This design comes from an exercise in tuning for small area on the open sky130 flow, not from production work.
Only simulation tests tie the RTL to the original design; equivalence was not proved.
Not every run is shown, and edits may drop behaviour that the tests do not exercise.
Power is estimated from default activity; no workload was simulated.

Run 1, wiring by layer:
(3 px per µm)
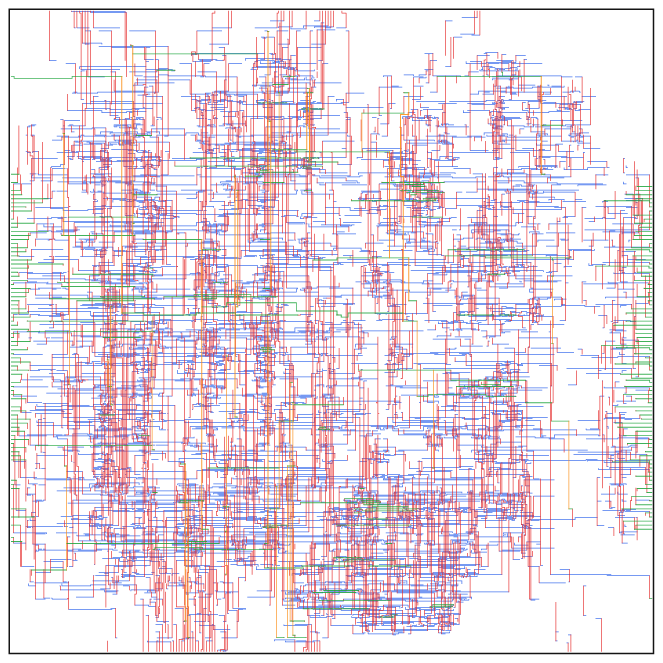
Run 1, routing congestion map:
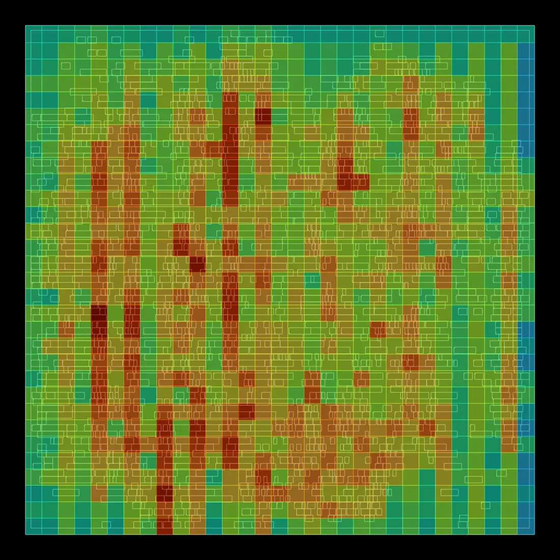
Run 1, met1 routing:
(2 px per µm) Cells faint in the background.
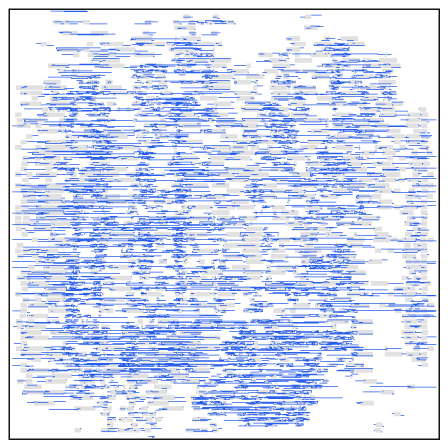
Run 1, I/O nets highlighted:
(3 px per µm)
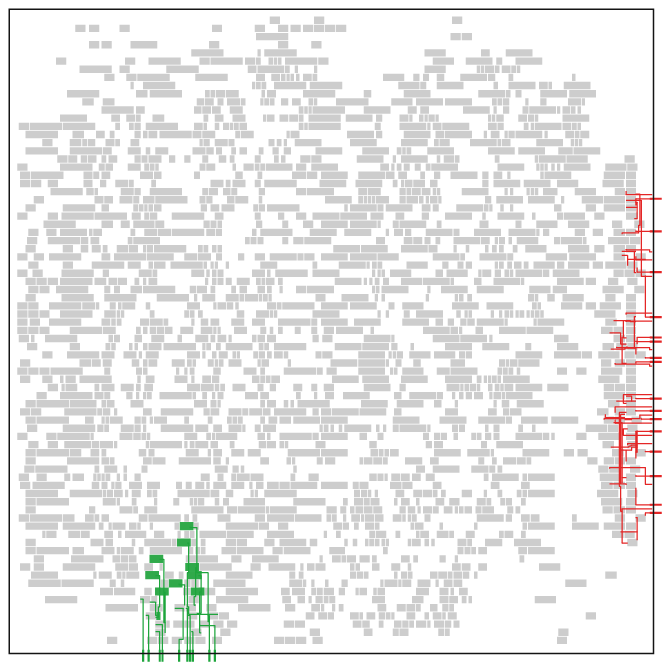
**flow/design.v**
```verilog
parameter	INIT_PER	   =	24000;
parameter	REF_PER		=	1024;
parameter	SC_CL		  =	3;
parameter	SC_RCD		=	3;
parameter	SC_RRD		=	7;
parameter	SC_PM		  =	1;
parameter	SC_BL		  =	1;
parameter	SDR_BL		=	(SC_PM == 1) ? 3'b111	:
							        (SC_BL == 1) ? 3'b000	:
							        (SC_BL == 2) ? 3'b001 :
							        (SC_BL == 4) ? 3'b010 : 3'b011;
parameter	SDR_BT		=	1'b0;	 
parameter	SDR_CL		=	(SC_CL == 2) ? 3'b10 : 3'b11;
module control_interface(
        CLK,
        RESET_N,
        CMD,
        ADDR,
        REF_ACK,
		INIT_ACK,
        CM_ACK,
        NOP,
        READA,
        WRITEA,
        REFRESH,
        PRECHARGE,
        LOAD_MODE,
        SADDR,
        REF_REQ,
		INIT_REQ,
        CMD_ACK
        );
parameter	INIT_PER	   =	24000;
parameter	REF_PER		=	1024;
parameter	SC_CL		  =	3;
parameter	SC_RCD		=	3;
parameter	SC_RRD		=	7;
parameter	SC_PM		  =	1;
parameter	SC_BL		  =	1;
parameter	SDR_BL		=	(SC_PM == 1) ? 3'b111	:
							        (SC_BL == 1) ? 3'b000	:
							        (SC_BL == 2) ? 3'b001 :
							        (SC_BL == 4) ? 3'b010 : 3'b011;
parameter	SDR_BT		=	1'b0;	 
parameter	SDR_CL		=	(SC_CL == 2) ? 3'b10 : 3'b11;
input                           CLK;                     
input                           RESET_N;                 
input   [2:0]                   CMD;                     
input   [23-1:0]            ADDR;                    
input                           REF_ACK;                 
input							INIT_ACK;				 
input                           CM_ACK;                  
output                          NOP;                     
output                          READA;                   
output                          WRITEA;                  
output                          REFRESH;                 
output                          PRECHARGE;               
output                          LOAD_MODE;               
output  [23-1:0]            SADDR;                   
output                          REF_REQ;                 
output                          INIT_REQ;                
output                          CMD_ACK;                 
reg                             NOP;
reg                             READA;
reg                             WRITEA;
reg                             REFRESH;
reg                             PRECHARGE;
reg                             LOAD_MODE;
reg     [23-1:0]            SADDR;
reg                             REF_REQ;
reg                             INIT_REQ;
reg                             CMD_ACK;
reg     [15:0]                  timer;
reg		[15:0]					init_timer;
always @(posedge CLK or negedge RESET_N)
begin
        if (RESET_N == 0) 
        begin
                NOP             <= 0;
                READA           <= 0;
                WRITEA          <= 0;
                SADDR           <= 0;
        end
        else
        begin
                SADDR <= ADDR;                                   
                if (CMD == 3'b000)                               
                        NOP <= 1;
                else
                        NOP <= 0;
                if (CMD == 3'b001)                               
                        READA <= 1;
                else
                        READA <= 0;
                if (CMD == 3'b010)                               
                        WRITEA <= 1;
                else
                        WRITEA <= 0;
        end
end
always @(posedge CLK or negedge RESET_N)
begin
        if (RESET_N == 0)
                CMD_ACK <= 0;
        else
                if ((CM_ACK == 1) & (CMD_ACK == 0))
                        CMD_ACK <= 1;
                else
                        CMD_ACK <= 0;
end
always @(posedge CLK or negedge RESET_N) begin
        if (RESET_N == 0) 
        begin
                timer           <= 0;
                REF_REQ         <= 0;
        end        
        else 
        begin
                if (REF_ACK == 1)
				begin
                	timer <= REF_PER;
					REF_REQ	<=0;
				end
				else if (INIT_REQ == 1)
				begin
                	timer <= REF_PER+200;
					REF_REQ	<=0;					
				end
                else
                	timer <= timer - 1'b1;
                if (timer==0)
                    REF_REQ    <= 1;
        end
end
always @(posedge CLK or negedge RESET_N) begin
        if (RESET_N == 0) 
        begin
                init_timer      <= 0;
				REFRESH         <= 0;
                PRECHARGE      	<= 0; 
				LOAD_MODE		<= 0;
				INIT_REQ		<= 0;
        end        
        else 
        begin
                if ( init_timer  < (INIT_PER+201))
					init_timer 	<= init_timer+1;
				if (init_timer < INIT_PER)
				begin
					REFRESH		<=0;
					PRECHARGE	<=0;
					LOAD_MODE	<=0;
					INIT_REQ	<=1;
				end
				else if(init_timer == (INIT_PER+20))
				begin
					REFRESH		<=0;
					PRECHARGE	<=1;
					LOAD_MODE	<=0;
					INIT_REQ	<=0;
				end
				else if( 	(init_timer == (INIT_PER+40))	||
							(init_timer == (INIT_PER+60))	||
							(init_timer == (INIT_PER+80))	||
							(init_timer == (INIT_PER+100))	||
							(init_timer == (INIT_PER+120))	||
							(init_timer == (INIT_PER+140))	||
							(init_timer == (INIT_PER+160))	||
							(init_timer == (INIT_PER+180))	)
				begin
					REFRESH		<=1;
					PRECHARGE	<=0;
					LOAD_MODE	<=0;
					INIT_REQ	<=0;
				end
				else if(init_timer == (INIT_PER+200))
				begin
					REFRESH		<=0;
					PRECHARGE	<=0;
					LOAD_MODE	<=1;
					INIT_REQ	<=0;				
				end
				else
				begin
					REFRESH		<=0;
					PRECHARGE	<=0;
					LOAD_MODE	<=0;
					INIT_REQ	<=0;									
				end
        end
end
endmodule
module command(
        CLK,
        RESET_N,
        SADDR,
        NOP,
        READA,
        WRITEA,
        REFRESH,
        PRECHARGE,
        LOAD_MODE,
        REF_REQ,
		INIT_REQ,
		PM_STOP,
		PM_DONE,
        REF_ACK,
        CM_ACK,
        OE,
        SA,
        BA,
        CS_N,
        CKE,
        RAS_N,
        CAS_N,
        WE_N
        );
parameter	INIT_PER	   =	24000;
parameter	REF_PER		=	1024;
parameter	SC_CL		  =	3;
parameter	SC_RCD		=	3;
parameter	SC_RRD		=	7;
parameter	SC_PM		  =	1;
parameter	SC_BL		  =	1;
parameter	SDR_BL		=	(SC_PM == 1) ? 3'b111	:
							        (SC_BL == 1) ? 3'b000	:
							        (SC_BL == 2) ? 3'b001 :
							        (SC_BL == 4) ? 3'b010 : 3'b011;
parameter	SDR_BT		=	1'b0;	 
parameter	SDR_CL		=	(SC_CL == 2) ? 3'b10 : 3'b11;
input                           CLK;                     
input                           RESET_N;                 
input   [23-1:0]            SADDR;                   
input                           NOP;                     
input                           READA;                   
input                           WRITEA;                  
input                           REFRESH;                 
input                           PRECHARGE;               
input                           LOAD_MODE;               
input                           REF_REQ;                 
input							INIT_REQ;				 
input							PM_STOP;				 
input							PM_DONE;				 
output                          REF_ACK;                 
output                          CM_ACK;                  
output                          OE;                      
output  [11:0]                  SA;                      
output  [1:0]                   BA;                      
output  [1:0]                   CS_N;                    
output                          CKE;                     
output                          RAS_N;                   
output                          CAS_N;                   
output                          WE_N;                    
reg                             CM_ACK;
reg                             REF_ACK;
reg                             OE;
reg     [11:0]                  SA;
reg     [1:0]                   BA;
reg     [1:0]                   CS_N;
reg                             CKE;
reg                             RAS_N;
reg                             CAS_N;
reg                             WE_N;
reg                             do_reada;
reg                             do_writea;
reg                             do_refresh;
reg                             do_precharge;
reg                             do_load_mode;
reg								do_initial;
reg                             command_done;
reg     [7:0]                   command_delay;
reg     [1:0]                   rw_shift;
reg                             do_act;
reg                             rw_flag;
reg                             do_rw;
reg     [6:0]                   oe_shift;
reg                             oe1;
reg                             oe2;
reg                             oe3;
reg                             oe4;
reg     [3:0]                   rp_shift;
reg                             rp_done;
reg								ex_read;
reg								ex_write;
wire    [12 - 1:0]        rowaddr;
wire    [8 - 1:0]        coladdr;
wire    [2 - 1:0]       bankaddr;
assign   rowaddr   = SADDR[8 + 12 - 1: 8];           
assign   coladdr   = SADDR[0 + 8 - 1:0];            
assign   bankaddr  = SADDR[20 + 2 - 1:20];         
always @(posedge CLK or negedge RESET_N)
begin
        if (RESET_N == 0) 
        begin
                do_reada        <= 0;
                do_writea       <= 0;
                do_refresh      <= 0;
                do_precharge    <= 0;
                do_load_mode    <= 0;
				do_initial		<= 0;
                command_done    <= 0;
                command_delay   <= 0;
                rw_flag         <= 0;
                rp_shift        <= 0;
                rp_done         <= 0;
				ex_read			<= 0;
				ex_write		<= 0;
        end
        else
        begin
			if( INIT_REQ == 1 )
			begin
                do_reada        <= 0;
                do_writea       <= 0;
                do_refresh      <= 0;
                do_precharge    <= 0;
                do_load_mode    <= 0;
				do_initial		<= 1;
                command_done    <= 0;
                command_delay   <= 0;
                rw_flag         <= 0;
                rp_shift        <= 0;
                rp_done         <= 0;
				ex_read			<= 0;
				ex_write		<= 0;
			end
			else
			begin
				do_initial		<= 0;
                if ((REF_REQ == 1 | REFRESH == 1) & command_done == 0 & do_refresh == 0 & rp_done == 0          
                        & do_reada == 0 & do_writea == 0)
                        do_refresh <= 1;         
                else
                        do_refresh <= 0;
                if ((READA == 1) & (command_done == 0) & (do_reada == 0) & (rp_done == 0) & (REF_REQ == 0))     
                begin
				        do_reada <= 1;
						ex_read <= 1;
				end
                else
                        do_reada <= 0;
                if ((WRITEA == 1) & (command_done == 0) & (do_writea == 0) & (rp_done == 0) & (REF_REQ == 0))   
                begin
				        do_writea <= 1;
						ex_write <= 1;
				end
                else
                        do_writea <= 0;
                if ((PRECHARGE == 1) & (command_done == 0) & (do_precharge == 0))	 
                        do_precharge <= 1;
                else
                        do_precharge <= 0;
                if ((LOAD_MODE == 1) & (command_done == 0) & (do_load_mode == 0))	 
                        do_load_mode <= 1;
                else
                        do_load_mode <= 0;
                if ((do_refresh == 1) | (do_reada == 1) | (do_writea == 1) | (do_precharge == 1)
                     | (do_load_mode == 1))
                begin
                        command_delay <= 8'b11111111;
                        command_done  <= 1;
                        rw_flag <= do_reada;                                                  
                end
                else
                begin
                        command_done        <= command_delay[0];                 
                        command_delay		<= (command_delay>>1);
                end 
                if (command_delay[0] == 0 & command_done == 1)
                begin
                	rp_shift <= 4'b1111;
                	rp_done <= 1;
                end
                else
                begin						
					if(SC_PM == 0)
					begin
						rp_shift	<= (rp_shift>>1);
                    	rp_done		<= rp_shift[0];
					end
					else
					begin
						if( (ex_read == 0) && (ex_write == 0) )
						begin
							rp_shift	<= (rp_shift>>1);
        	            	rp_done		<= rp_shift[0];
						end
						else
						begin
							if( PM_STOP==1 )
							begin
								rp_shift	<= (rp_shift>>1);
        	      		      	rp_done     <= rp_shift[0];
								ex_read		<= 1'b0;
								ex_write	<= 1'b0;
							end					
						end
					end
                end
			end
        end
end
always @(posedge CLK or negedge RESET_N)
begin
        if (RESET_N == 0)
        begin
                oe_shift <= 0;
                oe1      <= 0;
                oe2      <= 0;
                oe3      <= 0;
                oe4      <= 0;
                OE       <= 0;
        end
        else
        begin
                if (SC_PM == 0)
                begin
                        if (do_writea == 1)
                        begin
                                if (SC_BL == 1)				 
                                        oe_shift <= 0;		 
                                else if (SC_BL == 2)
                                        oe_shift <= 1;
                                else if (SC_BL == 4)
                                        oe_shift <= 7;
                                else if (SC_BL == 8)
                                        oe_shift <= 127;
                                oe1 <= 1;
                        end
                        else 
                        begin
                                oe_shift <= (oe_shift>>1);
                                oe1  <= oe_shift[0];
                                oe2  <= oe1;
                                oe3  <= oe2;
                                oe4  <= oe3;
                                if (SC_RCD == 2)
                                        OE <= oe3;
                                else
                                        OE <= oe4;
                        end
                end
                else
                begin
                        if (do_writea == 1)					  
                                oe4   <= 1;
                        else if (do_precharge == 1 | do_reada == 1 | do_refresh==1 | do_initial == 1 | PM_STOP==1 )
                                oe4   <= 0;
                        OE <= oe4;
                end
        end
end
always @(posedge CLK or negedge RESET_N)
begin
        if (RESET_N == 0)
        begin
                rw_shift <= 0;
                do_rw    <= 0;
        end
        else
        begin
                if ((do_reada == 1) | (do_writea == 1))
                begin
                        if (SC_RCD == 1)                           
                                do_rw <= 1;
                        else if (SC_RCD == 2)
                                rw_shift <= 1;
                        else if (SC_RCD == 3)
                                rw_shift <= 2;
                end
                else
                begin
                        rw_shift <= (rw_shift>>1);
                        do_rw    <= rw_shift[0];
                end 
        end
end              
always @(posedge CLK or negedge RESET_N) 
begin
        if (RESET_N == 0) 
        begin
                CM_ACK   <= 0;
                REF_ACK  <= 0;
        end
        else
        begin
                if (do_refresh == 1 & REF_REQ == 1)                    
                        REF_ACK <= 1;
                else if ((do_refresh == 1) | (do_reada == 1) | (do_writea == 1) | (do_precharge == 1)    
                         | (do_load_mode))
                        CM_ACK <= 1;
                else
                begin
                        REF_ACK <= 0;
                        CM_ACK  <= 0;
                end
        end
end 
always @(posedge CLK ) begin
        if (RESET_N==0) begin
                SA    <= 0;
                BA    <= 0;
                CS_N  <= 1;
                RAS_N <= 1;
                CAS_N <= 1;
                WE_N  <= 1;
                CKE   <= 0;
        end
        else begin
                CKE <= 1;
                if (do_writea == 1 | do_reada == 1)     
                        SA <= rowaddr;
                else
                        SA <= coladdr;                  
                if ((do_rw==1) | (do_precharge))
                        SA[10] <= !SC_PM;               
                if (do_precharge==1 | do_load_mode==1)
                        BA <= 0;                        
                else
                        BA <= bankaddr[1:0];            
                if (do_refresh==1 | do_precharge==1 | do_load_mode==1 | do_initial==1)
                        CS_N <= 0;                                     
                else                                                   
                begin
                        CS_N[0] <= SADDR[23-1];                    
                        CS_N[1] <= ~SADDR[23-1];                   
                end
				if(do_load_mode==1)
				SA	  <= {2'b00,SDR_CL,SDR_BT,SDR_BL};
                if ( do_refresh==1 ) begin                         
                        RAS_N <= 0;
                        CAS_N <= 0;
                        WE_N  <= 1;
                end
                else if ((do_precharge==1) & ((oe4 == 1) | (rw_flag == 1))) begin       
                        RAS_N <= 1;
                        CAS_N <= 1;
                        WE_N  <= 0;
                end
                else if (do_precharge==1) begin                  
                        RAS_N <= 0;
                        CAS_N <= 1;
                        WE_N  <= 0;
                end
                else if (do_load_mode==1) begin                  
                        RAS_N <= 0;
                        CAS_N <= 0;
                        WE_N  <= 0;
                end
                else if (do_reada == 1 | do_writea == 1) begin   
                        RAS_N <= 0;
                        CAS_N <= 1;
                        WE_N  <= 1;
                end
                else if (do_rw == 1) begin                       
                        RAS_N <= 1;
                        CAS_N <= 0;
                        WE_N  <= rw_flag;
                end
				else if (do_initial ==1) begin
                        RAS_N <= 1;
                        CAS_N <= 1;
                        WE_N  <= 1;				
				end
                else begin                                       
                        RAS_N <= 1;
                        CAS_N <= 1;
                        WE_N  <= 1;
                end
        end 
end
endmodule
module sdr_data_path(
        CLK,
        RESET_N,
        DATAIN,
        DM,
        DQOUT,
        DQM
        );
parameter	INIT_PER	   =	24000;
parameter	REF_PER		=	1024;
parameter	SC_CL		  =	3;
parameter	SC_RCD		=	3;
parameter	SC_RRD		=	7;
parameter	SC_PM		  =	1;
parameter	SC_BL		  =	1;
parameter	SDR_BL		=	(SC_PM == 1) ? 3'b111	:
							        (SC_BL == 1) ? 3'b000	:
							        (SC_BL == 2) ? 3'b001 :
							        (SC_BL == 4) ? 3'b010 : 3'b011;
parameter	SDR_BT		=	1'b0;	 
parameter	SDR_CL		=	(SC_CL == 2) ? 3'b10 : 3'b11;
input                           CLK;                     
input                           RESET_N;                 
input   [16-1:0]            DATAIN;                  
input   [16/8-1:0]          DM;                      
output  [16-1:0]            DQOUT;
output  [16/8-1:0]          DQM;                     
reg     [16/8-1:0]          DQM;
always @(posedge CLK or negedge RESET_N)
begin
        if (RESET_N == 0) 
		DQM		<= 16/8-1'hF;
        else
 		DQM		<=	DM;                 
end
assign DQOUT = DATAIN;
endmodule
module Sdram_Control (
		RESET_N,
		CLK,
		WR1_ADDR,
		WR1_MAX_ADDR,
		WR1_LENGTH,
		WR1_LOAD,
		WR1_FIFO_Q,
		WR1_FIFO_RUSEDW,
		WR1_FIFO_RDREQ,
		RD1_ADDR,
		RD1_MAX_ADDR,
		RD1_LENGTH,
		RD1_LOAD,
		RD1_FIFO_DATA,
		RD1_FIFO_WRREQ,
		RD1_FIFO_WUSEDW,
		SA,
		BA,
		CS_N,
		CKE,
		RAS_N,
		CAS_N,
		WE_N,
		DQ_IN,
		DQ_OUT,
		DQ_OE,
		DQM
);
parameter	INIT_PER	   =	24000;
parameter	REF_PER		=	1024;
parameter	SC_CL		  =	3;
parameter	SC_RCD		=	3;
parameter	SC_RRD		=	7;
parameter	SC_PM		  =	1;
parameter	SC_BL		  =	1;
parameter	SDR_BL		=	(SC_PM == 1) ? 3'b111	:
							        (SC_BL == 1) ? 3'b000	:
							        (SC_BL == 2) ? 3'b001 :
							        (SC_BL == 4) ? 3'b010 : 3'b011;
parameter	SDR_BT		=	1'b0;	 
parameter	SDR_CL		=	(SC_CL == 2) ? 3'b10 : 3'b11;
input                           RESET_N;                 
input                           CLK;
input   [23-1:0]            WR1_ADDR;                
input   [23-1:0]            WR1_MAX_ADDR;            
input          [10:0]           WR1_LENGTH;              
input                           WR1_LOAD;                
input   [16-1:0]            WR1_FIFO_Q;              
input           [9:0]           WR1_FIFO_RUSEDW;         
output                          WR1_FIFO_RDREQ;          
input   [23-1:0]            RD1_ADDR;                
input   [23-1:0]            RD1_MAX_ADDR;            
input          [10:0]           RD1_LENGTH;              
input                           RD1_LOAD;                
output  [16-1:0]            RD1_FIFO_DATA;           
output                          RD1_FIFO_WRREQ;          
input           [9:0]           RD1_FIFO_WUSEDW;         
output        [11:0]            SA;                      
output         [1:0]            BA;                      
output         [1:0]            CS_N;                    
output                          CKE;                     
output                          RAS_N;                   
output                          CAS_N;                   
output                          WE_N;                    
input   [16-1:0]            DQ_IN;                   
output  [16-1:0]            DQ_OUT;                  
output                          DQ_OE;                   
output [16/8-1:0]           DQM;                     
reg		[23-1:0]			        mADDR;					         
reg		       [10:0]			        mLENGTH;				         
reg		[23-1:0]			        rWR1_ADDR;			         
reg		[23-1:0]			        rWR1_MAX_ADDR;	         
reg		       [10:0]		 	        rWR1_LENGTH;		         
reg		[23-1:0]			        rRD1_ADDR;			         
reg		[23-1:0]			        rRD1_MAX_ADDR;	         
reg		       [10:0]			        rRD1_LENGTH;		         
reg		       [1:0]			        WR_MASK;				         
reg		       [1:0]			        RD_MASK;				         
reg								              mWR_DONE;				         
reg								              mRD_DONE;				         
reg								              mWR,Pre_WR;			         
reg							      	        mRD,Pre_RD;			         
reg 	          [9:0] 		          ST;						           
reg		       [1:0] 			        CMD;					           
reg								              PM_STOP;				         
reg								              PM_DONE;				         
reg								              Read;					           
reg								              Write;					         
reg	   [16-1:0]             mDATAOUT;                
wire   [16-1:0]             mDATAIN;                 
wire   [16-1:0]             mDATAIN1;                
wire                            CMDACK;                  
reg  [16/8-1:0]             DQM;                     
reg          [11:0]             SA;                      
reg           [1:0]             BA;                      
reg           [1:0]             CS_N;                    
reg                             CKE;                     
reg                             RAS_N;                   
reg                             CAS_N;                   
reg                             WE_N;                    
wire    [16-1:0]            DQOUT;					         
wire  [16/8-1:0]            IDQM;                    
wire          [12:0]            ISA;                     
wire           [1:0]            IBA;                     
wire           [1:0]            ICS_N;                   
wire                            ICKE;                    
wire                            IRAS_N;                  
wire                            ICAS_N;                  
wire                            IWE_N;                   
reg						      		        OUT_VALID;			         
reg								              IN_REQ;					         
wire           [10:0]		        write_side_fifo_rusedw1;
wire           [10:0]		        read_side_fifo_wusedw1;
wire    [23-1:0]            saddr;
wire                            load_mode;
wire                            nop;
wire                            reada;
wire                            writea;
wire                            refresh;
wire                            precharge;
wire                            oe;
wire							              ref_ack;
wire							              ref_req;
wire							              init_req;
wire							              cm_ack;
wire							              active;
control_interface  u_control_interface (
        .CLK(CLK),
        .RESET_N(RESET_N),
        .CMD(CMD),
        .ADDR(mADDR),
        .REF_ACK(ref_ack),
        .CM_ACK(cm_ack),
        .NOP(nop),
        .READA(reada),
        .WRITEA(writea),
        .REFRESH(refresh),
        .PRECHARGE(precharge),
        .LOAD_MODE(load_mode),
        .SADDR(saddr),
        .REF_REQ(ref_req),
				.INIT_REQ(init_req),
        .CMD_ACK(CMDACK) );
command  u_command (
         .CLK(CLK),
         .RESET_N(RESET_N),
         .SADDR(saddr),
         .NOP(nop),
         .READA(reada),
         .WRITEA(writea),
         .REFRESH(refresh),
				 .LOAD_MODE(load_mode),
         .PRECHARGE(precharge),
         .REF_REQ(ref_req),
				 .INIT_REQ(init_req),
         .REF_ACK(ref_ack),
         .CM_ACK(cm_ack),
         .OE(oe),
				 .PM_STOP(PM_STOP),
				 .PM_DONE(PM_DONE),
         .SA(ISA),
         .BA(IBA),
         .CS_N(ICS_N),
         .CKE(ICKE),
         .RAS_N(IRAS_N),
         .CAS_N(ICAS_N),
         .WE_N(IWE_N) );
sdr_data_path  u_sdr_data_path (
         .CLK(CLK),
         .RESET_N(RESET_N),
         .DATAIN(mDATAIN),
         .DM(2'b00),
         .DQOUT(DQOUT),
         .DQM(IDQM) );
assign mDATAIN1                = WR1_FIFO_Q;
assign write_side_fifo_rusedw1 = {1'b0, WR1_FIFO_RUSEDW};
assign WR1_FIFO_RDREQ          = IN_REQ && WR_MASK[0];
assign read_side_fifo_wusedw1  = {1'b0, RD1_FIFO_WUSEDW};
assign RD1_FIFO_WRREQ          = OUT_VALID && RD_MASK[0];
assign RD1_FIFO_DATA           = mDATAOUT;
assign mDATAIN = mDATAIN1; 
assign DQ_OUT = DQOUT;
assign DQ_OE  = oe;
wire   [16-1:0]             DQ = oe ? DQOUT : DQ_IN;
assign active	=	Read | Write;
always @ (posedge CLK)
begin
	  SA      <= (ST==SC_CL+mLENGTH) ? 12'h200	:	ISA;
    BA      <= IBA;
    CS_N    <= ICS_N;
    CKE     <= ICKE;
    RAS_N   <= (ST==SC_CL+mLENGTH) ? 1'b0 : IRAS_N;
    CAS_N   <= (ST==SC_CL+mLENGTH) ? 1'b1 : ICAS_N;
    WE_N    <= (ST==SC_CL+mLENGTH) ? 1'b0 : IWE_N;
	  PM_STOP	<= (ST==SC_CL+mLENGTH) ? 1'b1 : 1'b0;
	  PM_DONE	<= (ST==SC_CL+SC_RCD+mLENGTH+2)	?	1'b1 : 1'b0;
	  DQM		  <= (active && (ST>=SC_CL) )	 ? (((ST==SC_CL+mLENGTH) && Write)?	2'b11	:	2'b0	)	:	2'b11;
	  mDATAOUT<= DQ;
end
always@(posedge CLK or negedge RESET_N)
begin
	if(!RESET_N)
	begin
		CMD			  <= 0;
		ST			  <= 0;
		Pre_RD	  <= 0;
		Pre_WR	  <= 0;
		Read		  <= 0;
		Write		  <= 0;
		OUT_VALID	<= 0;
		IN_REQ		<= 0;
		mWR_DONE	<= 0;
		mRD_DONE	<= 0;
	end
	else
	begin
		Pre_RD	<=	mRD;
		Pre_WR	<=	mWR;
		case (ST)
		0:	begin
				if (!Pre_WR && mWR)
				begin
					Read	<=	0;
					Write	<=	1;
					CMD		<=	2'b10;
					ST		<=	1;
				end
				else if (!Pre_RD && mRD)
				begin
					Read	<=	1;
					Write	<=	0;
					CMD		<=	2'b01;
					ST		<=	1;
				end
		end
		1:	begin
				if (CMDACK)
				begin
					CMD   <=  2'b00;
					ST    <=  2;
				end
		end
		default:  begin	
				if (ST!=SC_CL+SC_RCD+mLENGTH+1)
				  ST    <=  ST+1;
				else
				  ST    <=  0;
		end
		endcase
		if (Write)
		begin
			if (ST==SC_CL-1)
			  IN_REQ	<=	1;
			else if (ST==SC_CL+mLENGTH-1)
			  IN_REQ	<=	0;
			else if (ST==SC_CL+SC_RCD+mLENGTH)
			begin
				Write 	<=	0;
				mWR_DONE<=	1;
			end
		end
		else
		  mWR_DONE  <=	0;
		if (Read)
		begin
			if (ST==SC_CL+SC_RCD+1)
			  OUT_VALID	<=	1;
			else if (ST==SC_CL+SC_RCD+mLENGTH+1)
			begin
				OUT_VALID	<=	0;
				Read		  <=	0;
				mRD_DONE	<=	1;
			end
		end
		else
		  mRD_DONE	  <=	0;
	end
end
always@(posedge CLK)
	if (!RESET_N)
	begin
		rWR1_ADDR		  <=	WR1_ADDR;
		rRD1_ADDR		  <=	RD1_ADDR;
		rWR1_MAX_ADDR	<=	WR1_MAX_ADDR;
		rRD1_MAX_ADDR	<=	RD1_MAX_ADDR;
		rWR1_LENGTH		<=	WR1_LENGTH;
		rRD1_LENGTH		<=	RD1_LENGTH;
	end
	else
	begin
    if (mWR_DONE&&WR_MASK[0])
		begin
			if(rWR1_ADDR < rWR1_MAX_ADDR-rWR1_LENGTH)
				rWR1_ADDR	<= rWR1_ADDR+rWR1_LENGTH;
			else
				rWR1_ADDR	<= WR1_ADDR;
		end
		if (mRD_DONE&&RD_MASK[0])
		begin
			if(rRD1_ADDR<rRD1_MAX_ADDR-rRD1_LENGTH)
				rRD1_ADDR	<=	rRD1_ADDR+rRD1_LENGTH;
			else
				rRD1_ADDR	<=	RD1_ADDR;
		end
	end
always@(posedge CLK or negedge RESET_N)
	if (!RESET_N)
	begin
		mWR		<=	0;
		mRD		<=	0;
		mADDR   <=	0;
		mLENGTH	<=	0;
		RD_MASK <=	0;  
		WR_MASK <=	0;
	end
	else
	begin
		if ( (mWR==0) && (mRD==0) && (ST==0) &&
			(WR_MASK==0)	&&	(RD_MASK==0) &&
			(WR1_LOAD==0)	
			&&	(RD1_LOAD==0)
			)
		begin
			if ( ( write_side_fifo_rusedw1 >= rWR1_LENGTH  ) && (rWR1_LENGTH!=0) )
			begin
				mADDR	  <=	rWR1_ADDR;
				mLENGTH	<=	rWR1_LENGTH;
				WR_MASK	<=	2'b01;
				RD_MASK	<=	2'b00;
				mWR		  <=	1;
				mRD		  <=	0;
			end
			else if ( (read_side_fifo_wusedw1 < rRD1_LENGTH) )
			begin
				mADDR	  <=	rRD1_ADDR;
				mLENGTH	<=	rRD1_LENGTH;
				WR_MASK	<=	2'b00;
				RD_MASK	<=	2'b01;
				mWR		  <=	0;
				mRD		  <=	1;				
			end
		end
		if (mRD_DONE)
		begin
			RD_MASK	<=	0;
			mRD		  <=	0;
		end		
		else if (mWR_DONE)
		begin
			WR_MASK	<=	0;
			mWR		  <=	0;
		end
	end
endmodule
```
**flow/run.sh**
```bash
#!/bin/bash
# synth_recipe.tcl (not shown) runs the flow's synth.tcl, then flattens the netlist and writes it again
# the make line also repeats each setting of config.mk as NAME=value (left out here)
make -C /OpenROAD-flow-scripts/flow DESIGN_CONFIG=/design/flow/config.mk WORK_HOME=/design/flow/orfs CLKGATE_MAP_FILE= SYNTH_SCRIPT=/design/flow/synth_recipe.tcl finish
```
**flow/config.mk**
```make
export PLATFORM = sky130hd
export DESIGN_NAME = Sdram_Control
export DESIGN_NICKNAME = Sdram_Control
export VERILOG_FILES = /design/flow/design.v
export SDC_FILE = /design/flow/constraint.sdc
export NUM_CORES = 8
export LEC_CHECK = 0
export CAP_MARGIN = 20
export CORE_MARGIN = 2
export CORE_UTILIZATION = 40
export SLEW_MARGIN = 20
```
**flow/constraint.sdc**
```tcl
create_clock -name core_clock -period 10.0 [get_ports {CLK}]
set_input_delay 2.0000 -clock core_clock [delete_from_list [all_inputs] [get_ports {CLK}]]
set_output_delay 2.0000 -clock core_clock [all_outputs]
set_load 0.01 [all_outputs]
```
==> metrics.md, run 1 <==
| Metric | Value |
|---|---|
| Critical-path cell list | `inv_1, ha_1, nor2b_1, o21ai_0, a21boi_0, o21ai_0, a211oi_1, o31ai_1, nor3b_1, xnor2_1, ha_1, nor2b_1, o21ai_0, a21oi_1, o21a_1, o21ai_0, o211ai_1, buf_4, mux2_2` |
| Gate Count Post-Synth | `1697` |
| Max FO, Critical Path | `22` |
| R2r startpoint | `rWR1_LENGTH[1]` |
| Register Area | `8360 µm²` |
| Worst Setup Slack, final | `4.81 ns` |
| Status | `complete, no violations` |
| Core Area | `43900 µm²` |
| Wire length on met3 | `2.62 mm` |
| R2R depth | `19` |
| Setup crit end | `rWR1_ADDR[6]` |
| Cells after DPL | `2450` |
| Clock-cell share | `0.0562` |
| Seq cells | `323` |
| CTS max path bufs | `3` |
| TNS Setup | `0 ns` |
| Seq area share | `0.387` |
| Main area contributors after synthesis | `dfrtp_1 21%, edfxtp_1 19%, ha_1 8.6%` |
| TritonCTS clock tree | `built` |
| Post-CTS setup buffer count | `0` |
| Top Metal Used | `met4` |
| Routed vias/inst | `5.35` |
| Post-CTS Hold Fix Bufs | `0` |
| Net Count, Synth | `1992` |
| Worst R2R End | `rWR1_ADDR[6]` |
| Critical Path Most Common Cell | `o21ai_0` |
| Synthesized flop and latch total | `323` |
| Worst hold-check path type | `flip-flop to flip-flop` |
| Commonest non-fill, non-tap cell in the layout | `clkdlybuf4s50_1` |
| HPWL after DPL | `35.3 mm` |
| Area of the multi-input gates | `8680 µm²` |
| Area leader, netlist | `dfrtp_1` |
| Post-synth EDFFs | `114` |
| DR pass1 iterations | `5` |
| Netlist cell types | `80` |
| Gr ovfl total | `0` |
| Largest net degree at the start of global routing | `75` |
| Cts repair resizes | `0` |
| CP arrival | `5.50 ns` |
| Initial antenna violation count | `0` |
| P_leak | `0.00882 µW` |
| Maxcap violations | `0` |
| Crit path largest cell delay | `0.74 ns` |
| Die Height | `214 µm` |
| Post-synthesis sequential area ratio | `0.473` |
| Worst path top cell family by delay | `compound AO/OA/AOI/OAI gates` |
| Hold_ws | `0.331 ns` |
| # Taps | `592` |
| Hold endpoint | `CKE` |
-- 'wiring by layer' (at the start) --
[green] metal 3 | wire length: 2620 µm
[blue] metal 1 | wire length: 20.7 mm
[red] metal 2 | wire length: 21.2 mm
[orange] metal 4 | wire length: 1550 µm
DR WL/cell: 18.3 µm
via count: 13500

-- 'routing congestion map' (at the start) --
GR Layer Usage met3: 0.0299
GRT Max-Usage Layer: met2
total global-route track usage: 0.200
Final Core Density: 0.491
met2 GRT Util: 0.327

-- 'met1 routing' (at the start) --
main direction: horizontal
wire length on this layer: 20.7 mm
nets with wire on the layer: 2014
share of all routed wire: 45%
longest straight run: 55.2 µm
WL final: 46.1 mm
GR Layer Usage met1: 0.268

-- 'I/O nets highlighted' (at the start) --
[red] DQ_OUT | bits: 16 | direction: output | end cells: 0 | wire: 593 µm
[green] WR1_FIFO_RUSEDW | bits: 10 | direction: input | end cells: 10 | wire: 316 µm
Port Buf Inserts: 226
Ports: 227

## run 1: cell families after synthesis
| kind of cell | synth area share |
|---|---|
| DFF | 0.473 |
| and+or+nand+nor | 0.168 |
| AOI/OAI and AO/OA | 0.122 |
| muxes | 0.0301 |
| xor gates and xnor gates | 0.0797 |
| buffers and inverters | 0.0367 |
| adders and majority gates | 0.0902 |
## run 1: sequential cells by signal, indices dropped and copies added (netlist names), 4 cells and up
| name | flops |
|---|---|
| SA | 12 |
| ST | 10 |
| mADDR | 23 |
| mDATAOUT | 16 |
| mLENGTH | 11 |
| rRD1_ADDR | 23 |
| rRD1_LENGTH | 11 |
| rRD1_MAX_ADDR | 23 |
| rWR1_ADDR | 23 |
| rWR1_LENGTH | 11 |
| rWR1_MAX_ADDR | 23 |
| u_command.SA | 12 |
| u_command.command_delay | 8 |
| u_command.rp_shift | 4 |
| u_control_interface.SADDR | 23 |
| u_control_interface.init_timer | 16 |
| u_control_interface.timer | 16 |
## run 1: where the power goes
part / total, µW / switching (µW) / internal, µW
clock: 1340 / 568 / 775
combinational: 1390 / 725 / 664
sequential: 1860 / 264 / 1600
total: 4590 / 1560 / 3040
--- run 2 (changed files replaced; the others as in run 1) ---
removed: flow/run.sh
==> flow/design.v <==
parameter	INIT_PER	   =	24000;
parameter	REF_PER		=	1024;
parameter	SC_CL		  =	3;
parameter	SC_RCD		=	3;
parameter	SC_RRD		=	7;
parameter	SC_PM		  =	1;
parameter	SC_BL		  =	1;
parameter	SDR_BL		=	(SC_PM == 1) ? 3'b111	:
							        (SC_BL == 1) ? 3'b000	:
							        (SC_BL == 2) ? 3'b001 :
							        (SC_BL == 4) ? 3'b010 : 3'b011;
parameter	SDR_BT		=	1'b0;	 
parameter	SDR_CL		=	(SC_CL == 2) ? 3'b10 : 3'b11;
module Sdram_Control (
		RESET_N, CLK,
		WR1_ADDR, WR1_MAX_ADDR, WR1_LENGTH, WR1_LOAD,
		WR1_FIFO_Q, WR1_FIFO_RUSEDW, WR1_FIFO_RDREQ,
		RD1_ADDR, RD1_MAX_ADDR, RD1_LENGTH, RD1_LOAD,
		RD1_FIFO_DATA, RD1_FIFO_WRREQ, RD1_FIFO_WUSEDW,
		SA, BA, CS_N, CKE, RAS_N, CAS_N, WE_N,
		DQ_IN, DQ_OUT, DQ_OE, DQM
);
parameter	INIT_PER	   =	24000;
parameter	REF_PER		=	1024;
parameter	SC_CL		  =	3;
parameter	SC_RCD		=	3;
parameter	SC_RRD		=	7;
parameter	SC_PM		  =	1;
parameter	SC_BL		  =	1;
parameter	SDR_BL		=	(SC_PM == 1) ? 3'b111	:
							        (SC_BL == 1) ? 3'b000	:
							        (SC_BL == 2) ? 3'b001 :
							        (SC_BL == 4) ? 3'b010 : 3'b011;
parameter	SDR_BT		=	1'b0;	 
parameter	SDR_CL		=	(SC_CL == 2) ? 3'b10 : 3'b11;
input                           RESET_N;
input                           CLK;
input   [23-1:0]            WR1_ADDR;
input   [23-1:0]            WR1_MAX_ADDR;
input          [10:0]           WR1_LENGTH;
input                           WR1_LOAD;
input   [16-1:0]            WR1_FIFO_Q;
input           [9:0]           WR1_FIFO_RUSEDW;
output                          WR1_FIFO_RDREQ;
input   [23-1:0]            RD1_ADDR;
input   [23-1:0]            RD1_MAX_ADDR;
input          [10:0]           RD1_LENGTH;
input                           RD1_LOAD;
output  [16-1:0]            RD1_FIFO_DATA;
output                          RD1_FIFO_WRREQ;
input           [9:0]           RD1_FIFO_WUSEDW;
output        [11:0]            SA;
output         [1:0]            BA;
output         [1:0]            CS_N;
output                          CKE;
output                          RAS_N;
output                          CAS_N;
output                          WE_N;
input   [16-1:0]            DQ_IN;
output  [16-1:0]            DQ_OUT;
output                          DQ_OE;
output [16/8-1:0]           DQM;
localparam [15:0] T_TOP  = INIT_PER + REF_PER + 201;    
localparam [15:0] T_REF  = REF_PER;
reg  [22:0] rWR1_ADDR, rRD1_ADDR, rWR1_MAX, rRD1_MAX;
reg   [8:0] rWR1_LEN, rRD1_LEN;
reg         mWR, mRD;         
reg   [2:0] U;                
reg   [8:0] R;                
reg         in_req, out_valid, rdone, cmd_d, CMD_ACK, dqm_r;
reg  [22:0] A;                
reg  [15:0] mDATAOUT;
wire cnt   = U[2] | U[1];
wire st0   = (U == 3'd0);
wire st1   = (U == 3'd1);
wire endc  = cnt & (R == 9'h1FB);    
wire frc   = cnt & (R == 9'h1FF);    
wire rq0   = cnt & (R == 9'h000);    
wire Write = mWR & ~st0 & ~endc;
wire Read  = mRD & ~st0;
wire start = st0 & (mWR | (mRD & ~rdone));
wire idle  = ~mWR & ~mRD & st0 & ~WR1_LOAD & ~RD1_LOAD;
wire wcond = ({1'b0, WR1_FIFO_RUSEDW} >= {2'b0, rWR1_LEN}) && (rWR1_LEN != 9'd0);
wire rcond = ({1'b0, RD1_FIFO_WUSEDW} <  {2'b0, rRD1_LEN});
wire  [8:0] len_s = mWR ? rWR1_LEN : rRD1_LEN;
wire [22:0] max_s = mWR ? rWR1_MAX : rRD1_MAX;
wire [23:0] nxt   = {1'b0, A} + {15'd0, len_s};
wire        mflag = (max_s[22:9] == 14'd0) && (max_s[8:0] < len_s);
wire        cont  = nxt < {mflag, max_s};
reg  [15:0] T;
reg         REF_REQ, LOAD_MODE, do_initial;
wire INIT_REQ  = ~REF_REQ & (T >= REF_PER + 201) & (T <= REF_PER + INIT_PER + 200);
wire PRECHARGE = ~REF_REQ & (T == REF_PER + 180);
wire REFRESH   = ~REF_REQ & ((T == REF_PER + 160) | (T == REF_PER + 140) |
                             (T == REF_PER + 120) | (T == REF_PER + 100) |
                             (T == REF_PER +  80) | (T == REF_PER +  60) |
                             (T == REF_PER +  40) | (T == REF_PER +  20));
reg do_reada, do_writea, do_refresh, do_precharge, do_load_mode;
reg [3:0] J;           
reg [2:0] P;           
reg rw_flag, ex, oe4, OE, do_rw, CM_ACK, REF_ACK;
reg [1:0] rw_shift;
wire command_done = (J != 4'd0);
wire rp_done      = (P != 3'd0);
wire do_any = do_refresh | do_reada | do_writea | do_precharge | do_load_mode;
wire READA  = cmd_d & mRD;
wire WRITEA = cmd_d & mWR;
wire PM_STOP;
reg c_r1, c_ras, c_cas, c_we, c_act, c_a10, c_lm, c_baz, c_csall;
reg s_r2, s_ras, s_cas, s_we, s_act, s_a10, s_lm, s_baz, s_csall, s_frc;
assign PM_STOP = s_frc;
always @(posedge CLK)
	if (!RESET_N) begin
		rWR1_ADDR <= WR1_ADDR;
		rRD1_ADDR <= RD1_ADDR;
		rWR1_MAX  <= WR1_MAX_ADDR;
		rRD1_MAX  <= RD1_MAX_ADDR;
		rWR1_LEN  <= WR1_LENGTH[8:0];
		rRD1_LEN  <= RD1_LENGTH[8:0];
	end else begin
		if (endc & mWR)
			rWR1_ADDR <= cont ? nxt[22:0] : WR1_ADDR;
		if (rdone)
			rRD1_ADDR <= cont ? nxt[22:0] : RD1_ADDR;
	end
always @(posedge CLK or negedge RESET_N)
	if (!RESET_N) begin
		mWR <= 1'b0; mRD <= 1'b0; U <= 3'd0;
		in_req <= 1'b0; out_valid <= 1'b0; rdone <= 1'b0;
		cmd_d <= 1'b0; CMD_ACK <= 1'b0; A <= 23'd0;
	end else begin
		if (idle & wcond)
			mWR <= 1'b1;
		else if (idle & rcond)
			mRD <= 1'b1;
		if (rdone)
			mRD <= 1'b0;
		else if (endc & mWR)
			mWR <= 1'b0;
		if (st0) begin
			if (start) U <= 3'd1;
		end else if (st1) begin
			if (CMD_ACK) U <= 3'd2;
		end else if (endc)
			U <= 3'd0;
		else if (U != 3'd7)
			U <= U + 3'd1;
		if (mWR & (U == 3'd2))
			in_req <= 1'b1;
		else if (mWR & rq0)
			in_req <= 1'b0;
		out_valid <= Read & (U == 3'd7) & ~endc;
		rdone     <= Read & endc;
		cmd_d     <= st1;
		CMD_ACK   <= CM_ACK & ~CMD_ACK;
		if (cmd_d)
			A <= mWR ? rWR1_ADDR : rRD1_ADDR;
	end
always @(posedge CLK) begin
	if (st0)
		R <= len_s;
	else if (cnt)
		R <= R - 9'd1;
	dqm_r    <= ~(Read | Write) | ~(U[2] | (U[1] & U[0])) | (frc & Write);
	mDATAOUT <= OE ? WR1_FIFO_Q : DQ_IN;
end
always @(posedge CLK or negedge RESET_N)
	if (!RESET_N) begin
		T <= T_TOP; REF_REQ <= 1'b0; LOAD_MODE <= 1'b0; do_initial <= 1'b0;
	end else begin
		T          <= REF_ACK ? T_REF : T - 16'd1;
		REF_REQ    <= (T == 16'd0) | (REF_REQ & ~REF_ACK);
		LOAD_MODE  <= ~REF_REQ & (T == REF_PER + 1);
		do_initial <= INIT_REQ;
	end
always @(posedge CLK or negedge RESET_N)
	if (!RESET_N) begin
		do_reada <= 0; do_writea <= 0; do_refresh <= 0; do_precharge <= 0; do_load_mode <= 0;
		J <= 0; P <= 0; rw_flag <= 0; ex <= 0;
	end else if (INIT_REQ) begin
		do_reada <= 0; do_writea <= 0; do_refresh <= 0; do_precharge <= 0; do_load_mode <= 0;
		J <= 0; P <= 0; rw_flag <= 0; ex <= 0;
	end else begin
		do_refresh   <= (REF_REQ | REFRESH) & ~command_done & ~do_refresh & ~rp_done & ~do_reada & ~do_writea;
		do_reada     <= READA  & ~command_done & ~do_reada  & ~rp_done & ~REF_REQ;
		do_writea    <= WRITEA & ~command_done & ~do_writea & ~rp_done & ~REF_REQ;
		if ((READA  & ~command_done & ~do_reada  & ~rp_done & ~REF_REQ) |
		    (WRITEA & ~command_done & ~do_writea & ~rp_done & ~REF_REQ))
			ex <= 1'b1;
		do_precharge <= PRECHARGE & ~command_done & ~do_precharge;
		do_load_mode <= LOAD_MODE & ~command_done & ~do_load_mode;
		if (do_any) begin
			J <= 4'd9;
			rw_flag <= do_reada;
		end else if (J != 4'd0)
			J <= J - 4'd1;
		if (J == 4'd1)
			P <= 3'd5;
		else if (~ex) begin
			if (P != 3'd0) P <= P - 3'd1;
		end else if (PM_STOP) begin
			if (P != 3'd0) P <= P - 3'd1;
			ex <= 1'b0;
		end
	end
always @(posedge CLK or negedge RESET_N)
	if (!RESET_N) begin
		oe4 <= 0; OE <= 0; rw_shift <= 0; do_rw <= 0; CM_ACK <= 0; REF_ACK <= 0;
	end else begin
		if (do_writea)
			oe4 <= 1'b1;
		else if (do_precharge | do_reada | do_refresh | do_initial | PM_STOP)
			oe4 <= 1'b0;
		OE <= oe4;
		if (do_reada | do_writea)
			rw_shift <= 2'b10;
		else begin
			rw_shift <= rw_shift >> 1;
			do_rw    <= rw_shift[0];
		end
		if (do_refresh & REF_REQ)
			REF_ACK <= 1'b1;
		else if (do_any)
			CM_ACK <= 1'b1;
		else begin
			REF_ACK <= 1'b0;
			CM_ACK  <= 1'b0;
		end
	end
always @(posedge CLK or negedge RESET_N)
	if (!RESET_N) begin
		c_r1 <= 0; c_ras <= 1; c_cas <= 1; c_we <= 1;
		c_act <= 0; c_a10 <= 0; c_lm <= 0; c_baz <= 0; c_csall <= 0;
		s_r2 <= 0; s_ras <= 1; s_cas <= 1; s_we <= 1;
		s_act <= 0; s_a10 <= 0; s_lm <= 0; s_baz <= 0; s_csall <= 0; s_frc <= 0;
	end else begin
		c_r1    <= 1'b1;
		c_act   <= do_writea | do_reada;
		c_a10   <= do_rw | do_precharge;
		c_lm    <= do_load_mode;
		c_baz   <= do_precharge | do_load_mode;
		c_csall <= do_refresh | do_precharge | do_load_mode | do_initial;
		if (do_refresh)                              {c_ras, c_cas, c_we} <= 3'b001;
		else if (do_precharge & (oe4 | rw_flag))     {c_ras, c_cas, c_we} <= 3'b110;
		else if (do_precharge)                       {c_ras, c_cas, c_we} <= 3'b010;
		else if (do_load_mode)                       {c_ras, c_cas, c_we} <= 3'b000;
		else if (do_reada | do_writea)               {c_ras, c_cas, c_we} <= 3'b011;
		else if (do_rw)                              {c_ras, c_cas, c_we} <= {2'b10, rw_flag};
		else                                         {c_ras, c_cas, c_we} <= 3'b111;
		s_r2    <= c_r1;
		s_act   <= c_act;
		s_a10   <= c_a10;
		s_lm    <= c_lm;
		s_baz   <= c_baz;
		s_csall <= c_csall;
		s_frc   <= frc;
		s_ras   <= frc ? 1'b0 : c_ras;
		s_cas   <= frc ? 1'b1 : c_cas;
		s_we    <= frc ? 1'b0 : c_we;
	end
wire [11:0] sa_rc = s_act ? {A[19], A[18] & ~s_a10, A[17:8]} : {4'd0, A[7:0]};
assign SA    = s_frc ? 12'h200 : s_lm ? {2'b00, SDR_CL, SDR_BT, SDR_BL} : sa_rc;
assign BA    = s_baz ? 2'b00 : A[21:20];
assign CS_N  = ~s_r2 ? 2'b01 : s_csall ? 2'b00 : {~A[22], A[22]};
assign CKE   = s_r2;
assign RAS_N = s_ras;
assign CAS_N = s_cas;
assign WE_N  = s_we;
assign DQM   = {dqm_r, dqm_r};
assign DQ_OUT = WR1_FIFO_Q;
assign DQ_OE  = OE;
assign WR1_FIFO_RDREQ = in_req;
assign RD1_FIFO_WRREQ = out_valid;
assign RD1_FIFO_DATA  = mDATAOUT;
endmodule
==> flow/flow/run.sh <==
#!/bin/bash
# Standard ORFS layout; the port buffers use the smallest buffer cell.
set -euo pipefail
bash standard.sh finish 'BUFFER_PORTS_ARGS=-buffer_cell sky130_fd_sc_hd__buf_1' > standard_make.log 2>&1
==> flow/standard.sh <==
#!/bin/bash
# synth_recipe.tcl (not shown) runs the flow's synth.tcl, then flattens the netlist and writes it again
# the make line also repeats each setting of config.mk as NAME=value (left out here)
make -C /OpenROAD-flow-scripts/flow DESIGN_CONFIG=/design/flow/config.mk WORK_HOME=/design/flow/orfs CLKGATE_MAP_FILE= SYNTH_SCRIPT=/design/flow/synth_recipe.tcl "${@:-finish}"
Run 2, supply network:
(3 px per µm) Pins as bars on the die edge.
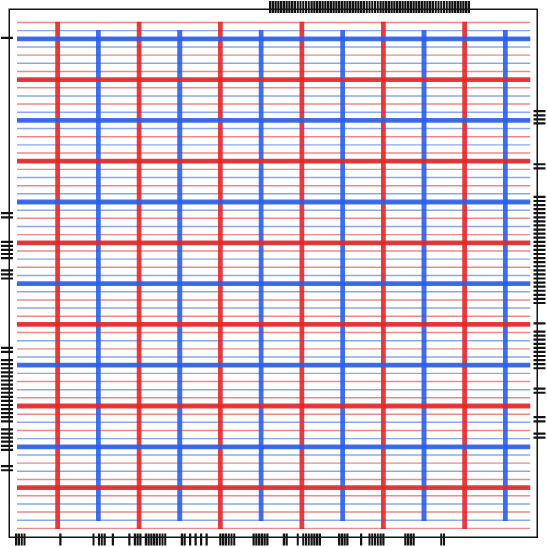
[red] VSS
[blue] VDD
rows: 62
met1 rails: 63
met5 straps: 12

Run 2, routing congestion map:
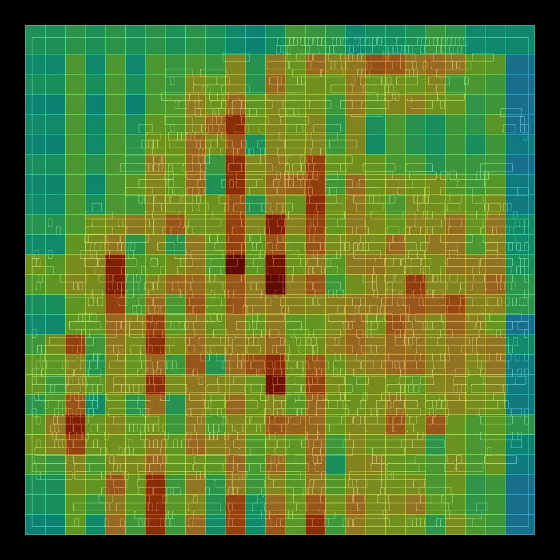
total global-route track usage: 0.180
Final Core Density: 0.476
GR Layer Usage met3: 0.0277
DR WL/cell: 17.2 µm
met2 GRT Util: 0.295

==> metrics.md, run 2 <==
| Metric | Value |
|---|---|
| Status | `complete, no violations` |
| HPWL after DPL | `20.4 mm (-42%)` |
| Wire length on met3 | `1.47 mm (-44%)` |
| TritonCTS Buffers | `27` |
| Worst hold-check path type | `flip-flop to flip-flop` |
| Simple-gate portion of the synthesized area | `0.121 (-0.0470)` |
| Combinational family with the most area after synthesis | `simple AND/OR/NAND/NOR gates` |
| Largest net degree at the start of global routing | `67 (-11%)` |
| Gate Count Post-Synth | `1019 (-40%)` |
| Routed vias/inst | `5.07 (-5.3%)` |
| Clk power | `1000 µW (-25%)` |
| Main area contributors after synthesis | `edfxtp_1 30%, dfrtp_1 17%, ha_1 7.8%` |
| Int Pwr | `1800 µW (-41%)` |
| Hold endpoint | `s_r2` |
| Synthesized flop and latch total | `227 (-30%)` |
| CTS max path bufs | `3 (unchanged)` |
| Worst Setup Slack, final | `3.95 ns (-0.853 ns)` |
| Post-synthesis sequential area ratio | `0.527 (+0.0543)` |
| Max FO, Critical Path | `51 (+130%)` |
| Setup crit end | `rWR1_ADDR[22]` |
| DR pass1 iterations | `5 (unchanged)` |
| Total sequential power | `1080 µW (-42%)` |
| Crit path largest cell delay | `0.71 ns (-0.03 ns)` |
| Post-Synth XOR/XNOR Area | `0.0313 (-0.0484)` |
| Pwr top | `sequential cells` |
| Post-synthesis mux area share | `0.0982 (+0.0682)` |
| Switch Pwr | `603 µW (-61%)` |
| Post-synth EDFFs | `119 (+4.4%)` |
| Number of remaining DRC errors | `0` |
| Die footprint | `30800 µm²` |
| Htree depth | `1` |
| WL final | `28.0 mm (-39%)` |
| Area leader, netlist | `edfxtp_1` |
| Netlist cell types | `85 (+6.3%)` |
| Post-CTS setup buffer count | `0 (unchanged)` |
| Adder-cell share of the synthesized area | `0.0793 (-0.0109)` |
| Die Height | `176 µm (-18%)` |
| Compound-cell area share of the yosys netlist | `0.0928 (-0.0291)` |
| Switching share of total power | `0.251 (-0.0882)` |
| Part of the power in the clock network | `0.417 (+0.125)` |
| Sequential share of power | `0.449 (+0.044)` |
| Maxcap violations | `0 (unchanged)` |
| Ports | `227 (unchanged)` |
| GR Layer Usage met1 | `0.249 (-0.0191)` |
| Via count | `8259 (-39%)` |
| Gr ovfl total | `0 (unchanged)` |
| Commonest non-fill, non-tap cell in the layout | `buf_1` |
| R2R depth | `15 (-4)` |
| Comb. pwr | `322 µW (-77%)` |
| GRT Max-Usage Layer | `met2` |
| Top Metal Used | `met4` |
| R2r startpoint | `mWR` |
| Gate power share | `0.134 (-0.168)` |
| Critical-path cell list | `o21ai_0, inv_1, fa_1, and2b_1, o31ai_2, a221oi_2, o211ai_1, xnor2_1, ha_1, nand4_1, nor4_1, o311ai_1, nand3_2, buf_4, mux2_2` |
| P_leak | `0.00579 µW (-34%)` |
| Hold_ws | `0.347 ns (+0.0160 ns)` |
| CP startpoint kind | `flip-flop` |
| Cts repair resizes | `0 (unchanged)` |
| TNS Setup | `0 ns (unchanged)` |
Run 2, I/O nets highlighted:
(3 px per µm)
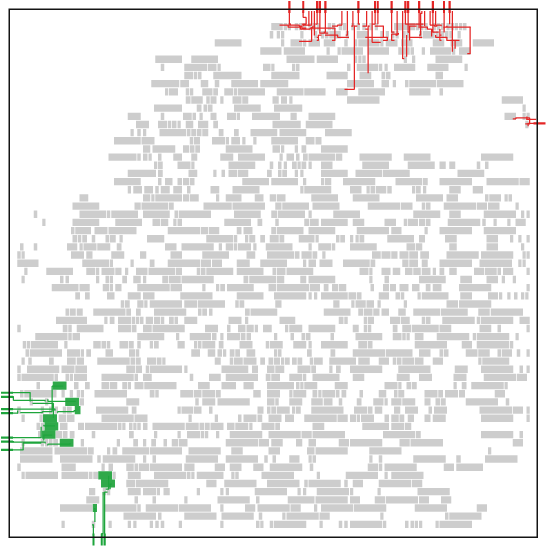
[red] DQ_OUT | bits: 16 | direction: output | end cells: 0 | wire: 422 µm
[green] WR1_FIFO_RUSEDW | bits: 10 | direction: input | end cells: 10 | wire: 191 µm
Port Buf Inserts: 222

Run 2, met1 routing:
(3 px per µm) Cells faint in the background.
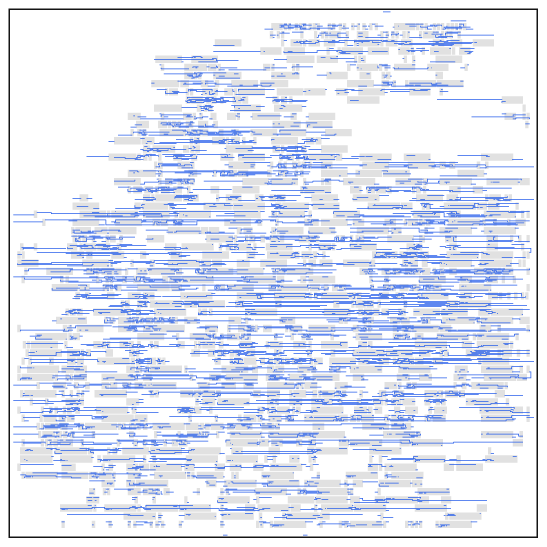
main direction: horizontal
wire length on this layer: 12800 µm
share of all routed wire: 46%
nets with wire on the layer: 1326

==> run 2: changes by cell type after synthesis, sizes merged, moves of 29 or more <==
cell / previous run / this run
mux2i: 7 / 51
o21ai: 83 / 38
dfxtp: 58 / 17
xor2: 52 / 14
a221o: 34 / 0
nor2: 124 / 95
ha: 121 / 73
nand2: 109 / 57
dfrtp: 151 / 79
nor3: 60 / 19
and3: 38 / 9
xnor2: 108 / 28
==> run 2: final cells by class <==
cell class,count,area [µm²]
Clock buffer,35,726
Clock inverter,14,180
Fill cell,2681,15100
Inverter,65,244
Multi-Input combinational cell,671,4990
Sequential cell,227,6210
Tap cell,384,480
Timing Repair Buffer,232,912
==> run 2: worst max-delay path, delay by kind of cell (launching register included) <==
kind                     cells  cell delay, ns
AO/OA/AOI/OAI                5            1.75
AND/OR/NAND/NOR              4            0.99
buffers and inverters        2            0.73
flip-flops                   1            0.71
adder cells (fa/ha/maj)      2            0.70
XOR/XNOR                     1            0.43
multiplexers                 1            0.41
==> run 2: metrics by stage <==
step | cells | util
after global placement | 1579 | 0.445
after global routing | 1628 | 0.476
after detailed placement | 1579 | 0.445
after floorplan | 1019 | -
final | 1628 | 0.476
after CTS | 1628 | 0.476
## Run 3: what changed since run 2
==> flow/run.sh (new file) <==
#!/bin/bash
# synth_recipe.tcl (not shown) runs the flow's synth.tcl, then flattens the netlist and writes it again
# the make line also repeats each setting of config.mk as NAME=value (left out here)
make -C /OpenROAD-flow-scripts/flow DESIGN_CONFIG=/design/flow/config.mk WORK_HOME=/design/flow/orfs CLKGATE_MAP_FILE= SYNTH_SCRIPT=/design/flow/synth_recipe.tcl finish
--- a/flow/config.mk
+++ b/flow/config.mk
@@ -8,4 +8,5 @@
 export CAP_MARGIN = 20
 export CORE_MARGIN = 2
 export CORE_UTILIZATION = 40
+export CTS_BUF_LIST = sky130_fd_sc_hd__clkbuf_4
 export SLEW_MARGIN = 20
removed: flow/flow/run.sh
removed: flow/standard.sh
Run 3, routing congestion map:
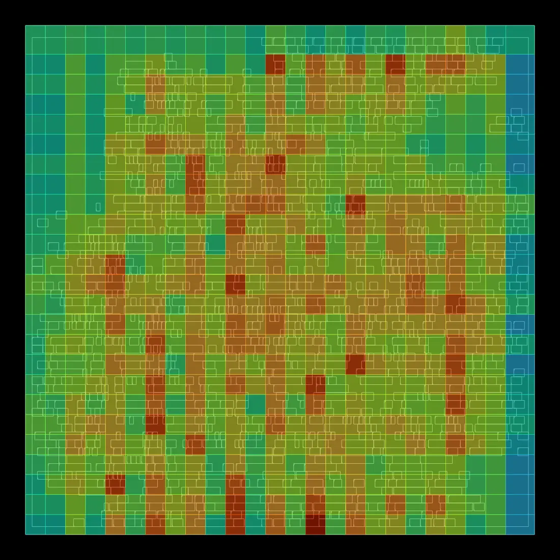
DR WL/cell: 16.9 µm
total global-route track usage: 0.184

Run 3, I/O nets highlighted:
(3 px per µm)
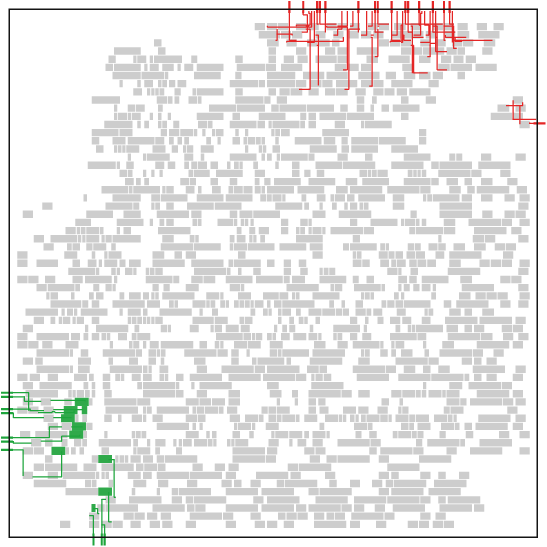
[red] DQ_OUT | bits: 16 | direction: output | end cells: 0 | wire: 600 µm
[green] WR1_FIFO_RUSEDW | bits: 10 | direction: input | end cells: 10 | wire: 220 µm

==> metrics.md, run 3 <==
| Metric | Value |
|---|---|
| Cells after DPL | `1579 (unchanged)` |
| Initial Util | `0.408` |
| Post-route ant nets | `0` |
| Int Pwr | `1730 µW (-4.0%)` |
| Syn Area/Cell | `11.5 µm²` |
| Most frequent cells in the layout | `221 x clkdlybuf4s50_1, 119 x edfxtp_1, 103 x clkbuf_4` |
| Synth Cell Area | `11800 µm²` |
| Final hold violations | `0` |
| Setup WS pre-CTS | `3.88 ns` |
| Htree depth | `2 (+1)` |
| Max IR drop VDD | `0.0000640 V` |
| CTS max path bufs | `3 (unchanged)` |
| Die W | `176 µm` |
| Die footprint | `30800 µm² (unchanged)` |
| Proportion of layout cells with a drive suffix above 1 | `0.158` |
| Clock tree skew after final layout | `0.0558 ns` |
| Gr ovfl total | `0 (unchanged)` |
| Final min period | `6.10 ns` |
| Worst relative slew slack | `0.365` |
| Status | `complete, no violations` |
| Final Cycle Share | `0.610` |
| Area leader, netlist | `edfxtp_1` |
| CP Class | `flip-flop to flip-flop` |
| Hold path start | `c_lm` |
| DR pass1 iterations | `5 (unchanged)` |
| TritonCTS Buffers | `61 (+130%)` |
| Post-synth EDFFs | `119 (unchanged)` |
| HPWL after DPL | `20.8 mm (+2.1%)` |
| Adder-cell share of the synthesized area | `0.0793 (unchanged)` |
| Critical-path cell list | `o21ai_0, inv_1, fa_1, and2b_1, o31ai_2, a221oi_2, o211ai_1, xnor2_1, ha_1, nand4_1, nor4_1, o311ai_1, nand3_2, buf_4, mux2_2` |
| Synthesized flop and latch total | `227 (unchanged)` |
| Part of the power in the clock network | `0.372 (-0.045)` |
| Num rows | `62` |
| Crit path largest cell delay | `0.67 ns (-0.04 ns)` |
| TNS Setup | `0 ns (unchanged)` |
| Clock transition at path regs | `0.07 ns` |
| Hold_ws | `0.343 ns (-0.00417 ns)` |
| RSZ-0062 raised after global routing | `false` |
| Net Count, Synth | `1263` |
| Maxcap violations | `0 (unchanged)` |
| Sequential share of power | `0.464 (+0.015)` |
| Gate power share | `0.163 (+0.029)` |
| CP bufs+invs | `2 (unchanged)` |
| Global-route wire length before repair | `44.5 mm` |
| CP endpoint kind | `flip-flop` |
| Core Area | `28900 µm²` |
| Post-synthesis mux area share | `0.0982 (unchanged)` |
| Port Buf Inserts | `222 (unchanged)` |
| Compound-cell area share of the yosys netlist | `0.0928 (unchanged)` |
| Number of remaining DRC errors | `0 (unchanged)` |
| Commonest non-fill, non-tap cell in the layout | `clkdlybuf4s50_1` |
| Slowest cell on the critical path | `dfrtp_4` |
| Count leader, synth | `edfxtp_1` |
| Final setup viols | `0` |
| Final Core Density | `0.522 (+0.0460)` |
| P per Cell Area | `154 nW/µm²` |
| Dominant synthesized flop cell | `edfxtp_1` |
| Max FO, Critical Path | `51 (unchanged)` |
| Gate Count Post-Synth | `1019 (unchanged)` |
| Simple-gate portion of the synthesized area | `0.121 (unchanged)` |
| Combinational family with the most area after synthesis | `simple AND/OR/NAND/NOR gates` |
| Initial antenna violation count | `1` |
| R2r startpoint | `mWR` |
| Post-CTS Hold Fix Bufs | `0` |
| CTS root buffer | `clkbuf_4` |
| Sink Count | `227` |
| Worst path top cell family by delay | `compound AO/OA/AOI/OAI gates` |
| TritonCTS clock tree | `built` |
| Ys Warns | `1` |
| P_leak | `0.00646 µW (+12%)` |
| Die Height | `176 µm (unchanged)` |
| Nets | `1502` |
| Worst hold-check path type | `flip-flop to flip-flop` |
| Post-route design area | `15100 µm²` |
| Worst-margin pin slew | `0.948 ns` |
| Post-CTS setup buffer count | `0 (unchanged)` |
| Asr flop ratio synth | `0.401` |
| Max-slew violation count | `0` |
| Ports | `227 (unchanged)` |
| Routed vias/inst | `5.04 (-0.68%)` |
| Worst Setup Slack, final | `3.90 ns (-0.0512 ns)` |
| FMAX | `164 MHz` |
| CP startpoint kind | `flip-flop` |
| Fillers | `2621 (-2.2%)` |
| Finished Layout Cells | `1695 (+4.1%)` |
| Post-synthesis sequential area ratio | `0.527 (unchanged)` |
| Cts repair resizes | `0 (unchanged)` |
| Largest net degree at the start of global routing | `69 (+3.0%)` |
| Main area contributors after synthesis | `edfxtp_1 30%, dfrtp_1 17%, ha_1 7.8%` |
| Synth top area share | `0.304` |
| CP arrival | `6.53 ns` |
| Number of global-route vias before repair | `8506` |
| Synth cell count leaders | `119 x edfxtp_1, 93 x nor2_1, 79 x dfrtp_1, 73 x ha_1, 65 x inv_1` |
| Required @ worst endpoint | `10.43 ns` |
| Post-Synth XOR/XNOR Area | `0.0313 (unchanged)` |
| Switching share of total power | `0.255 (+0.00437)` |
| Synth-to-layout area growth | `28.1%` |
| Crit path from | `mWR` |
| Switch Pwr | `593 µW (-1.7%)` |
| Total Power | `2320 µW` |
| Netlist cell types | `85 (unchanged)` |
| Iter 0 DRT Violations | `438` |
| Placed cell area | `14200 µm²` |
Run 3, wiring by layer:
(4 px per µm)
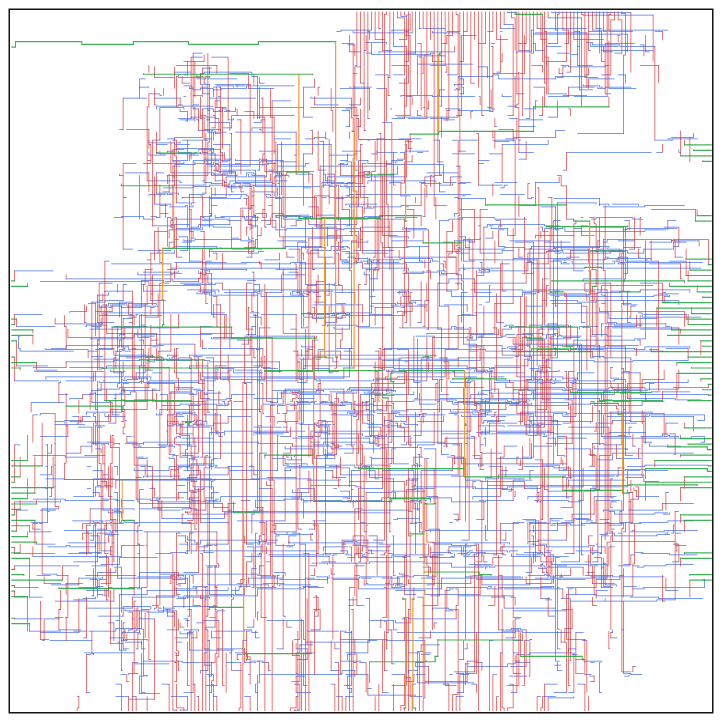
[green] metal 3 | wire length: 1530 µm
[orange] metal 4 | wire length: 513 µm
[blue] metal 1 | wire length: 12900 µm
[red] metal 2 | wire length: 13700 µm
WL final: 28.6 mm
via count: 8540

Run 3, met1 routing:
(3 px per µm) Cells faint in the background.
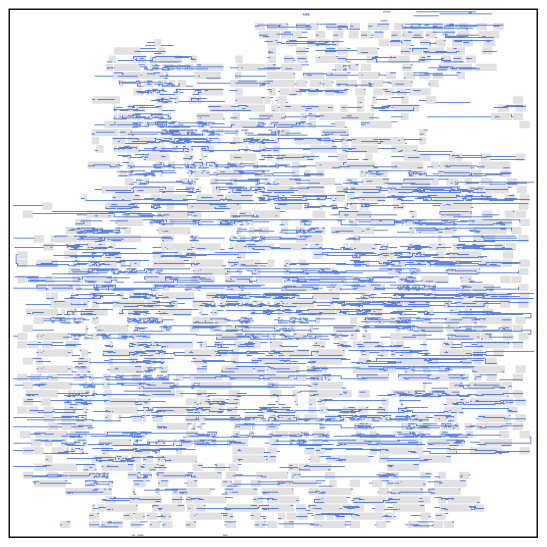
wire length on this layer: 12900 µm
main direction: horizontal
share of all routed wire: 45%
nets with wire on the layer: 1367

-- run 3: cell counts after synthesis --
No cell type changed its count.
-- run 3: metal layers --
metal / wire [µm] / GRT usage
met1: 12900 / 0.248
met2: 13700 / 0.305
met3: 1530 / 0.0333
met4: 513 / 0.0544
met5: 0 / 0
-- run 3: path summary, 6_finish.rpt --
check | end | slack [ns] | depth (start not counted)
min in group asynchronous | U[2] | 1.24 | 1
worst max-delay path | rRD1_ADDR[22] | 3.90 | 15
worst min register to register | s_lm | 0.34 | 0
max in group asynchronous | T[11] | 7.53 | 2
worst max register to register | rRD1_ADDR[22] | 3.90 | 15
worst min-delay path | s_lm | 0.34 | 0
-- run 3: power by group through the flow --
stage                     combinational, µW  sequential [µW]  clock [µW]
final                                   379             1080         866
after global routing                    421             1090         944
after CTS                               383             1080         900
after detailed placement                380             1100           0
after global placement                  375             1100           0
after floorplan                         221             1090           0
-- run 3: area by class of cell --
cell class,instances,area (µm²),share of cell area
clock inverters,12,75.1,0.00498
repair buffers,232,2290,0.152
diodes,1,2.50,0.000166
clock buffers,103,773,0.0513
flip-flops and latches,227,6210,0.412
multi-input cells,671,4990,0.331
inverters,65,244,0.0162
well taps,384,480,0.0319
## Run 4: what changed since run 3
--- a/flow/config.mk
+++ b/flow/config.mk
@@ -8,5 +8,4 @@
 export CAP_MARGIN = 20
 export CORE_MARGIN = 2
 export CORE_UTILIZATION = 40
-export CTS_BUF_LIST = sky130_fd_sc_hd__clkbuf_4
 export SLEW_MARGIN = 20
Run 4, wiring by layer:
(4 px per µm)
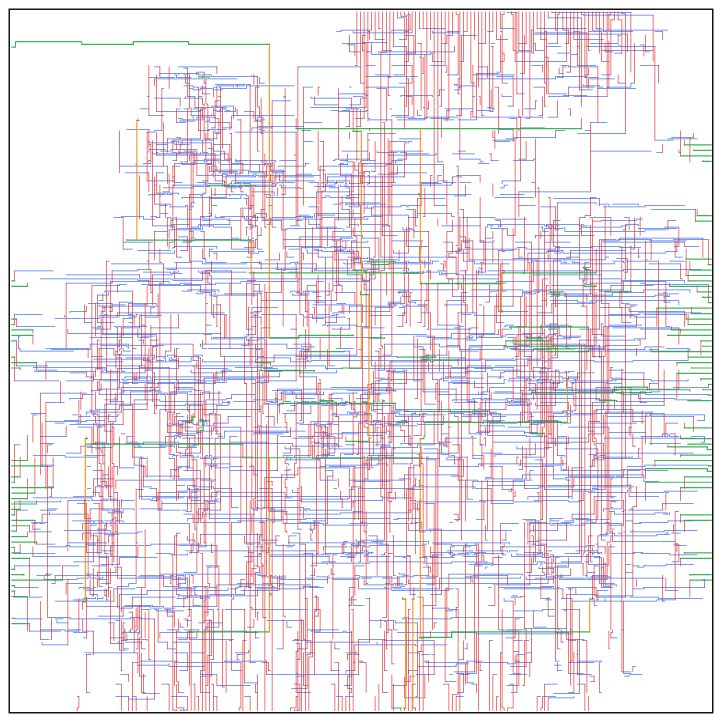
[orange] metal 4 | wire length: 463 µm
[blue] metal 1 | wire length: 13100 µm
[green] metal 3 | wire length: 1230 µm
[red] metal 2 | wire length: 13500 µm
via count: 8229
WL final: 28.3 mm
total global-route track usage: 0.182
DR WL/cell: 17.4 µm

Run 4, routing congestion map:
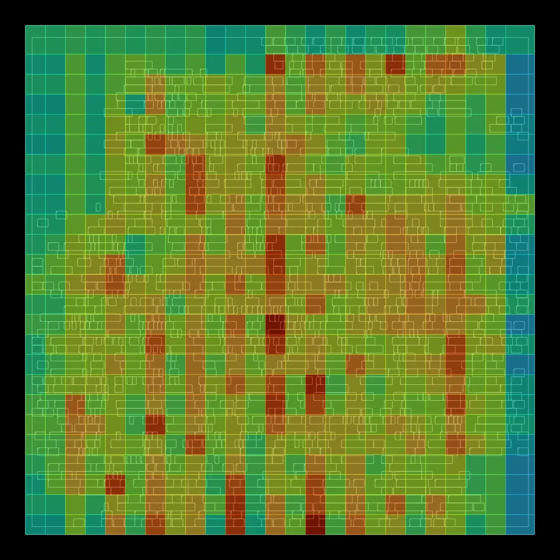
GR Layer Usage met3: 0.0232
met2 GRT Util: 0.308
GR Layer Usage met1: 0.252

==> metrics.md, run 4 <==
| Metric | Value |
|---|---|
| Seq cells | `227 (unchanged)` |
| Commonest non-fill, non-tap cell in the layout | `clkdlybuf4s50_1` |
| Diodes inserted | `0 (-1)` |
| Clock-cell share | `0.0552 (-0.00109)` |
| TNS Setup | `0 ns (unchanged)` |
| Crit path from | `mWR` |
| Clk_buf instances | `31 (-70%)` |
| Clock transition at path regs | `0.06 ns (about the same)` |
| Nets | `1466 (-2.4%)` |
| Number of remaining DRC errors | `0 (unchanged)` |
| NonClk Buf Share | `0.152 (+0.000202)` |
| Register Area | `6210 µm² (unchanged)` |
| Worst-margin pin slew | `0.942 ns (-0.00574 ns)` |
| Bufs w/o clock | `232 (unchanged)` |
| Area leader, netlist | `edfxtp_1` |
| Adder-cell share of the synthesized area | `0.0793 (unchanged)` |
| CP endpoint kind | `flip-flop` |
| Syn Area/Cell | `11.5 µm² (unchanged)` |
| Met2 routed WL | `13.5 mm (-1.7%)` |
| Net Count, Synth | `1263 (unchanged)` |
| Initial Util | `0.408 (unchanged)` |
| Htree depth | `1 (-1)` |
| DR pass1 iterations | `7 (+2)` |
| Port Buf Inserts | `222 (unchanged)` |
| Count leader, synth | `edfxtp_1` |
| CTS root buffer | `clkbuf_16` |
| Core Area | `28900 µm² (unchanged)` |
| Compound-cell area share of the yosys netlist | `0.0928 (unchanged)` |
| Global-route wire length before repair | `44.3 mm (-0.60%)` |
| Largest net degree at the start of global routing | `69 (unchanged)` |
| Combinational family with the most area after synthesis | `simple AND/OR/NAND/NOR gates` |
| Hold path start | `c_csall` |
| Final Core Density | `0.522 (-0.000694)` |
| Worst hold-check path type | `flip-flop to flip-flop` |
| Ports | `227 (unchanged)` |
| Final hold violations | `0 (unchanged)` |
| Setup crit end | `rWR1_ADDR[20]` |
| Worst R2R End | `rWR1_ADDR[20]` |
| GRT Max-Usage Layer | `met2` |
| Die Height | `176 µm (unchanged)` |
| CTS max path bufs | `3 (unchanged)` |
| Final Cycle Share | `0.608 (-0.00144)` |
| Worst relative slew slack | `0.369 (+0.00384)` |
| Sink Count | `227 (unchanged)` |
| Top Metal Used | `met4` |
| Initial antenna violation count | `0 (-1)` |
| R2R depth | `15 (unchanged)` |
| HPWL after DPL | `20.8 mm (unchanged)` |
| CP Class | `flip-flop to flip-flop` |
| P_leak | `0.00635 µW (-1.6%)` |
| Die W | `176 µm (unchanged)` |
| Dominant synthesized flop cell | `edfxtp_1` |
| Number of global-route vias before repair | `8239 (-3.1%)` |
| Synth cell count leaders | `119 x edfxtp_1, 93 x nor2_1, 79 x dfrtp_1, 73 x ha_1, 65 x inv_1` |
| Area of the multi-input gates | `4990 µm² (unchanged)` |
| CP startpoint kind | `flip-flop` |
| Routed met1 length | `13.1 mm (+2.1%)` |
| Synthesized flop and latch total | `227 (unchanged)` |
| RSZ-0062 raised after global routing | `false` |
| Die footprint | `30800 µm² (unchanged)` |
| Synth-to-layout area growth | `27.9%` |
| Wire length on met3 | `1.23 mm (-19%)` |
| Max-slew violation count | `0 (unchanged)` |
| Multi-input comb cells | `671 (unchanged)` |
| Most frequent cells in the layout | `221 x clkdlybuf4s50_1, 119 x edfxtp_1, 93 x nor2_1` |
| Post-synthesis mux area share | `0.0982 (unchanged)` |
| TritonCTS Buffers | `25 (-59%)` |
| Max FO, Critical Path | `51 (unchanged)` |
| # Taps | `384 (unchanged)` |
| Post-route ant nets | `0 (unchanged)` |
| Post-CTS Hold Fix Bufs | `0 (unchanged)` |
| Clock tree skew after final layout | `0.0245 ns (-0.0313 ns)` |
| Status | `complete, no violations` |
| Routed vias/inst | `5.07 (+0.57%)` |
| P per Cell Area | `159 nW/µm² (+3.2%)` |
Run 4, I/O nets highlighted:
(3 px per µm)
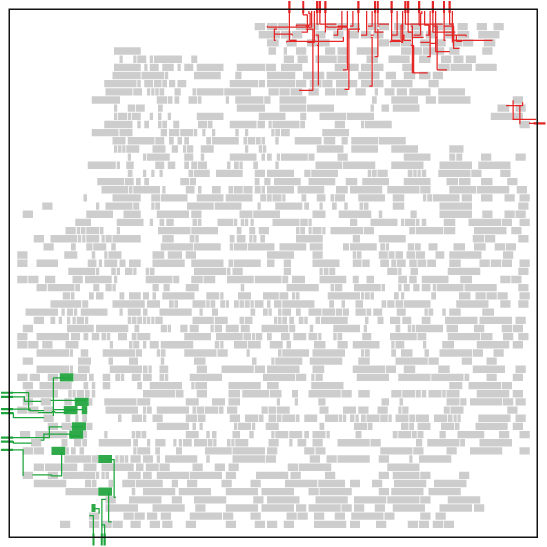
[green] WR1_FIFO_RUSEDW | bits: 10 | direction: input | end cells: 10 | wire: 233 µm
[red] DQ_OUT | bits: 16 | direction: output | end cells: 0 | wire: 605 µm

Run 4, met1 routing:
(3 px per µm) Cells faint in the background.
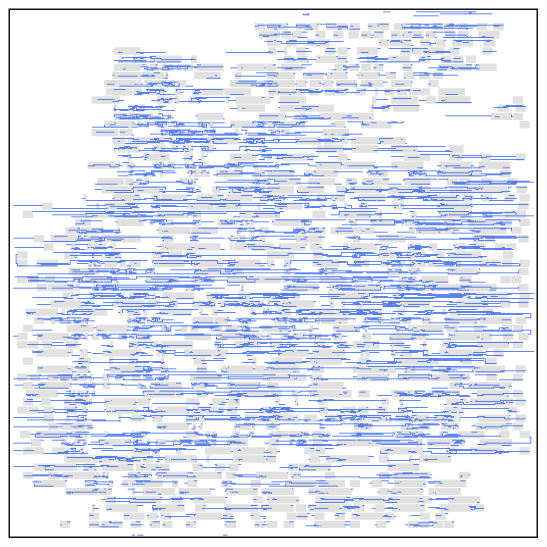
nets with wire on the layer: 1333
share of all routed wire: 46%

[run 4: cell counts after synthesis]
Identical to the previous run, type by type.
[run 4: worst max-delay path: stages, from the launching register on]
cell and delay [ns]:
dfrtp_4 0.67, o21ai_0 0.63, inv_1 0.22, fa_1 0.47, and2b_1 0.27, o31ai_2 0.09
a221oi_2 0.59, o211ai_1 0.21, xnor2_1 0.47, ha_1 0.24, nand4_1 0.15, nor4_1 0.51
o311ai_1 0.23, nand3_2 0.12, buf_4 0.52, mux2_2 0.41
[run 4: per-stage QoR]
stage / worst slack (ns) / std cells / area, µm² / hold WS [ns] / power [µW]
2_1_floorplan: 5.44 / 1019 / 11800 / 0.331 / 1310
3_3_place_gp: 4.01 / 1579 / 14200 / 0.333 / 1470
3_5_place_dp: 3.88 / 1579 / 14200 / 0.335 / 1480
4_1_cts: 3.85 / 1624 / 15100 / 0.346 / 2420
5_1_grt: 3.36 / 1624 / 15100 / 0.355 / 2510
6_report: 3.92 / 1624 / 15100 / 0.348 / 2400
[run 4: report_power, final]
group          switching [µW]  total (µW)  internal [µW]
clock network             364         936            573
logic                     186         379            193
registers                26.6        1080           1050
==> run 5: a larger rewrite; changed files in full <==
removed: flow/run.sh
==> flow/design.v <==
parameter	INIT_PER	   =	24000;
parameter	REF_PER		=	1024;
parameter	SC_CL		  =	3;
parameter	SC_RCD		=	3;
parameter	SC_RRD		=	7;
parameter	SC_PM		  =	1;
parameter	SC_BL		  =	1;
parameter	SDR_BL		=	(SC_PM == 1) ? 3'b111	:
							        (SC_BL == 1) ? 3'b000	:
							        (SC_BL == 2) ? 3'b001 :
							        (SC_BL == 4) ? 3'b010 : 3'b011;
parameter	SDR_BT		=	1'b0;	 
parameter	SDR_CL		=	(SC_CL == 2) ? 3'b10 : 3'b11;
module Sdram_Control (
		RESET_N, CLK,
		WR1_ADDR, WR1_MAX_ADDR, WR1_LENGTH, WR1_LOAD,
		WR1_FIFO_Q, WR1_FIFO_RUSEDW, WR1_FIFO_RDREQ,
		RD1_ADDR, RD1_MAX_ADDR, RD1_LENGTH, RD1_LOAD,
		RD1_FIFO_DATA, RD1_FIFO_WRREQ, RD1_FIFO_WUSEDW,
		SA, BA, CS_N, CKE, RAS_N, CAS_N, WE_N,
		DQ_IN, DQ_OUT, DQ_OE, DQM
);
parameter	INIT_PER	   =	24000;
parameter	REF_PER		=	1024;
parameter	SC_CL		  =	3;
parameter	SC_RCD		=	3;
parameter	SC_RRD		=	7;
parameter	SC_PM		  =	1;
parameter	SC_BL		  =	1;
parameter	SDR_BL		=	(SC_PM == 1) ? 3'b111	:
							        (SC_BL == 1) ? 3'b000	:
							        (SC_BL == 2) ? 3'b001 :
							        (SC_BL == 4) ? 3'b010 : 3'b011;
parameter	SDR_BT		=	1'b0;	 
parameter	SDR_CL		=	(SC_CL == 2) ? 3'b10 : 3'b11;
input                           RESET_N;
input                           CLK;
input   [23-1:0]            WR1_ADDR;
input   [23-1:0]            WR1_MAX_ADDR;
input          [10:0]           WR1_LENGTH;
input                           WR1_LOAD;
input   [16-1:0]            WR1_FIFO_Q;
input           [9:0]           WR1_FIFO_RUSEDW;
output                          WR1_FIFO_RDREQ;
input   [23-1:0]            RD1_ADDR;
input   [23-1:0]            RD1_MAX_ADDR;
input          [10:0]           RD1_LENGTH;
input                           RD1_LOAD;
output  [16-1:0]            RD1_FIFO_DATA;
output                          RD1_FIFO_WRREQ;
input           [9:0]           RD1_FIFO_WUSEDW;
output        [11:0]            SA;
output         [1:0]            BA;
output         [1:0]            CS_N;
output                          CKE;
output                          RAS_N;
output                          CAS_N;
output                          WE_N;
input   [16-1:0]            DQ_IN;
output  [16-1:0]            DQ_OUT;
output                          DQ_OE;
output [16/8-1:0]           DQM;
localparam [15:0] T_TOP  = INIT_PER + REF_PER + 201;    
localparam [15:0] T_REF  = REF_PER;
function automatic lt23(input [22:0] a, input [22:0] b);
	integer i; reg l;
	begin
		l = 1'b0;
		for (i = 0; i < 23; i = i + 1)
			l = (~a[i] & b[i]) | (~a[i] & l) | (b[i] & l);
		lt23 = l;
	end
endfunction
function automatic [8:0] dec9(input [8:0] x);
	integer i; reg b;
	begin
		b = 1'b1;
		for (i = 0; i < 9; i = i + 1) begin
			dec9[i] = x[i] ^ b;
			b = b & ~x[i];
		end
	end
endfunction
function automatic [15:0] dec16(input [15:0] x);
	integer i; reg b;
	begin
		b = 1'b1;
		for (i = 0; i < 16; i = i + 1) begin
			dec16[i] = x[i] ^ b;
			b = b & ~x[i];
		end
	end
endfunction
function automatic lt10(input [9:0] a, input [9:0] b);
	integer i; reg l;
	begin
		l = 1'b0;
		for (i = 0; i < 10; i = i + 1)
			l = (~a[i] & b[i]) | (~a[i] & l) | (b[i] & l);
		lt10 = l;
	end
endfunction
reg  [22:0] rWR1_ADDR, rRD1_ADDR, rWR1_MAX, rRD1_MAX;
reg   [8:0] rWR1_LEN, rRD1_LEN;
reg         mWR, mRD;         
reg   [2:0] U;                
reg   [8:0] R;                
reg         in_req, out_valid, rdone, cmd_d, CMD_ACK, dqm_r;
reg  [22:0] A;                
reg  [15:0] mDATAOUT;
wire cnt   = U[2] | U[1];
wire st0   = (U == 3'd0);
wire st1   = (U == 3'd1);
wire endc  = cnt & (R == 9'h1FB);    
wire frc   = cnt & (R == 9'h1FF);    
wire rq0   = cnt & (R == 9'h000);    
wire Write = mWR & ~st0 & ~endc;
wire Read  = mRD & ~st0;
wire start = st0 & (mWR | (mRD & ~rdone));
wire idle  = ~mWR & ~mRD & st0 & ~WR1_LOAD & ~RD1_LOAD;
wire wcond = ~lt10(WR1_FIFO_RUSEDW, {1'b0, rWR1_LEN}) && (rWR1_LEN != 9'd0);
wire rcond = lt10(RD1_FIFO_WUSEDW, {1'b0, rRD1_LEN});
wire  [8:0] len_s = mWR ? rWR1_LEN : rRD1_LEN;
wire [22:0] max_s = mWR ? rWR1_MAX : rRD1_MAX;
reg  [23:0] nxt;             
always @* begin : add_nxt
	integer i; reg c;
	c = 1'b0;
	for (i = 0; i < 23; i = i + 1) begin
		nxt[i] = A[i] ^ (i < 9 ? len_s[i] : 1'b0) ^ c;
		c = (A[i] & (i < 9 ? len_s[i] : 1'b0)) | (c & (A[i] ^ (i < 9 ? len_s[i] : 1'b0)));
	end
	nxt[23] = c;
end
wire        mflag = (max_s[22:9] == 14'd0) && lt10({1'b0, max_s[8:0]}, {1'b0, len_s});
wire        cont  = nxt[23] ? (mflag & lt23(nxt[22:0], max_s)) : (mflag | lt23(nxt[22:0], max_s));
reg  [15:0] T;
reg         REF_REQ, LOAD_MODE, do_initial;
wire INIT_REQ  = ~REF_REQ & (T >= REF_PER + 201) & (T <= REF_PER + INIT_PER + 200);
wire PRECHARGE = ~REF_REQ & (T == REF_PER + 180);
wire REFRESH   = ~REF_REQ & ((T == REF_PER + 160) | (T == REF_PER + 140) |
                             (T == REF_PER + 120) | (T == REF_PER + 100) |
                             (T == REF_PER +  80) | (T == REF_PER +  60) |
                             (T == REF_PER +  40) | (T == REF_PER +  20));
reg do_reada, do_writea, do_refresh, do_precharge, do_load_mode;
reg [3:0] J;           
reg [2:0] P;           
reg rw_flag, ex, oe4, OE, do_rw, CM_ACK, REF_ACK;
reg [1:0] rw_shift;
wire command_done = (J != 4'd0);
wire rp_done      = (P != 3'd0);
wire do_any = do_refresh | do_reada | do_writea | do_precharge | do_load_mode;
wire READA  = cmd_d & mRD;
wire WRITEA = cmd_d & mWR;
wire PM_STOP;
reg c_r1, c_ras, c_cas, c_we, c_init;
reg s_r2, s_ras, s_cas, s_we, s_init, s_frc;
wire c_act = rw_shift[1];      
wire s_act = rw_shift[0];      
assign PM_STOP = s_frc;
always @(posedge CLK)
	if (!RESET_N) begin
		rWR1_ADDR <= WR1_ADDR;
		rRD1_ADDR <= RD1_ADDR;
		rWR1_MAX  <= WR1_MAX_ADDR;
		rRD1_MAX  <= RD1_MAX_ADDR;
		rWR1_LEN  <= WR1_LENGTH[8:0];
		rRD1_LEN  <= RD1_LENGTH[8:0];
	end else begin
		if (endc & mWR)
			rWR1_ADDR <= cont ? nxt[22:0] : WR1_ADDR;
		if (rdone)
			rRD1_ADDR <= cont ? nxt[22:0] : RD1_ADDR;
	end
always @(posedge CLK)
	if (!RESET_N) begin
		mWR <= 1'b0; mRD <= 1'b0; U <= 3'd0;
		in_req <= 1'b0; out_valid <= 1'b0; rdone <= 1'b0;
		cmd_d <= 1'b0; CMD_ACK <= 1'b0; A <= 23'd0;
	end else begin
		if (idle & wcond)
			mWR <= 1'b1;
		else if (idle & rcond)
			mRD <= 1'b1;
		if (rdone)
			mRD <= 1'b0;
		else if (endc & mWR)
			mWR <= 1'b0;
		if (st0) begin
			if (start) U <= 3'd1;
		end else if (st1) begin
			if (CMD_ACK) U <= 3'd2;
		end else if (endc)
			U <= 3'd0;
		else if (U != 3'd7)
			U <= U + 3'd1;
		if (mWR & (U == 3'd2))
			in_req <= 1'b1;
		else if (mWR & rq0)
			in_req <= 1'b0;
		out_valid <= Read & (U == 3'd7) & ~endc;
		rdone     <= Read & endc;
		cmd_d     <= st1;
		CMD_ACK   <= CM_ACK & ~CMD_ACK;
		if (cmd_d)
			A <= mWR ? rWR1_ADDR : rRD1_ADDR;
	end
always @(posedge CLK) begin
	if (st0)
		R <= len_s;
	else if (cnt)
		R <= dec9(R);
	dqm_r    <= ~(Read | Write) | ~(U[2] | (U[1] & U[0])) | (frc & Write);
	mDATAOUT <= DQ_IN;    
end
always @(posedge CLK)
	if (!RESET_N) begin
		T <= T_TOP; REF_REQ <= 1'b0; LOAD_MODE <= 1'b0; do_initial <= 1'b0;
	end else begin
		T          <= REF_ACK ? T_REF : dec16(T);
		REF_REQ    <= (T == 16'd0) | (REF_REQ & ~REF_ACK);
		LOAD_MODE  <= ~REF_REQ & (T == REF_PER + 1);
		do_initial <= INIT_REQ;
	end
always @(posedge CLK)
	if (!RESET_N) begin
		do_reada <= 0; do_writea <= 0; do_refresh <= 0; do_precharge <= 0; do_load_mode <= 0;
		J <= 0; P <= 0; rw_flag <= 0; ex <= 0;
	end else if (INIT_REQ) begin
		do_reada <= 0; do_writea <= 0; do_refresh <= 0; do_precharge <= 0; do_load_mode <= 0;
		J <= 0; P <= 0; rw_flag <= 0; ex <= 0;
	end else begin
		do_refresh   <= (REF_REQ | REFRESH) & ~command_done & ~do_refresh & ~rp_done & ~do_reada & ~do_writea;
		do_reada     <= READA  & ~command_done & ~do_reada  & ~rp_done & ~REF_REQ;
		do_writea    <= WRITEA & ~command_done & ~do_writea & ~rp_done & ~REF_REQ;
		if ((READA  & ~command_done & ~do_reada  & ~rp_done & ~REF_REQ) |
		    (WRITEA & ~command_done & ~do_writea & ~rp_done & ~REF_REQ))
			ex <= 1'b1;
		do_precharge <= PRECHARGE & ~command_done & ~do_precharge;
		do_load_mode <= LOAD_MODE & ~command_done & ~do_load_mode;
		if (do_any) begin
			J <= 4'd9;
			rw_flag <= do_reada;
		end else if (J != 4'd0)
			J <= J - 4'd1;
		if (J == 4'd1)
			P <= 3'd5;
		else if (~ex) begin
			if (P != 3'd0) P <= P - 3'd1;
		end else if (PM_STOP) begin
			if (P != 3'd0) P <= P - 3'd1;
			ex <= 1'b0;
		end
	end
always @(posedge CLK)
	if (!RESET_N) begin
		oe4 <= 0; OE <= 0; rw_shift <= 0; do_rw <= 0; CM_ACK <= 0; REF_ACK <= 0;
	end else begin
		if (do_writea)
			oe4 <= 1'b1;
		else if (do_precharge | do_reada | do_refresh | do_initial | PM_STOP)
			oe4 <= 1'b0;
		OE <= oe4;
		if (do_reada | do_writea)
			rw_shift <= 2'b10;
		else begin
			rw_shift <= rw_shift >> 1;
			do_rw    <= rw_shift[0];
		end
		if (do_refresh & REF_REQ)
			REF_ACK <= 1'b1;
		else if (do_any)
			CM_ACK <= 1'b1;
		else begin
			REF_ACK <= 1'b0;
			CM_ACK  <= 1'b0;
		end
	end
always @(posedge CLK)
	if (!RESET_N) begin
		c_r1 <= 0; c_ras <= 1; c_cas <= 1; c_we <= 1; c_init <= 0;
		s_r2 <= 0; s_ras <= 1; s_cas <= 1; s_we <= 1; s_init <= 0; s_frc <= 0;
	end else begin
		c_r1    <= 1'b1;
		c_init  <= do_initial;
		if (do_refresh)                              {c_ras, c_cas, c_we} <= 3'b001;
		else if (do_precharge & (oe4 | rw_flag))     {c_ras, c_cas, c_we} <= 3'b110;
		else if (do_precharge)                       {c_ras, c_cas, c_we} <= 3'b010;
		else if (do_load_mode)                       {c_ras, c_cas, c_we} <= 3'b000;
		else if (do_reada | do_writea)               {c_ras, c_cas, c_we} <= 3'b011;
		else if (do_rw)                              {c_ras, c_cas, c_we} <= {2'b10, rw_flag};
		else                                         {c_ras, c_cas, c_we} <= 3'b111;
		s_r2    <= c_r1;
		s_init  <= c_init;
		s_frc   <= frc;
		{s_ras, s_cas, s_we} <= {c_ras, c_cas, c_we};
	end
wire s_lm    = ~s_ras & ~s_cas & ~s_we;                  
wire s_baz   = ~s_we & (s_cas | ~s_ras);                 
wire s_csall = (~s_ras & (~s_cas | ~s_we)) | (s_cas & ~s_we) | s_init;   
wire s_a10   = (s_ras & ~s_cas) | (s_cas & ~s_we);       
wire [11:0] sa_rc = s_act ? {A[19], A[18] & ~s_a10, A[17:8]} : {4'd0, A[7:0]};
assign SA    = s_frc ? 12'h200 : s_lm ? {2'b00, SDR_CL, SDR_BT, SDR_BL} : sa_rc;
assign BA    = s_baz ? 2'b00 : A[21:20];
assign CS_N  = ~s_r2 ? 2'b01 : s_csall ? 2'b00 : {~A[22], A[22]};
assign CKE   = s_r2;
assign RAS_N = s_ras & ~s_frc;
assign CAS_N = s_cas | s_frc;
assign WE_N  = s_we & ~s_frc;
assign DQM   = {dqm_r, dqm_r};
assign DQ_OUT = WR1_FIFO_Q;
assign DQ_OE  = OE;
assign WR1_FIFO_RDREQ = in_req;
assign RD1_FIFO_WRREQ = out_valid;
assign RD1_FIFO_DATA  = mDATAOUT;
endmodule
==> flow/flow/run.sh <==
#!/bin/bash
# Standard ORFS layout; the port buffers use the smallest buffer cell.
set -euo pipefail
bash standard.sh finish 'BUFFER_PORTS_ARGS=-buffer_cell sky130_fd_sc_hd__buf_1' > standard_make.log 2>&1
==> flow/standard.sh <==
#!/bin/bash
# synth_recipe.tcl (not shown) runs the flow's synth.tcl, then flattens the netlist and writes it again
# the make line also repeats each setting of config.mk as NAME=value (left out here)
make -C /OpenROAD-flow-scripts/flow DESIGN_CONFIG=/design/flow/config.mk WORK_HOME=/design/flow/orfs CLKGATE_MAP_FILE= SYNTH_SCRIPT=/design/flow/synth_recipe.tcl "${@:-finish}"
==> flow/config.mk <==
export PLATFORM = sky130hd
export DESIGN_NAME = Sdram_Control
export DESIGN_NICKNAME = Sdram_Control
export VERILOG_FILES = /design/flow/design.v
export SDC_FILE = /design/flow/constraint.sdc
export NUM_CORES = 8
export LEC_CHECK = 0
export CAP_MARGIN = 20
export CORE_MARGIN = 2
export CORE_UTILIZATION = 40
export CTS_CLUSTER_DIAMETER = 80
export CTS_CLUSTER_SIZE = 20
export SLEW_MARGIN = 20
Run 5, wiring by layer:
(4 px per µm)
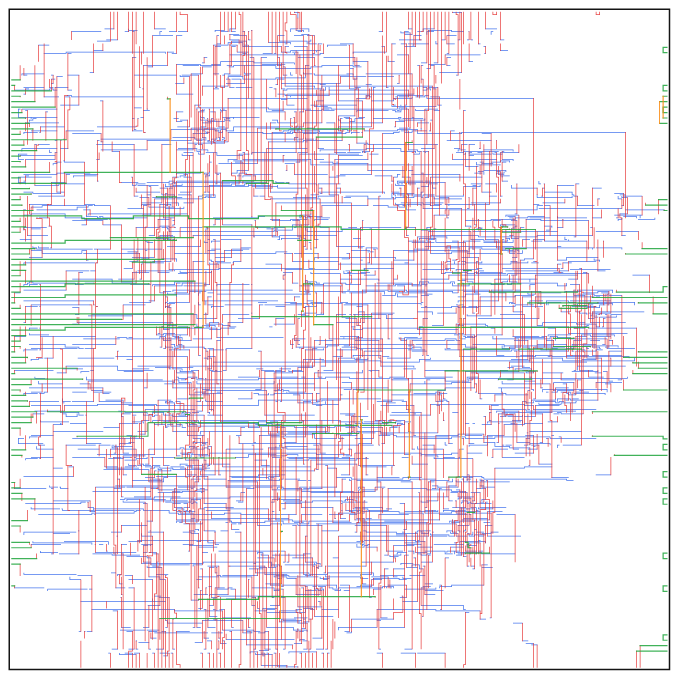
[orange] metal 4 | wire length: 322 µm
[red] metal 2 | wire length: 11300 µm
[blue] metal 1 | wire length: 11400 µm
[green] metal 3 | wire length: 1690 µm

Run 5, I/O nets highlighted:
(3 px per µm)
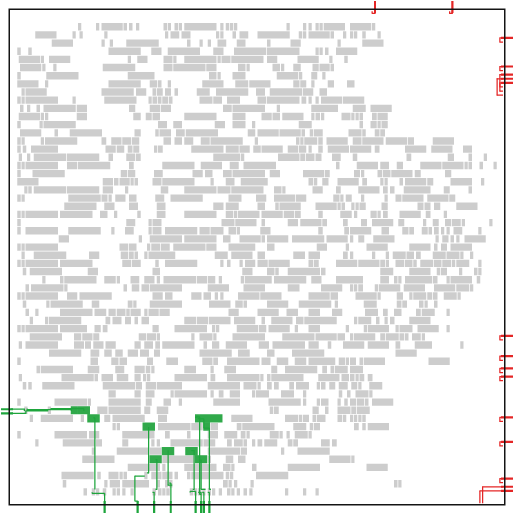
[green] WR1_FIFO_RUSEDW | bits: 10 | direction: input | end cells: 11 | wire: 241 µm
[red] DQ_OUT | bits: 16 | direction: output | end cells: 0 | wire: 76.7 µm
Port Buf Inserts: 190

==> metrics.md, run 5 <==
| Metric | Value |
|---|---|
| Clk power | `596 µW (-36%)` |
| CTS root buffer | `clkbuf_16` |
| Initial Util | `0.409 (+0.00126)` |
| CP endpoint kind | `flip-flop` |
| GR Layer Usage met3 | `0.0389 (+0.0158)` |
| CP Depth | `36 (+21)` |
| Critical Path Most Common Cell | `ha_1` |
| CP startpoint kind | `flip-flop` |
| Hold path start | `c_we` |
| Clock transition at path regs | `0.08 ns (+0.02 ns)` |
| Final Cycle Share | `0.892 (+0.284)` |
| Total sequential power | `1180 µW (+9%)` |
| Status | `complete, no violations` |
| DR WL/cell | `17.6 µm (+0.87%)` |
| Post-CTS Hold Fix Bufs | `0 (unchanged)` |
| TritonCTS Buffers | `15 (-40%)` |
| P per Cell Area | `205 nW/µm² (+29%)` |
| Int Pwr | `1640 µW (-9.8%)` |
| CP bufs+invs | `4 (+2)` |
| R2R depth | `36 (+21)` |
| Switching share of total power | `0.316 (+0.0758)` |
| Part of the power in the clock network | `0.248 (-0.143)` |
| Final hold violations | `0 (unchanged)` |
| HPWL after DPL | `18.3 mm (-12%)` |
| WL final | `24.7 mm (-13%)` |
| Top Metal Used | `met4` |
| Pwr top | `sequential cells` |
| Total global-route track usage | `0.179 (-0.00275)` |
| Worst-margin pin slew | `0.805 ns (-0.137 ns)` |
| Number of remaining DRC errors | `0 (unchanged)` |
| Switch Pwr | `759 µW (+32%)` |
| Count leader, synth | `edfxtp_1` |
| Die footprint | `27100 µm² (-12%)` |
| Comb. pwr | `629 µW (+66%)` |
| Dominant synthesized flop cell | `edfxtp_1` |
| Worst path top cell family by delay | `adder cells` |
| Total Power | `2400 µW (+0.22%)` |
| Met2 GRT Util | `0.290 (-0.0184)` |
| Commonest non-fill, non-tap cell in the layout | `buf_1` |
| Largest net degree at the start of global routing | `56 (-19%)` |
| Global-route wire length before repair | `37.9 mm (-14%)` |
| Most frequent cells in the layout | `190 x buf_1, 119 x edfxtp_1, 100 x dfxtp_1` |
| Initial antenna violation count | `0 (unchanged)` |
| Nets | `1292 (-12%)` |
| Routed met1 length | `11.4 mm (-13%)` |
| Diodes inserted | `0 (unchanged)` |
| CP Class | `flip-flop to flip-flop` |
| Number of global-route vias before repair | `7093 (-14%)` |
| Clock tree skew after final layout | `0.0159 ns (-0.00863 ns)` |
| CTS max path bufs | `3 (unchanged)` |
Run 5, met1 routing:
(3 px per µm) Cells faint in the background.
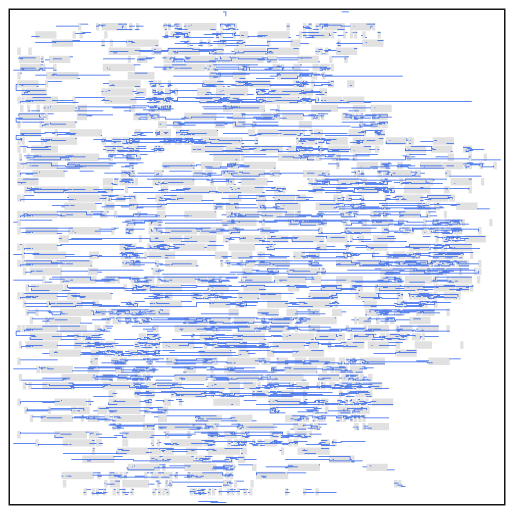
wire length on this layer: 11400 µm
longest straight run: 53.8 µm

Run 5, supply network:
(3 px per µm) Pins as bars on the die edge.
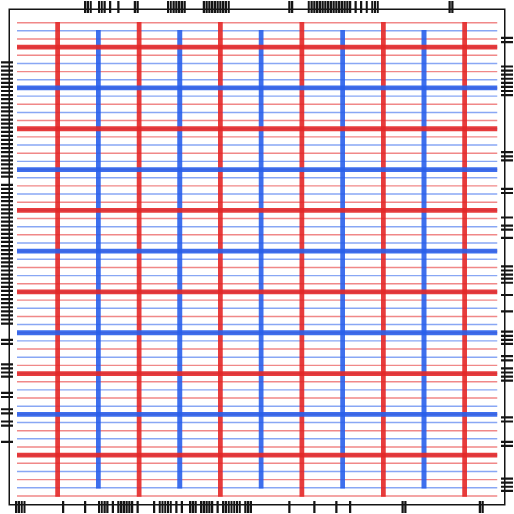
[blue] VDD
[red] VSS
rows: 58
met5 straps: 11
met4 straps: 11
signal pins: 227
Die Height: 165 µm
Die W: 165 µm
Core Area: 25300 µm²
Max IR drop VDD: 0.000156 V

[run 5: layout make-up]
cell class | instances | area, µm² | share of cell area
Sequential cell | 220 | 5600 | 0.478
Multi-Input combinational cell | 564 | 4230 | 0.361
Timing Repair Buffer | 201 | 796 | 0.0679
Tap cell | 330 | 413 | 0.0353
Clock buffer | 22 | 402 | 0.0343
Inverter | 64 | 241 | 0.0206
Clock inverter | 3 | 27.5 | 0.00235
[run 5: stage by stage]
| step | worst slack [ns] | instances | instance area, µm² |
|---|---|---|---|
| 2_1_floorplan | 1.32 | 898 | 10300 |
| 3_3_place_gp | 1.16 | 1379 | 11300 |
| 3_5_place_dp | 1.12 | 1379 | 11300 |
| 4_1_cts | 1.09 | 1404 | 11700 |
| 5_1_grt | 0.530 | 1404 | 11700 |
| 6_report | 1.08 | 1404 | 11700 |
[run 5: worst max-delay path by stage]
stage / endpoint
after global placement: rWR1_ADDR[7]
after detailed placement: rRD1_ADDR[2]
after global routing: rWR1_ADDR[1]
final: rWR1_ADDR[3]
after CTS: rRD1_ADDR[2]
after floorplan: rRD1_ADDR[0]
## Run 6: what changed since run 5
--- a/flow/config.mk
+++ b/flow/config.mk
@@ -8,6 +8,6 @@
 export CAP_MARGIN = 20
 export CORE_MARGIN = 2
 export CORE_UTILIZATION = 40
-export CTS_CLUSTER_DIAMETER = 80
-export CTS_CLUSTER_SIZE = 20
+export CTS_CLUSTER_DIAMETER = 60
+export CTS_CLUSTER_SIZE = 26
 export SLEW_MARGIN = 20
Run 6, I/O nets highlighted:
(3 px per µm)
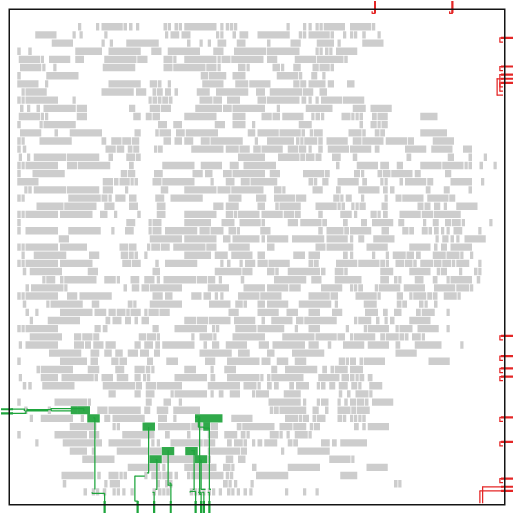
[red] DQ_OUT | bits: 16 | direction: output | end cells: 0 | wire: 76.7 µm
[green] WR1_FIFO_RUSEDW | bits: 10 | direction: input | end cells: 11 | wire: 241 µm

Run 6, wiring by layer:
(4 px per µm)
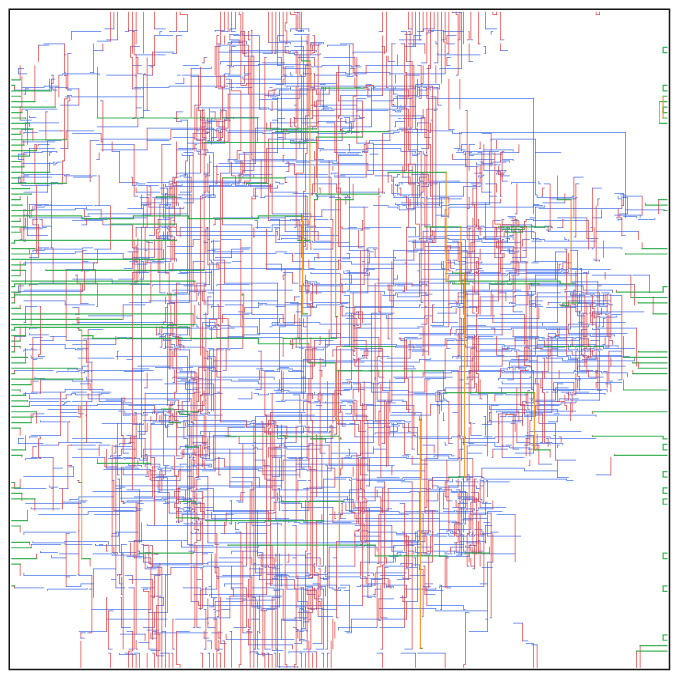
[red] metal 2 | wire length: 11300 µm
[blue] metal 1 | wire length: 11500 µm
[orange] metal 4 | wire length: 421 µm
[green] metal 3 | wire length: 1650 µm

==> metrics.md, run 6 <==
| Metric | Value |
|---|---|
| Hold_ws | `0.408 ns` |
| Worst skew pair latency | `0.52 ns` |
| Post-synth EDFFs | `119` |
| Largest net degree at the start of global routing | `56 (unchanged)` |
| Clock tree skew after final layout | `0.0164 ns (+0.000571 ns)` |
| Worst Setup Slack, final | `1.07 ns (-0.00549 ns)` |
| Port Buf Inserts | `190 (unchanged)` |
| Maxcap violations | `0` |
| RSZ-0062 raised after global routing | `false` |
| Proportion of layout cells with a drive suffix above 1 | `0.0826` |
| Post-CTS Hold Fix Bufs | `0 (unchanged)` |
| Critical Path Most Common Cell | `ha_1` |
| Wire length on met3 | `1.65 mm` |
| Max-slew violation count | `0` |
| Max IR drop VDD | `0.000167 V (+6.7%)` |
| Number of remaining DRC errors | `0 (unchanged)` |
| Max FO, Critical Path | `42` |
| Pwr top | `sequential cells` |
| Required @ worst endpoint | `10.26 ns` |
| Syn Area/Cell | `11.5 µm²` |
| Number of global-route vias before repair | `7160 (+0.94%)` |
| Top Metal Used | `met4` |
| Main area contributors after synthesis | `edfxtp_1 35%, dfxtp_1 20%, ha_1 5.8%` |
| CP bufs+invs | `4 (unchanged)` |
| Initial Util | `0.409 (unchanged)` |
| CP Depth | `36 (unchanged)` |
| Int Pwr | `1820 µW (+11%)` |
| Nets | `1299 (+0.54%)` |
| Placed cell area | `11300 µm² (unchanged)` |
| CP endpoint kind | `flip-flop` |
| Die W | `165 µm (unchanged)` |
| Setup crit end | `rRD1_ADDR[7]` |
| Die Height | `165 µm (unchanged)` |
| Flop2flop setup slack | `1.07 ns` |
| Post-route design area | `12100 µm² (+3.2%)` |
| Worst-margin pin slew | `0.814 ns (+0.00880 ns)` |
| Fillers | `2360` |
| Dominant synthesized flop cell | `edfxtp_1` |
| Worst R2R End | `rRD1_ADDR[7]` |
| Total sequential power | `1180 µW (about the same)` |
| Htree depth | `1` |
| Clock transition at path regs | `0.08 ns (about the same)` |
| Hold path start | `c_we` |
| Switch Pwr | `864 µW (+14%)` |
| Num rows | `58` |
| Ports | `227` |
| HPWL after DPL | `18.3 mm (unchanged)` |
| Die footprint | `27100 µm² (unchanged)` |
| Final Cycle Share | `0.893 (about the same)` |
| Comb. pwr | `632 µW (about the same)` |
| Routed vias/inst | `5.23` |
| Status | `complete, no violations` |
| Core Area | `25300 µm² (unchanged)` |
| Final min period | `8.93 ns` |
| CP Class | `flip-flop to flip-flop` |
| R2R depth | `36 (unchanged)` |
| Area leader, netlist | `edfxtp_1` |
| Worst hold-check path type | `flip-flop to flip-flop` |
| Post-CTS setup buffer count | `0` |
| Clk power | `882 µW (+48%)` |
| Switching share of total power | `0.321 (+0.00512)` |
| Part of the power in the clock network | `0.328 (+0.080)` |
| Most frequent cells in the layout | `190 x buf_1, 119 x edfxtp_1, 100 x dfxtp_1` |
| P per Cell Area | `222 nW/µm² (+8.5%)` |
| CP startpoint kind | `flip-flop` |
| Hold endpoint | `s_we` |
| CTS root buffer | `clkbuf_16` |
| R2r startpoint | `mWR` |
| Setup WS pre-CTS | `1.12 ns (unchanged)` |
| CTS max path bufs | `3 (unchanged)` |
| Global-route wire length before repair | `38.2 mm (+0.75%)` |
| TritonCTS Buffers | `22 (+7)` |
| Cts repair resizes | `0` |
| Initial antenna violation count | `0 (unchanged)` |
| Slowest cell on the critical path | `dfxtp_4` |
| Diodes inserted | `0 (unchanged)` |
| Worst path top cell family by delay | `adder cells` |
| Worst Hold Depth | `1` |
| Routed met1 length | `11.5 mm (+1.3%)` |
| Count leader, synth | `edfxtp_1` |
| Final hold violations | `0 (unchanged)` |
| Commonest non-fill, non-tap cell in the layout | `buf_1` |
Run 6, met1 routing:
(3 px per µm) Cells faint in the background.
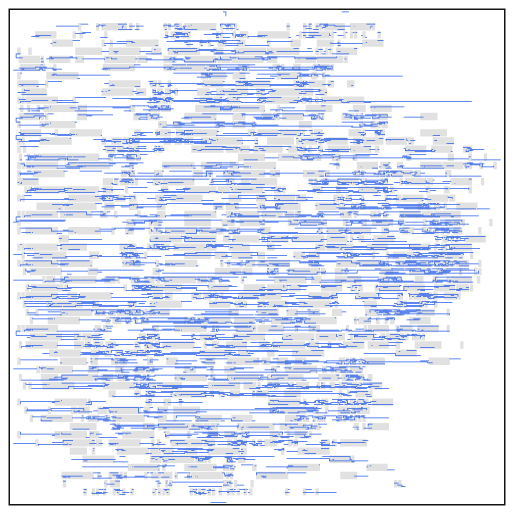
main direction: horizontal
longest straight run: 49.2 µm
share of all routed wire: 46%
wire length on this layer: 11500 µm
nets with wire on the layer: 1150
GR Layer Usage met1: 0.250
via count: 7420
WL final: 24.9 mm

Run 6, routing congestion map:
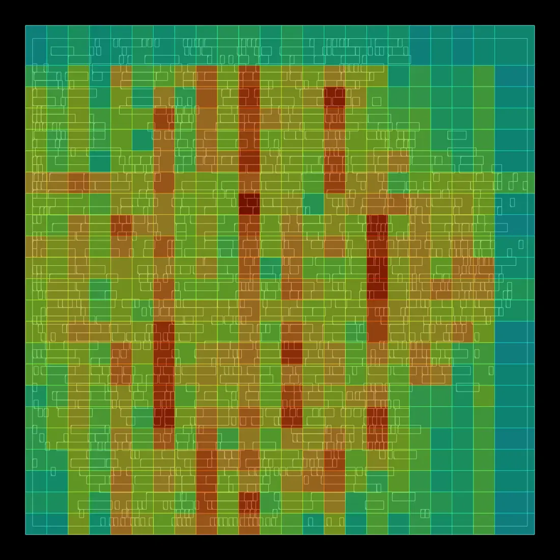
total global-route track usage: 0.181
GR Layer Usage met3: 0.0384
DR WL/cell: 17.5 µm
Final Core Density: 0.479
met2 GRT Util: 0.290

-- run 6: cell families (layout without fill, tap and decap cells) --
| kind of cell | after synthesis | count (layout) | share of synthesized area |
|---|---|---|---|
| buffers and inverters | 114 | 305 | 0.0497 |
| adder cells (fa/ha/maj) | 69 | 69 | 0.0871 |
| XOR/XNOR | 5 | 5 | 0.00424 |
| multiplexers | 83 | 83 | 0.0832 |
| AO/OA/AOI/OAI | 177 | 177 | 0.123 |
| AND/OR/NAND/NOR | 230 | 230 | 0.112 |
| flip-flops | 220 | 220 | 0.542 |
-- run 6: metrics by stage --
stage | total power, µW | instances
floorplan | 1640 | 898
global placement | 1810 | 1379
detailed placement | 1820 | 1379
CTS | 2710 | 1419
global route | 2840 | 1419
finish | 2690 | 1419
-- run 6: layout make-up --
cell class / instances / area [µm²] / area share
inverters: 64 / 241 / 0.0200
multi-input cells: 564 / 4230 / 0.350
well taps: 330 / 413 / 0.0342
clock inverters: 15 / 201 / 0.0167
repair buffers: 201 / 796 / 0.0658
flip-flops and latches: 220 / 5600 / 0.463
clock buffers: 25 / 604 / 0.0500
## Run 7: what changed since run 6
==> flow/flow/run.sh (replaced) <==
#!/bin/bash
set -euo pipefail
bash standard.sh finish 'BUFFER_PORTS_ARGS=-buffer_cell sky130_fd_sc_hd__buf_1' 'CTS_ARGS=-sink_clustering_enable -repair_clock_nets -sink_clustering_size 24 -sink_clustering_max_diameter 90 -dont_use_dummy_load' > standard_make.log 2>&1
--- a/flow/config.mk
+++ b/flow/config.mk
@@ -8,6 +8,4 @@
 export CAP_MARGIN = 20
 export CORE_MARGIN = 2
 export CORE_UTILIZATION = 40
-export CTS_CLUSTER_DIAMETER = 60
-export CTS_CLUSTER_SIZE = 26
 export SLEW_MARGIN = 20
Run 7, met1 routing:
(3 px per µm) Cells faint in the background.
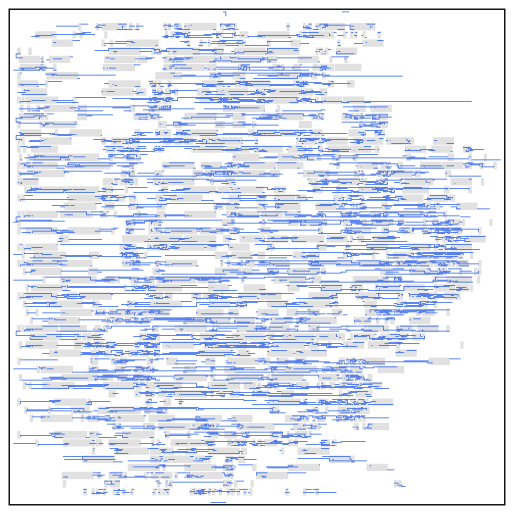
wire length on this layer: 11300 µm
longest straight run: 48.8 µm
nets with wire on the layer: 1145
WL final: 24.5 mm
GR Layer Usage met1: 0.248

Run 7, I/O nets highlighted:
(3 px per µm)
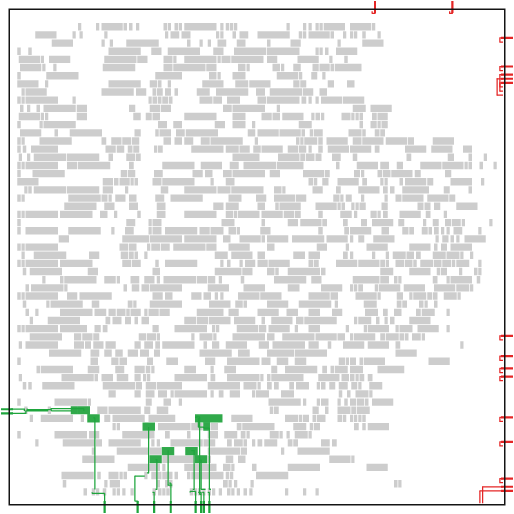
[green] WR1_FIFO_RUSEDW | bits: 10 | direction: input | end cells: 11 | wire: 241 µm
[red] DQ_OUT | bits: 16 | direction: output | end cells: 0 | wire: 76.7 µm

==> metrics.md, run 7 <==
| Metric | Value |
|---|---|
| Num rows | `58 (unchanged)` |
| Placed cell area | `11300 µm² (unchanged)` |
| Largest net degree at the start of global routing | `56 (unchanged)` |
| Maxcap violations | `0 (unchanged)` |
| Final Cycle Share | `0.890 (-0.00258)` |
| Global-route wire length before repair | `37.6 mm (-1.5%)` |
| Slowest cell on the critical path | `dfxtp_4` |
| Worst path top cell family by delay | `adder cells` |
| Worst Setup Slack, final | `1.10 ns (+0.0258 ns)` |
| RSZ-0062 raised after global routing | `false` |
| P per Cell Area | `201 nW/µm² (-9.5%)` |
| Post-CTS setup buffer count | `0 (unchanged)` |
| TritonCTS Buffers | `14 (-36%)` |
| Comb. pwr | `629 µW (about the same)` |
| Die Height | `165 µm (unchanged)` |
| Status | `complete, no violations` |
| Required @ worst endpoint | `10.24 ns (-0.02 ns)` |
| Routed met1 length | `11.3 mm (-2.0%)` |
| CP Class | `flip-flop to flip-flop` |
| Diodes inserted | `0 (unchanged)` |
| Port Buf Inserts | `190 (unchanged)` |
| R2R depth | `36 (unchanged)` |
| Ports | `227 (unchanged)` |
| Flop2flop setup slack | `1.10 ns (+0.03 ns)` |
| Htree depth | `1 (unchanged)` |
| CTS max path bufs | `3 (unchanged)` |
| Fillers | `2398 (+1.6%)` |
| Die footprint | `27100 µm² (unchanged)` |
| Routed vias/inst | `5.24 (+0.30%)` |
| Worst relative slew slack | `0.454` |
| CP endpoint kind | `flip-flop` |
| Area leader, netlist | `edfxtp_1` |
| Clk power | `538 µW (-39%)` |
| Most frequent cells in the layout | `190 x buf_1, 119 x edfxtp_1, 100 x dfxtp_1` |
| Routability Congestion | `0.823` |
| Hold endpoint | `s_we` |
| Count leader, synth | `edfxtp_1` |
| Worst-margin pin slew | `0.811 ns (-0.00301 ns)` |
| Worst Hold Depth | `1 (unchanged)` |
| Proportion of layout cells with a drive suffix above 1 | `0.0611 (-0.0215)` |
| Max FO, Critical Path | `42 (unchanged)` |
| Setup crit end | `rRD1_ADDR[7]` |
| Nets | `1291 (-0.62%)` |
| HPWL after DPL | `18.3 mm (unchanged)` |
| Int Pwr | `1610 µW (-12%)` |
| Synth-to-layout area growth | `12.6%` |
| Initial antenna violation count | `0 (unchanged)` |
| Worst skew pair latency | `0.50 ns (-0.02 ns)` |
| Switching share of total power | `0.314 (-0.00766)` |
| CTS root buffer | `clkbuf_16` |
| Total Power | `2340 µW (-13%)` |
| Cts repair resizes | `0 (unchanged)` |
| Final min period | `8.90 ns (-0.0258 ns)` |
| Post-synth EDFFs | `119 (unchanged)` |
| Total sequential power | `1180 µW (about the same)` |
| Switch Pwr | `735 µW (-15%)` |
| Initial Util | `0.409 (unchanged)` |
| Syn Area/Cell | `11.5 µm² (unchanged)` |
| CP startpoint kind | `flip-flop` |
| Wire length on met3 | `1.62 mm (-2.1%)` |
| Worst R2R End | `rRD1_ADDR[7]` |
| Core Area | `25300 µm² (unchanged)` |
| Worst hold-check path type | `flip-flop to flip-flop` |
| Setup WS pre-CTS | `1.12 ns (unchanged)` |
| CP bufs+invs | `4 (unchanged)` |
| Clock tree skew after final layout | `0.0556 ns (+0.0392 ns)` |
| Hold path start | `c_we` |
| Number of global-route vias before repair | `7050 (-1.5%)` |
| Part of the power in the clock network | `0.230 (-0.098)` |
| Top Metal Used | `met4` |
| Post-CTS Hold Fix Bufs | `0 (unchanged)` |
Run 7, routing congestion map:
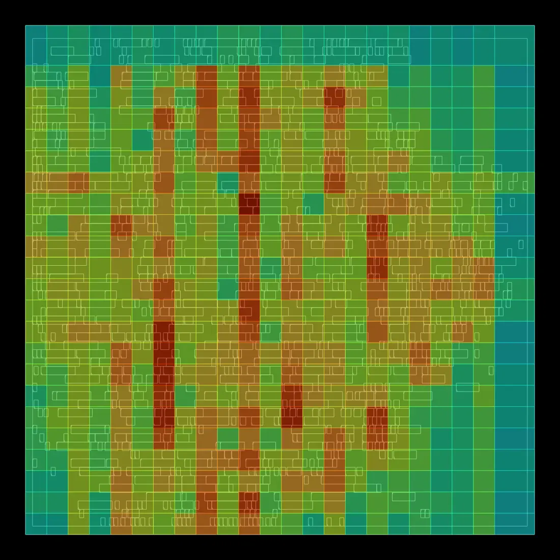
GR Layer Usage met3: 0.0357
met2 GRT Util: 0.291

Run 7, wiring by layer:
(4 px per µm)
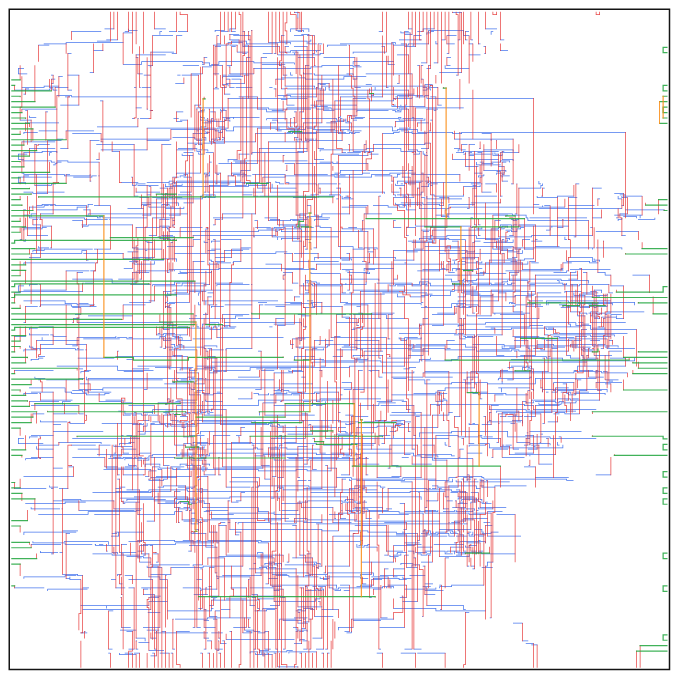
[red] metal 2 | wire length: 11300 µm
[blue] metal 1 | wire length: 11300 µm
[green] metal 3 | wire length: 1620 µm
[orange] metal 4 | wire length: 298 µm
DR WL/cell: 17.6 µm
via count: 7306
total global-route track usage: 0.178

run 7: cell counts after synthesis:
Identical to the previous run, type by type.
run 7: area by class of cell:
| type | count | area, µm² | area share |
|---|---|---|---|
| Timing Repair Buffer | 201 | 796 | 0.0684 |
| Inverter | 64 | 241 | 0.0208 |
| Sequential cell | 220 | 5600 | 0.481 |
| Clock buffer | 14 | 350 | 0.0301 |
| Multi-Input combinational cell | 564 | 4230 | 0.364 |
| Tap cell | 330 | 413 | 0.0355 |
run 7: kinds of logic after synthesis:
group / synth area share
buffers and inverters: 0.0497
muxes: 0.0832
adders and majority gates: 0.0871
DFF: 0.542
and+or+nand+nor: 0.112
xor gates and xnor gates: 0.00424
AOI/OAI and AO/OA: 0.123
run 7: stage by stage:
| stage | util | hold slack (ns) | std cells |
|---|---|---|---|
| 2_1_floorplan | - | 0.386 | 898 |
| 3_3_place_gp | 0.447 | 0.388 | 1379 |
| 3_5_place_dp | 0.447 | 0.395 | 1379 |
| 4_1_cts | 0.461 | 0.374 | 1393 |
| 5_1_grt | 0.461 | 0.382 | 1393 |
| 6_report | 0.461 | 0.368 | 1393 |

-- separate check: timing with driven ports --
No port has a modelled driver above. Below, the same layouts with a new extraction and two added sets of constraints. Step 1 (the two cells are an assumption about what drives the block):
set clk [get_ports {CLK}]
set_driving_cell -lib_cell sky130_fd_sc_hd__clkbuf_16 $clk
set_driving_cell -lib_cell sky130_fd_sc_hd__buf_2 [delete_from_list [all_inputs] $clk]
Step 2, shift: input delay + t, output delay - t, t = (earliest + latest rising clock arrival at the registers) / 2. This alone moves slack from input paths to output paths. a / b / c = no drivers / after step 1 / after step 2; a / b = the first two.
run | t, ns | setup WS [ns] | worst hold slack (ns) | worst setup path after step 2 | worst register clock-pin slew, ns
run 1 | 0.607 | 4.806 / 4.806 / 4.685 | 0.331 / 0.331 / 0.331 | input to register | 0.07 / 0.07
run 2 | 0.571 | 3.953 / 3.953 / 3.953 | 0.347 / 0.347 / 0.347 | register to register | 0.06 / 0.06
run 3 | 0.727 | 3.902 / 3.902 / 3.902 | 0.343 / 0.343 / 0.343 | register to register | 0.07 / 0.07
run 4 | 0.558 | 3.916 / 3.916 / 3.916 | 0.348 / 0.348 / 0.348 | register to register | 0.06 / 0.06
run 5 | 0.515 | 1.078 / 1.078 / 1.078 | 0.411 / 0.411 / 0.411 | register to register | 0.09 / 0.09
run 6 | 0.554 | 1.072 / 1.072 / 1.072 | 0.408 / 0.408 / 0.408 | register to register | 0.08 / 0.08
run 7 | 0.507 | 1.098 / 1.098 / 1.098 | 0.368 / 0.368 / 0.368 | register to register | 0.10 / 0.10
After both steps every run listed still meets setup and hold. For run 1, which loses most, drivers alone change the setup slack by 0.000 ns; drivers and shift together by -0.121 ns.
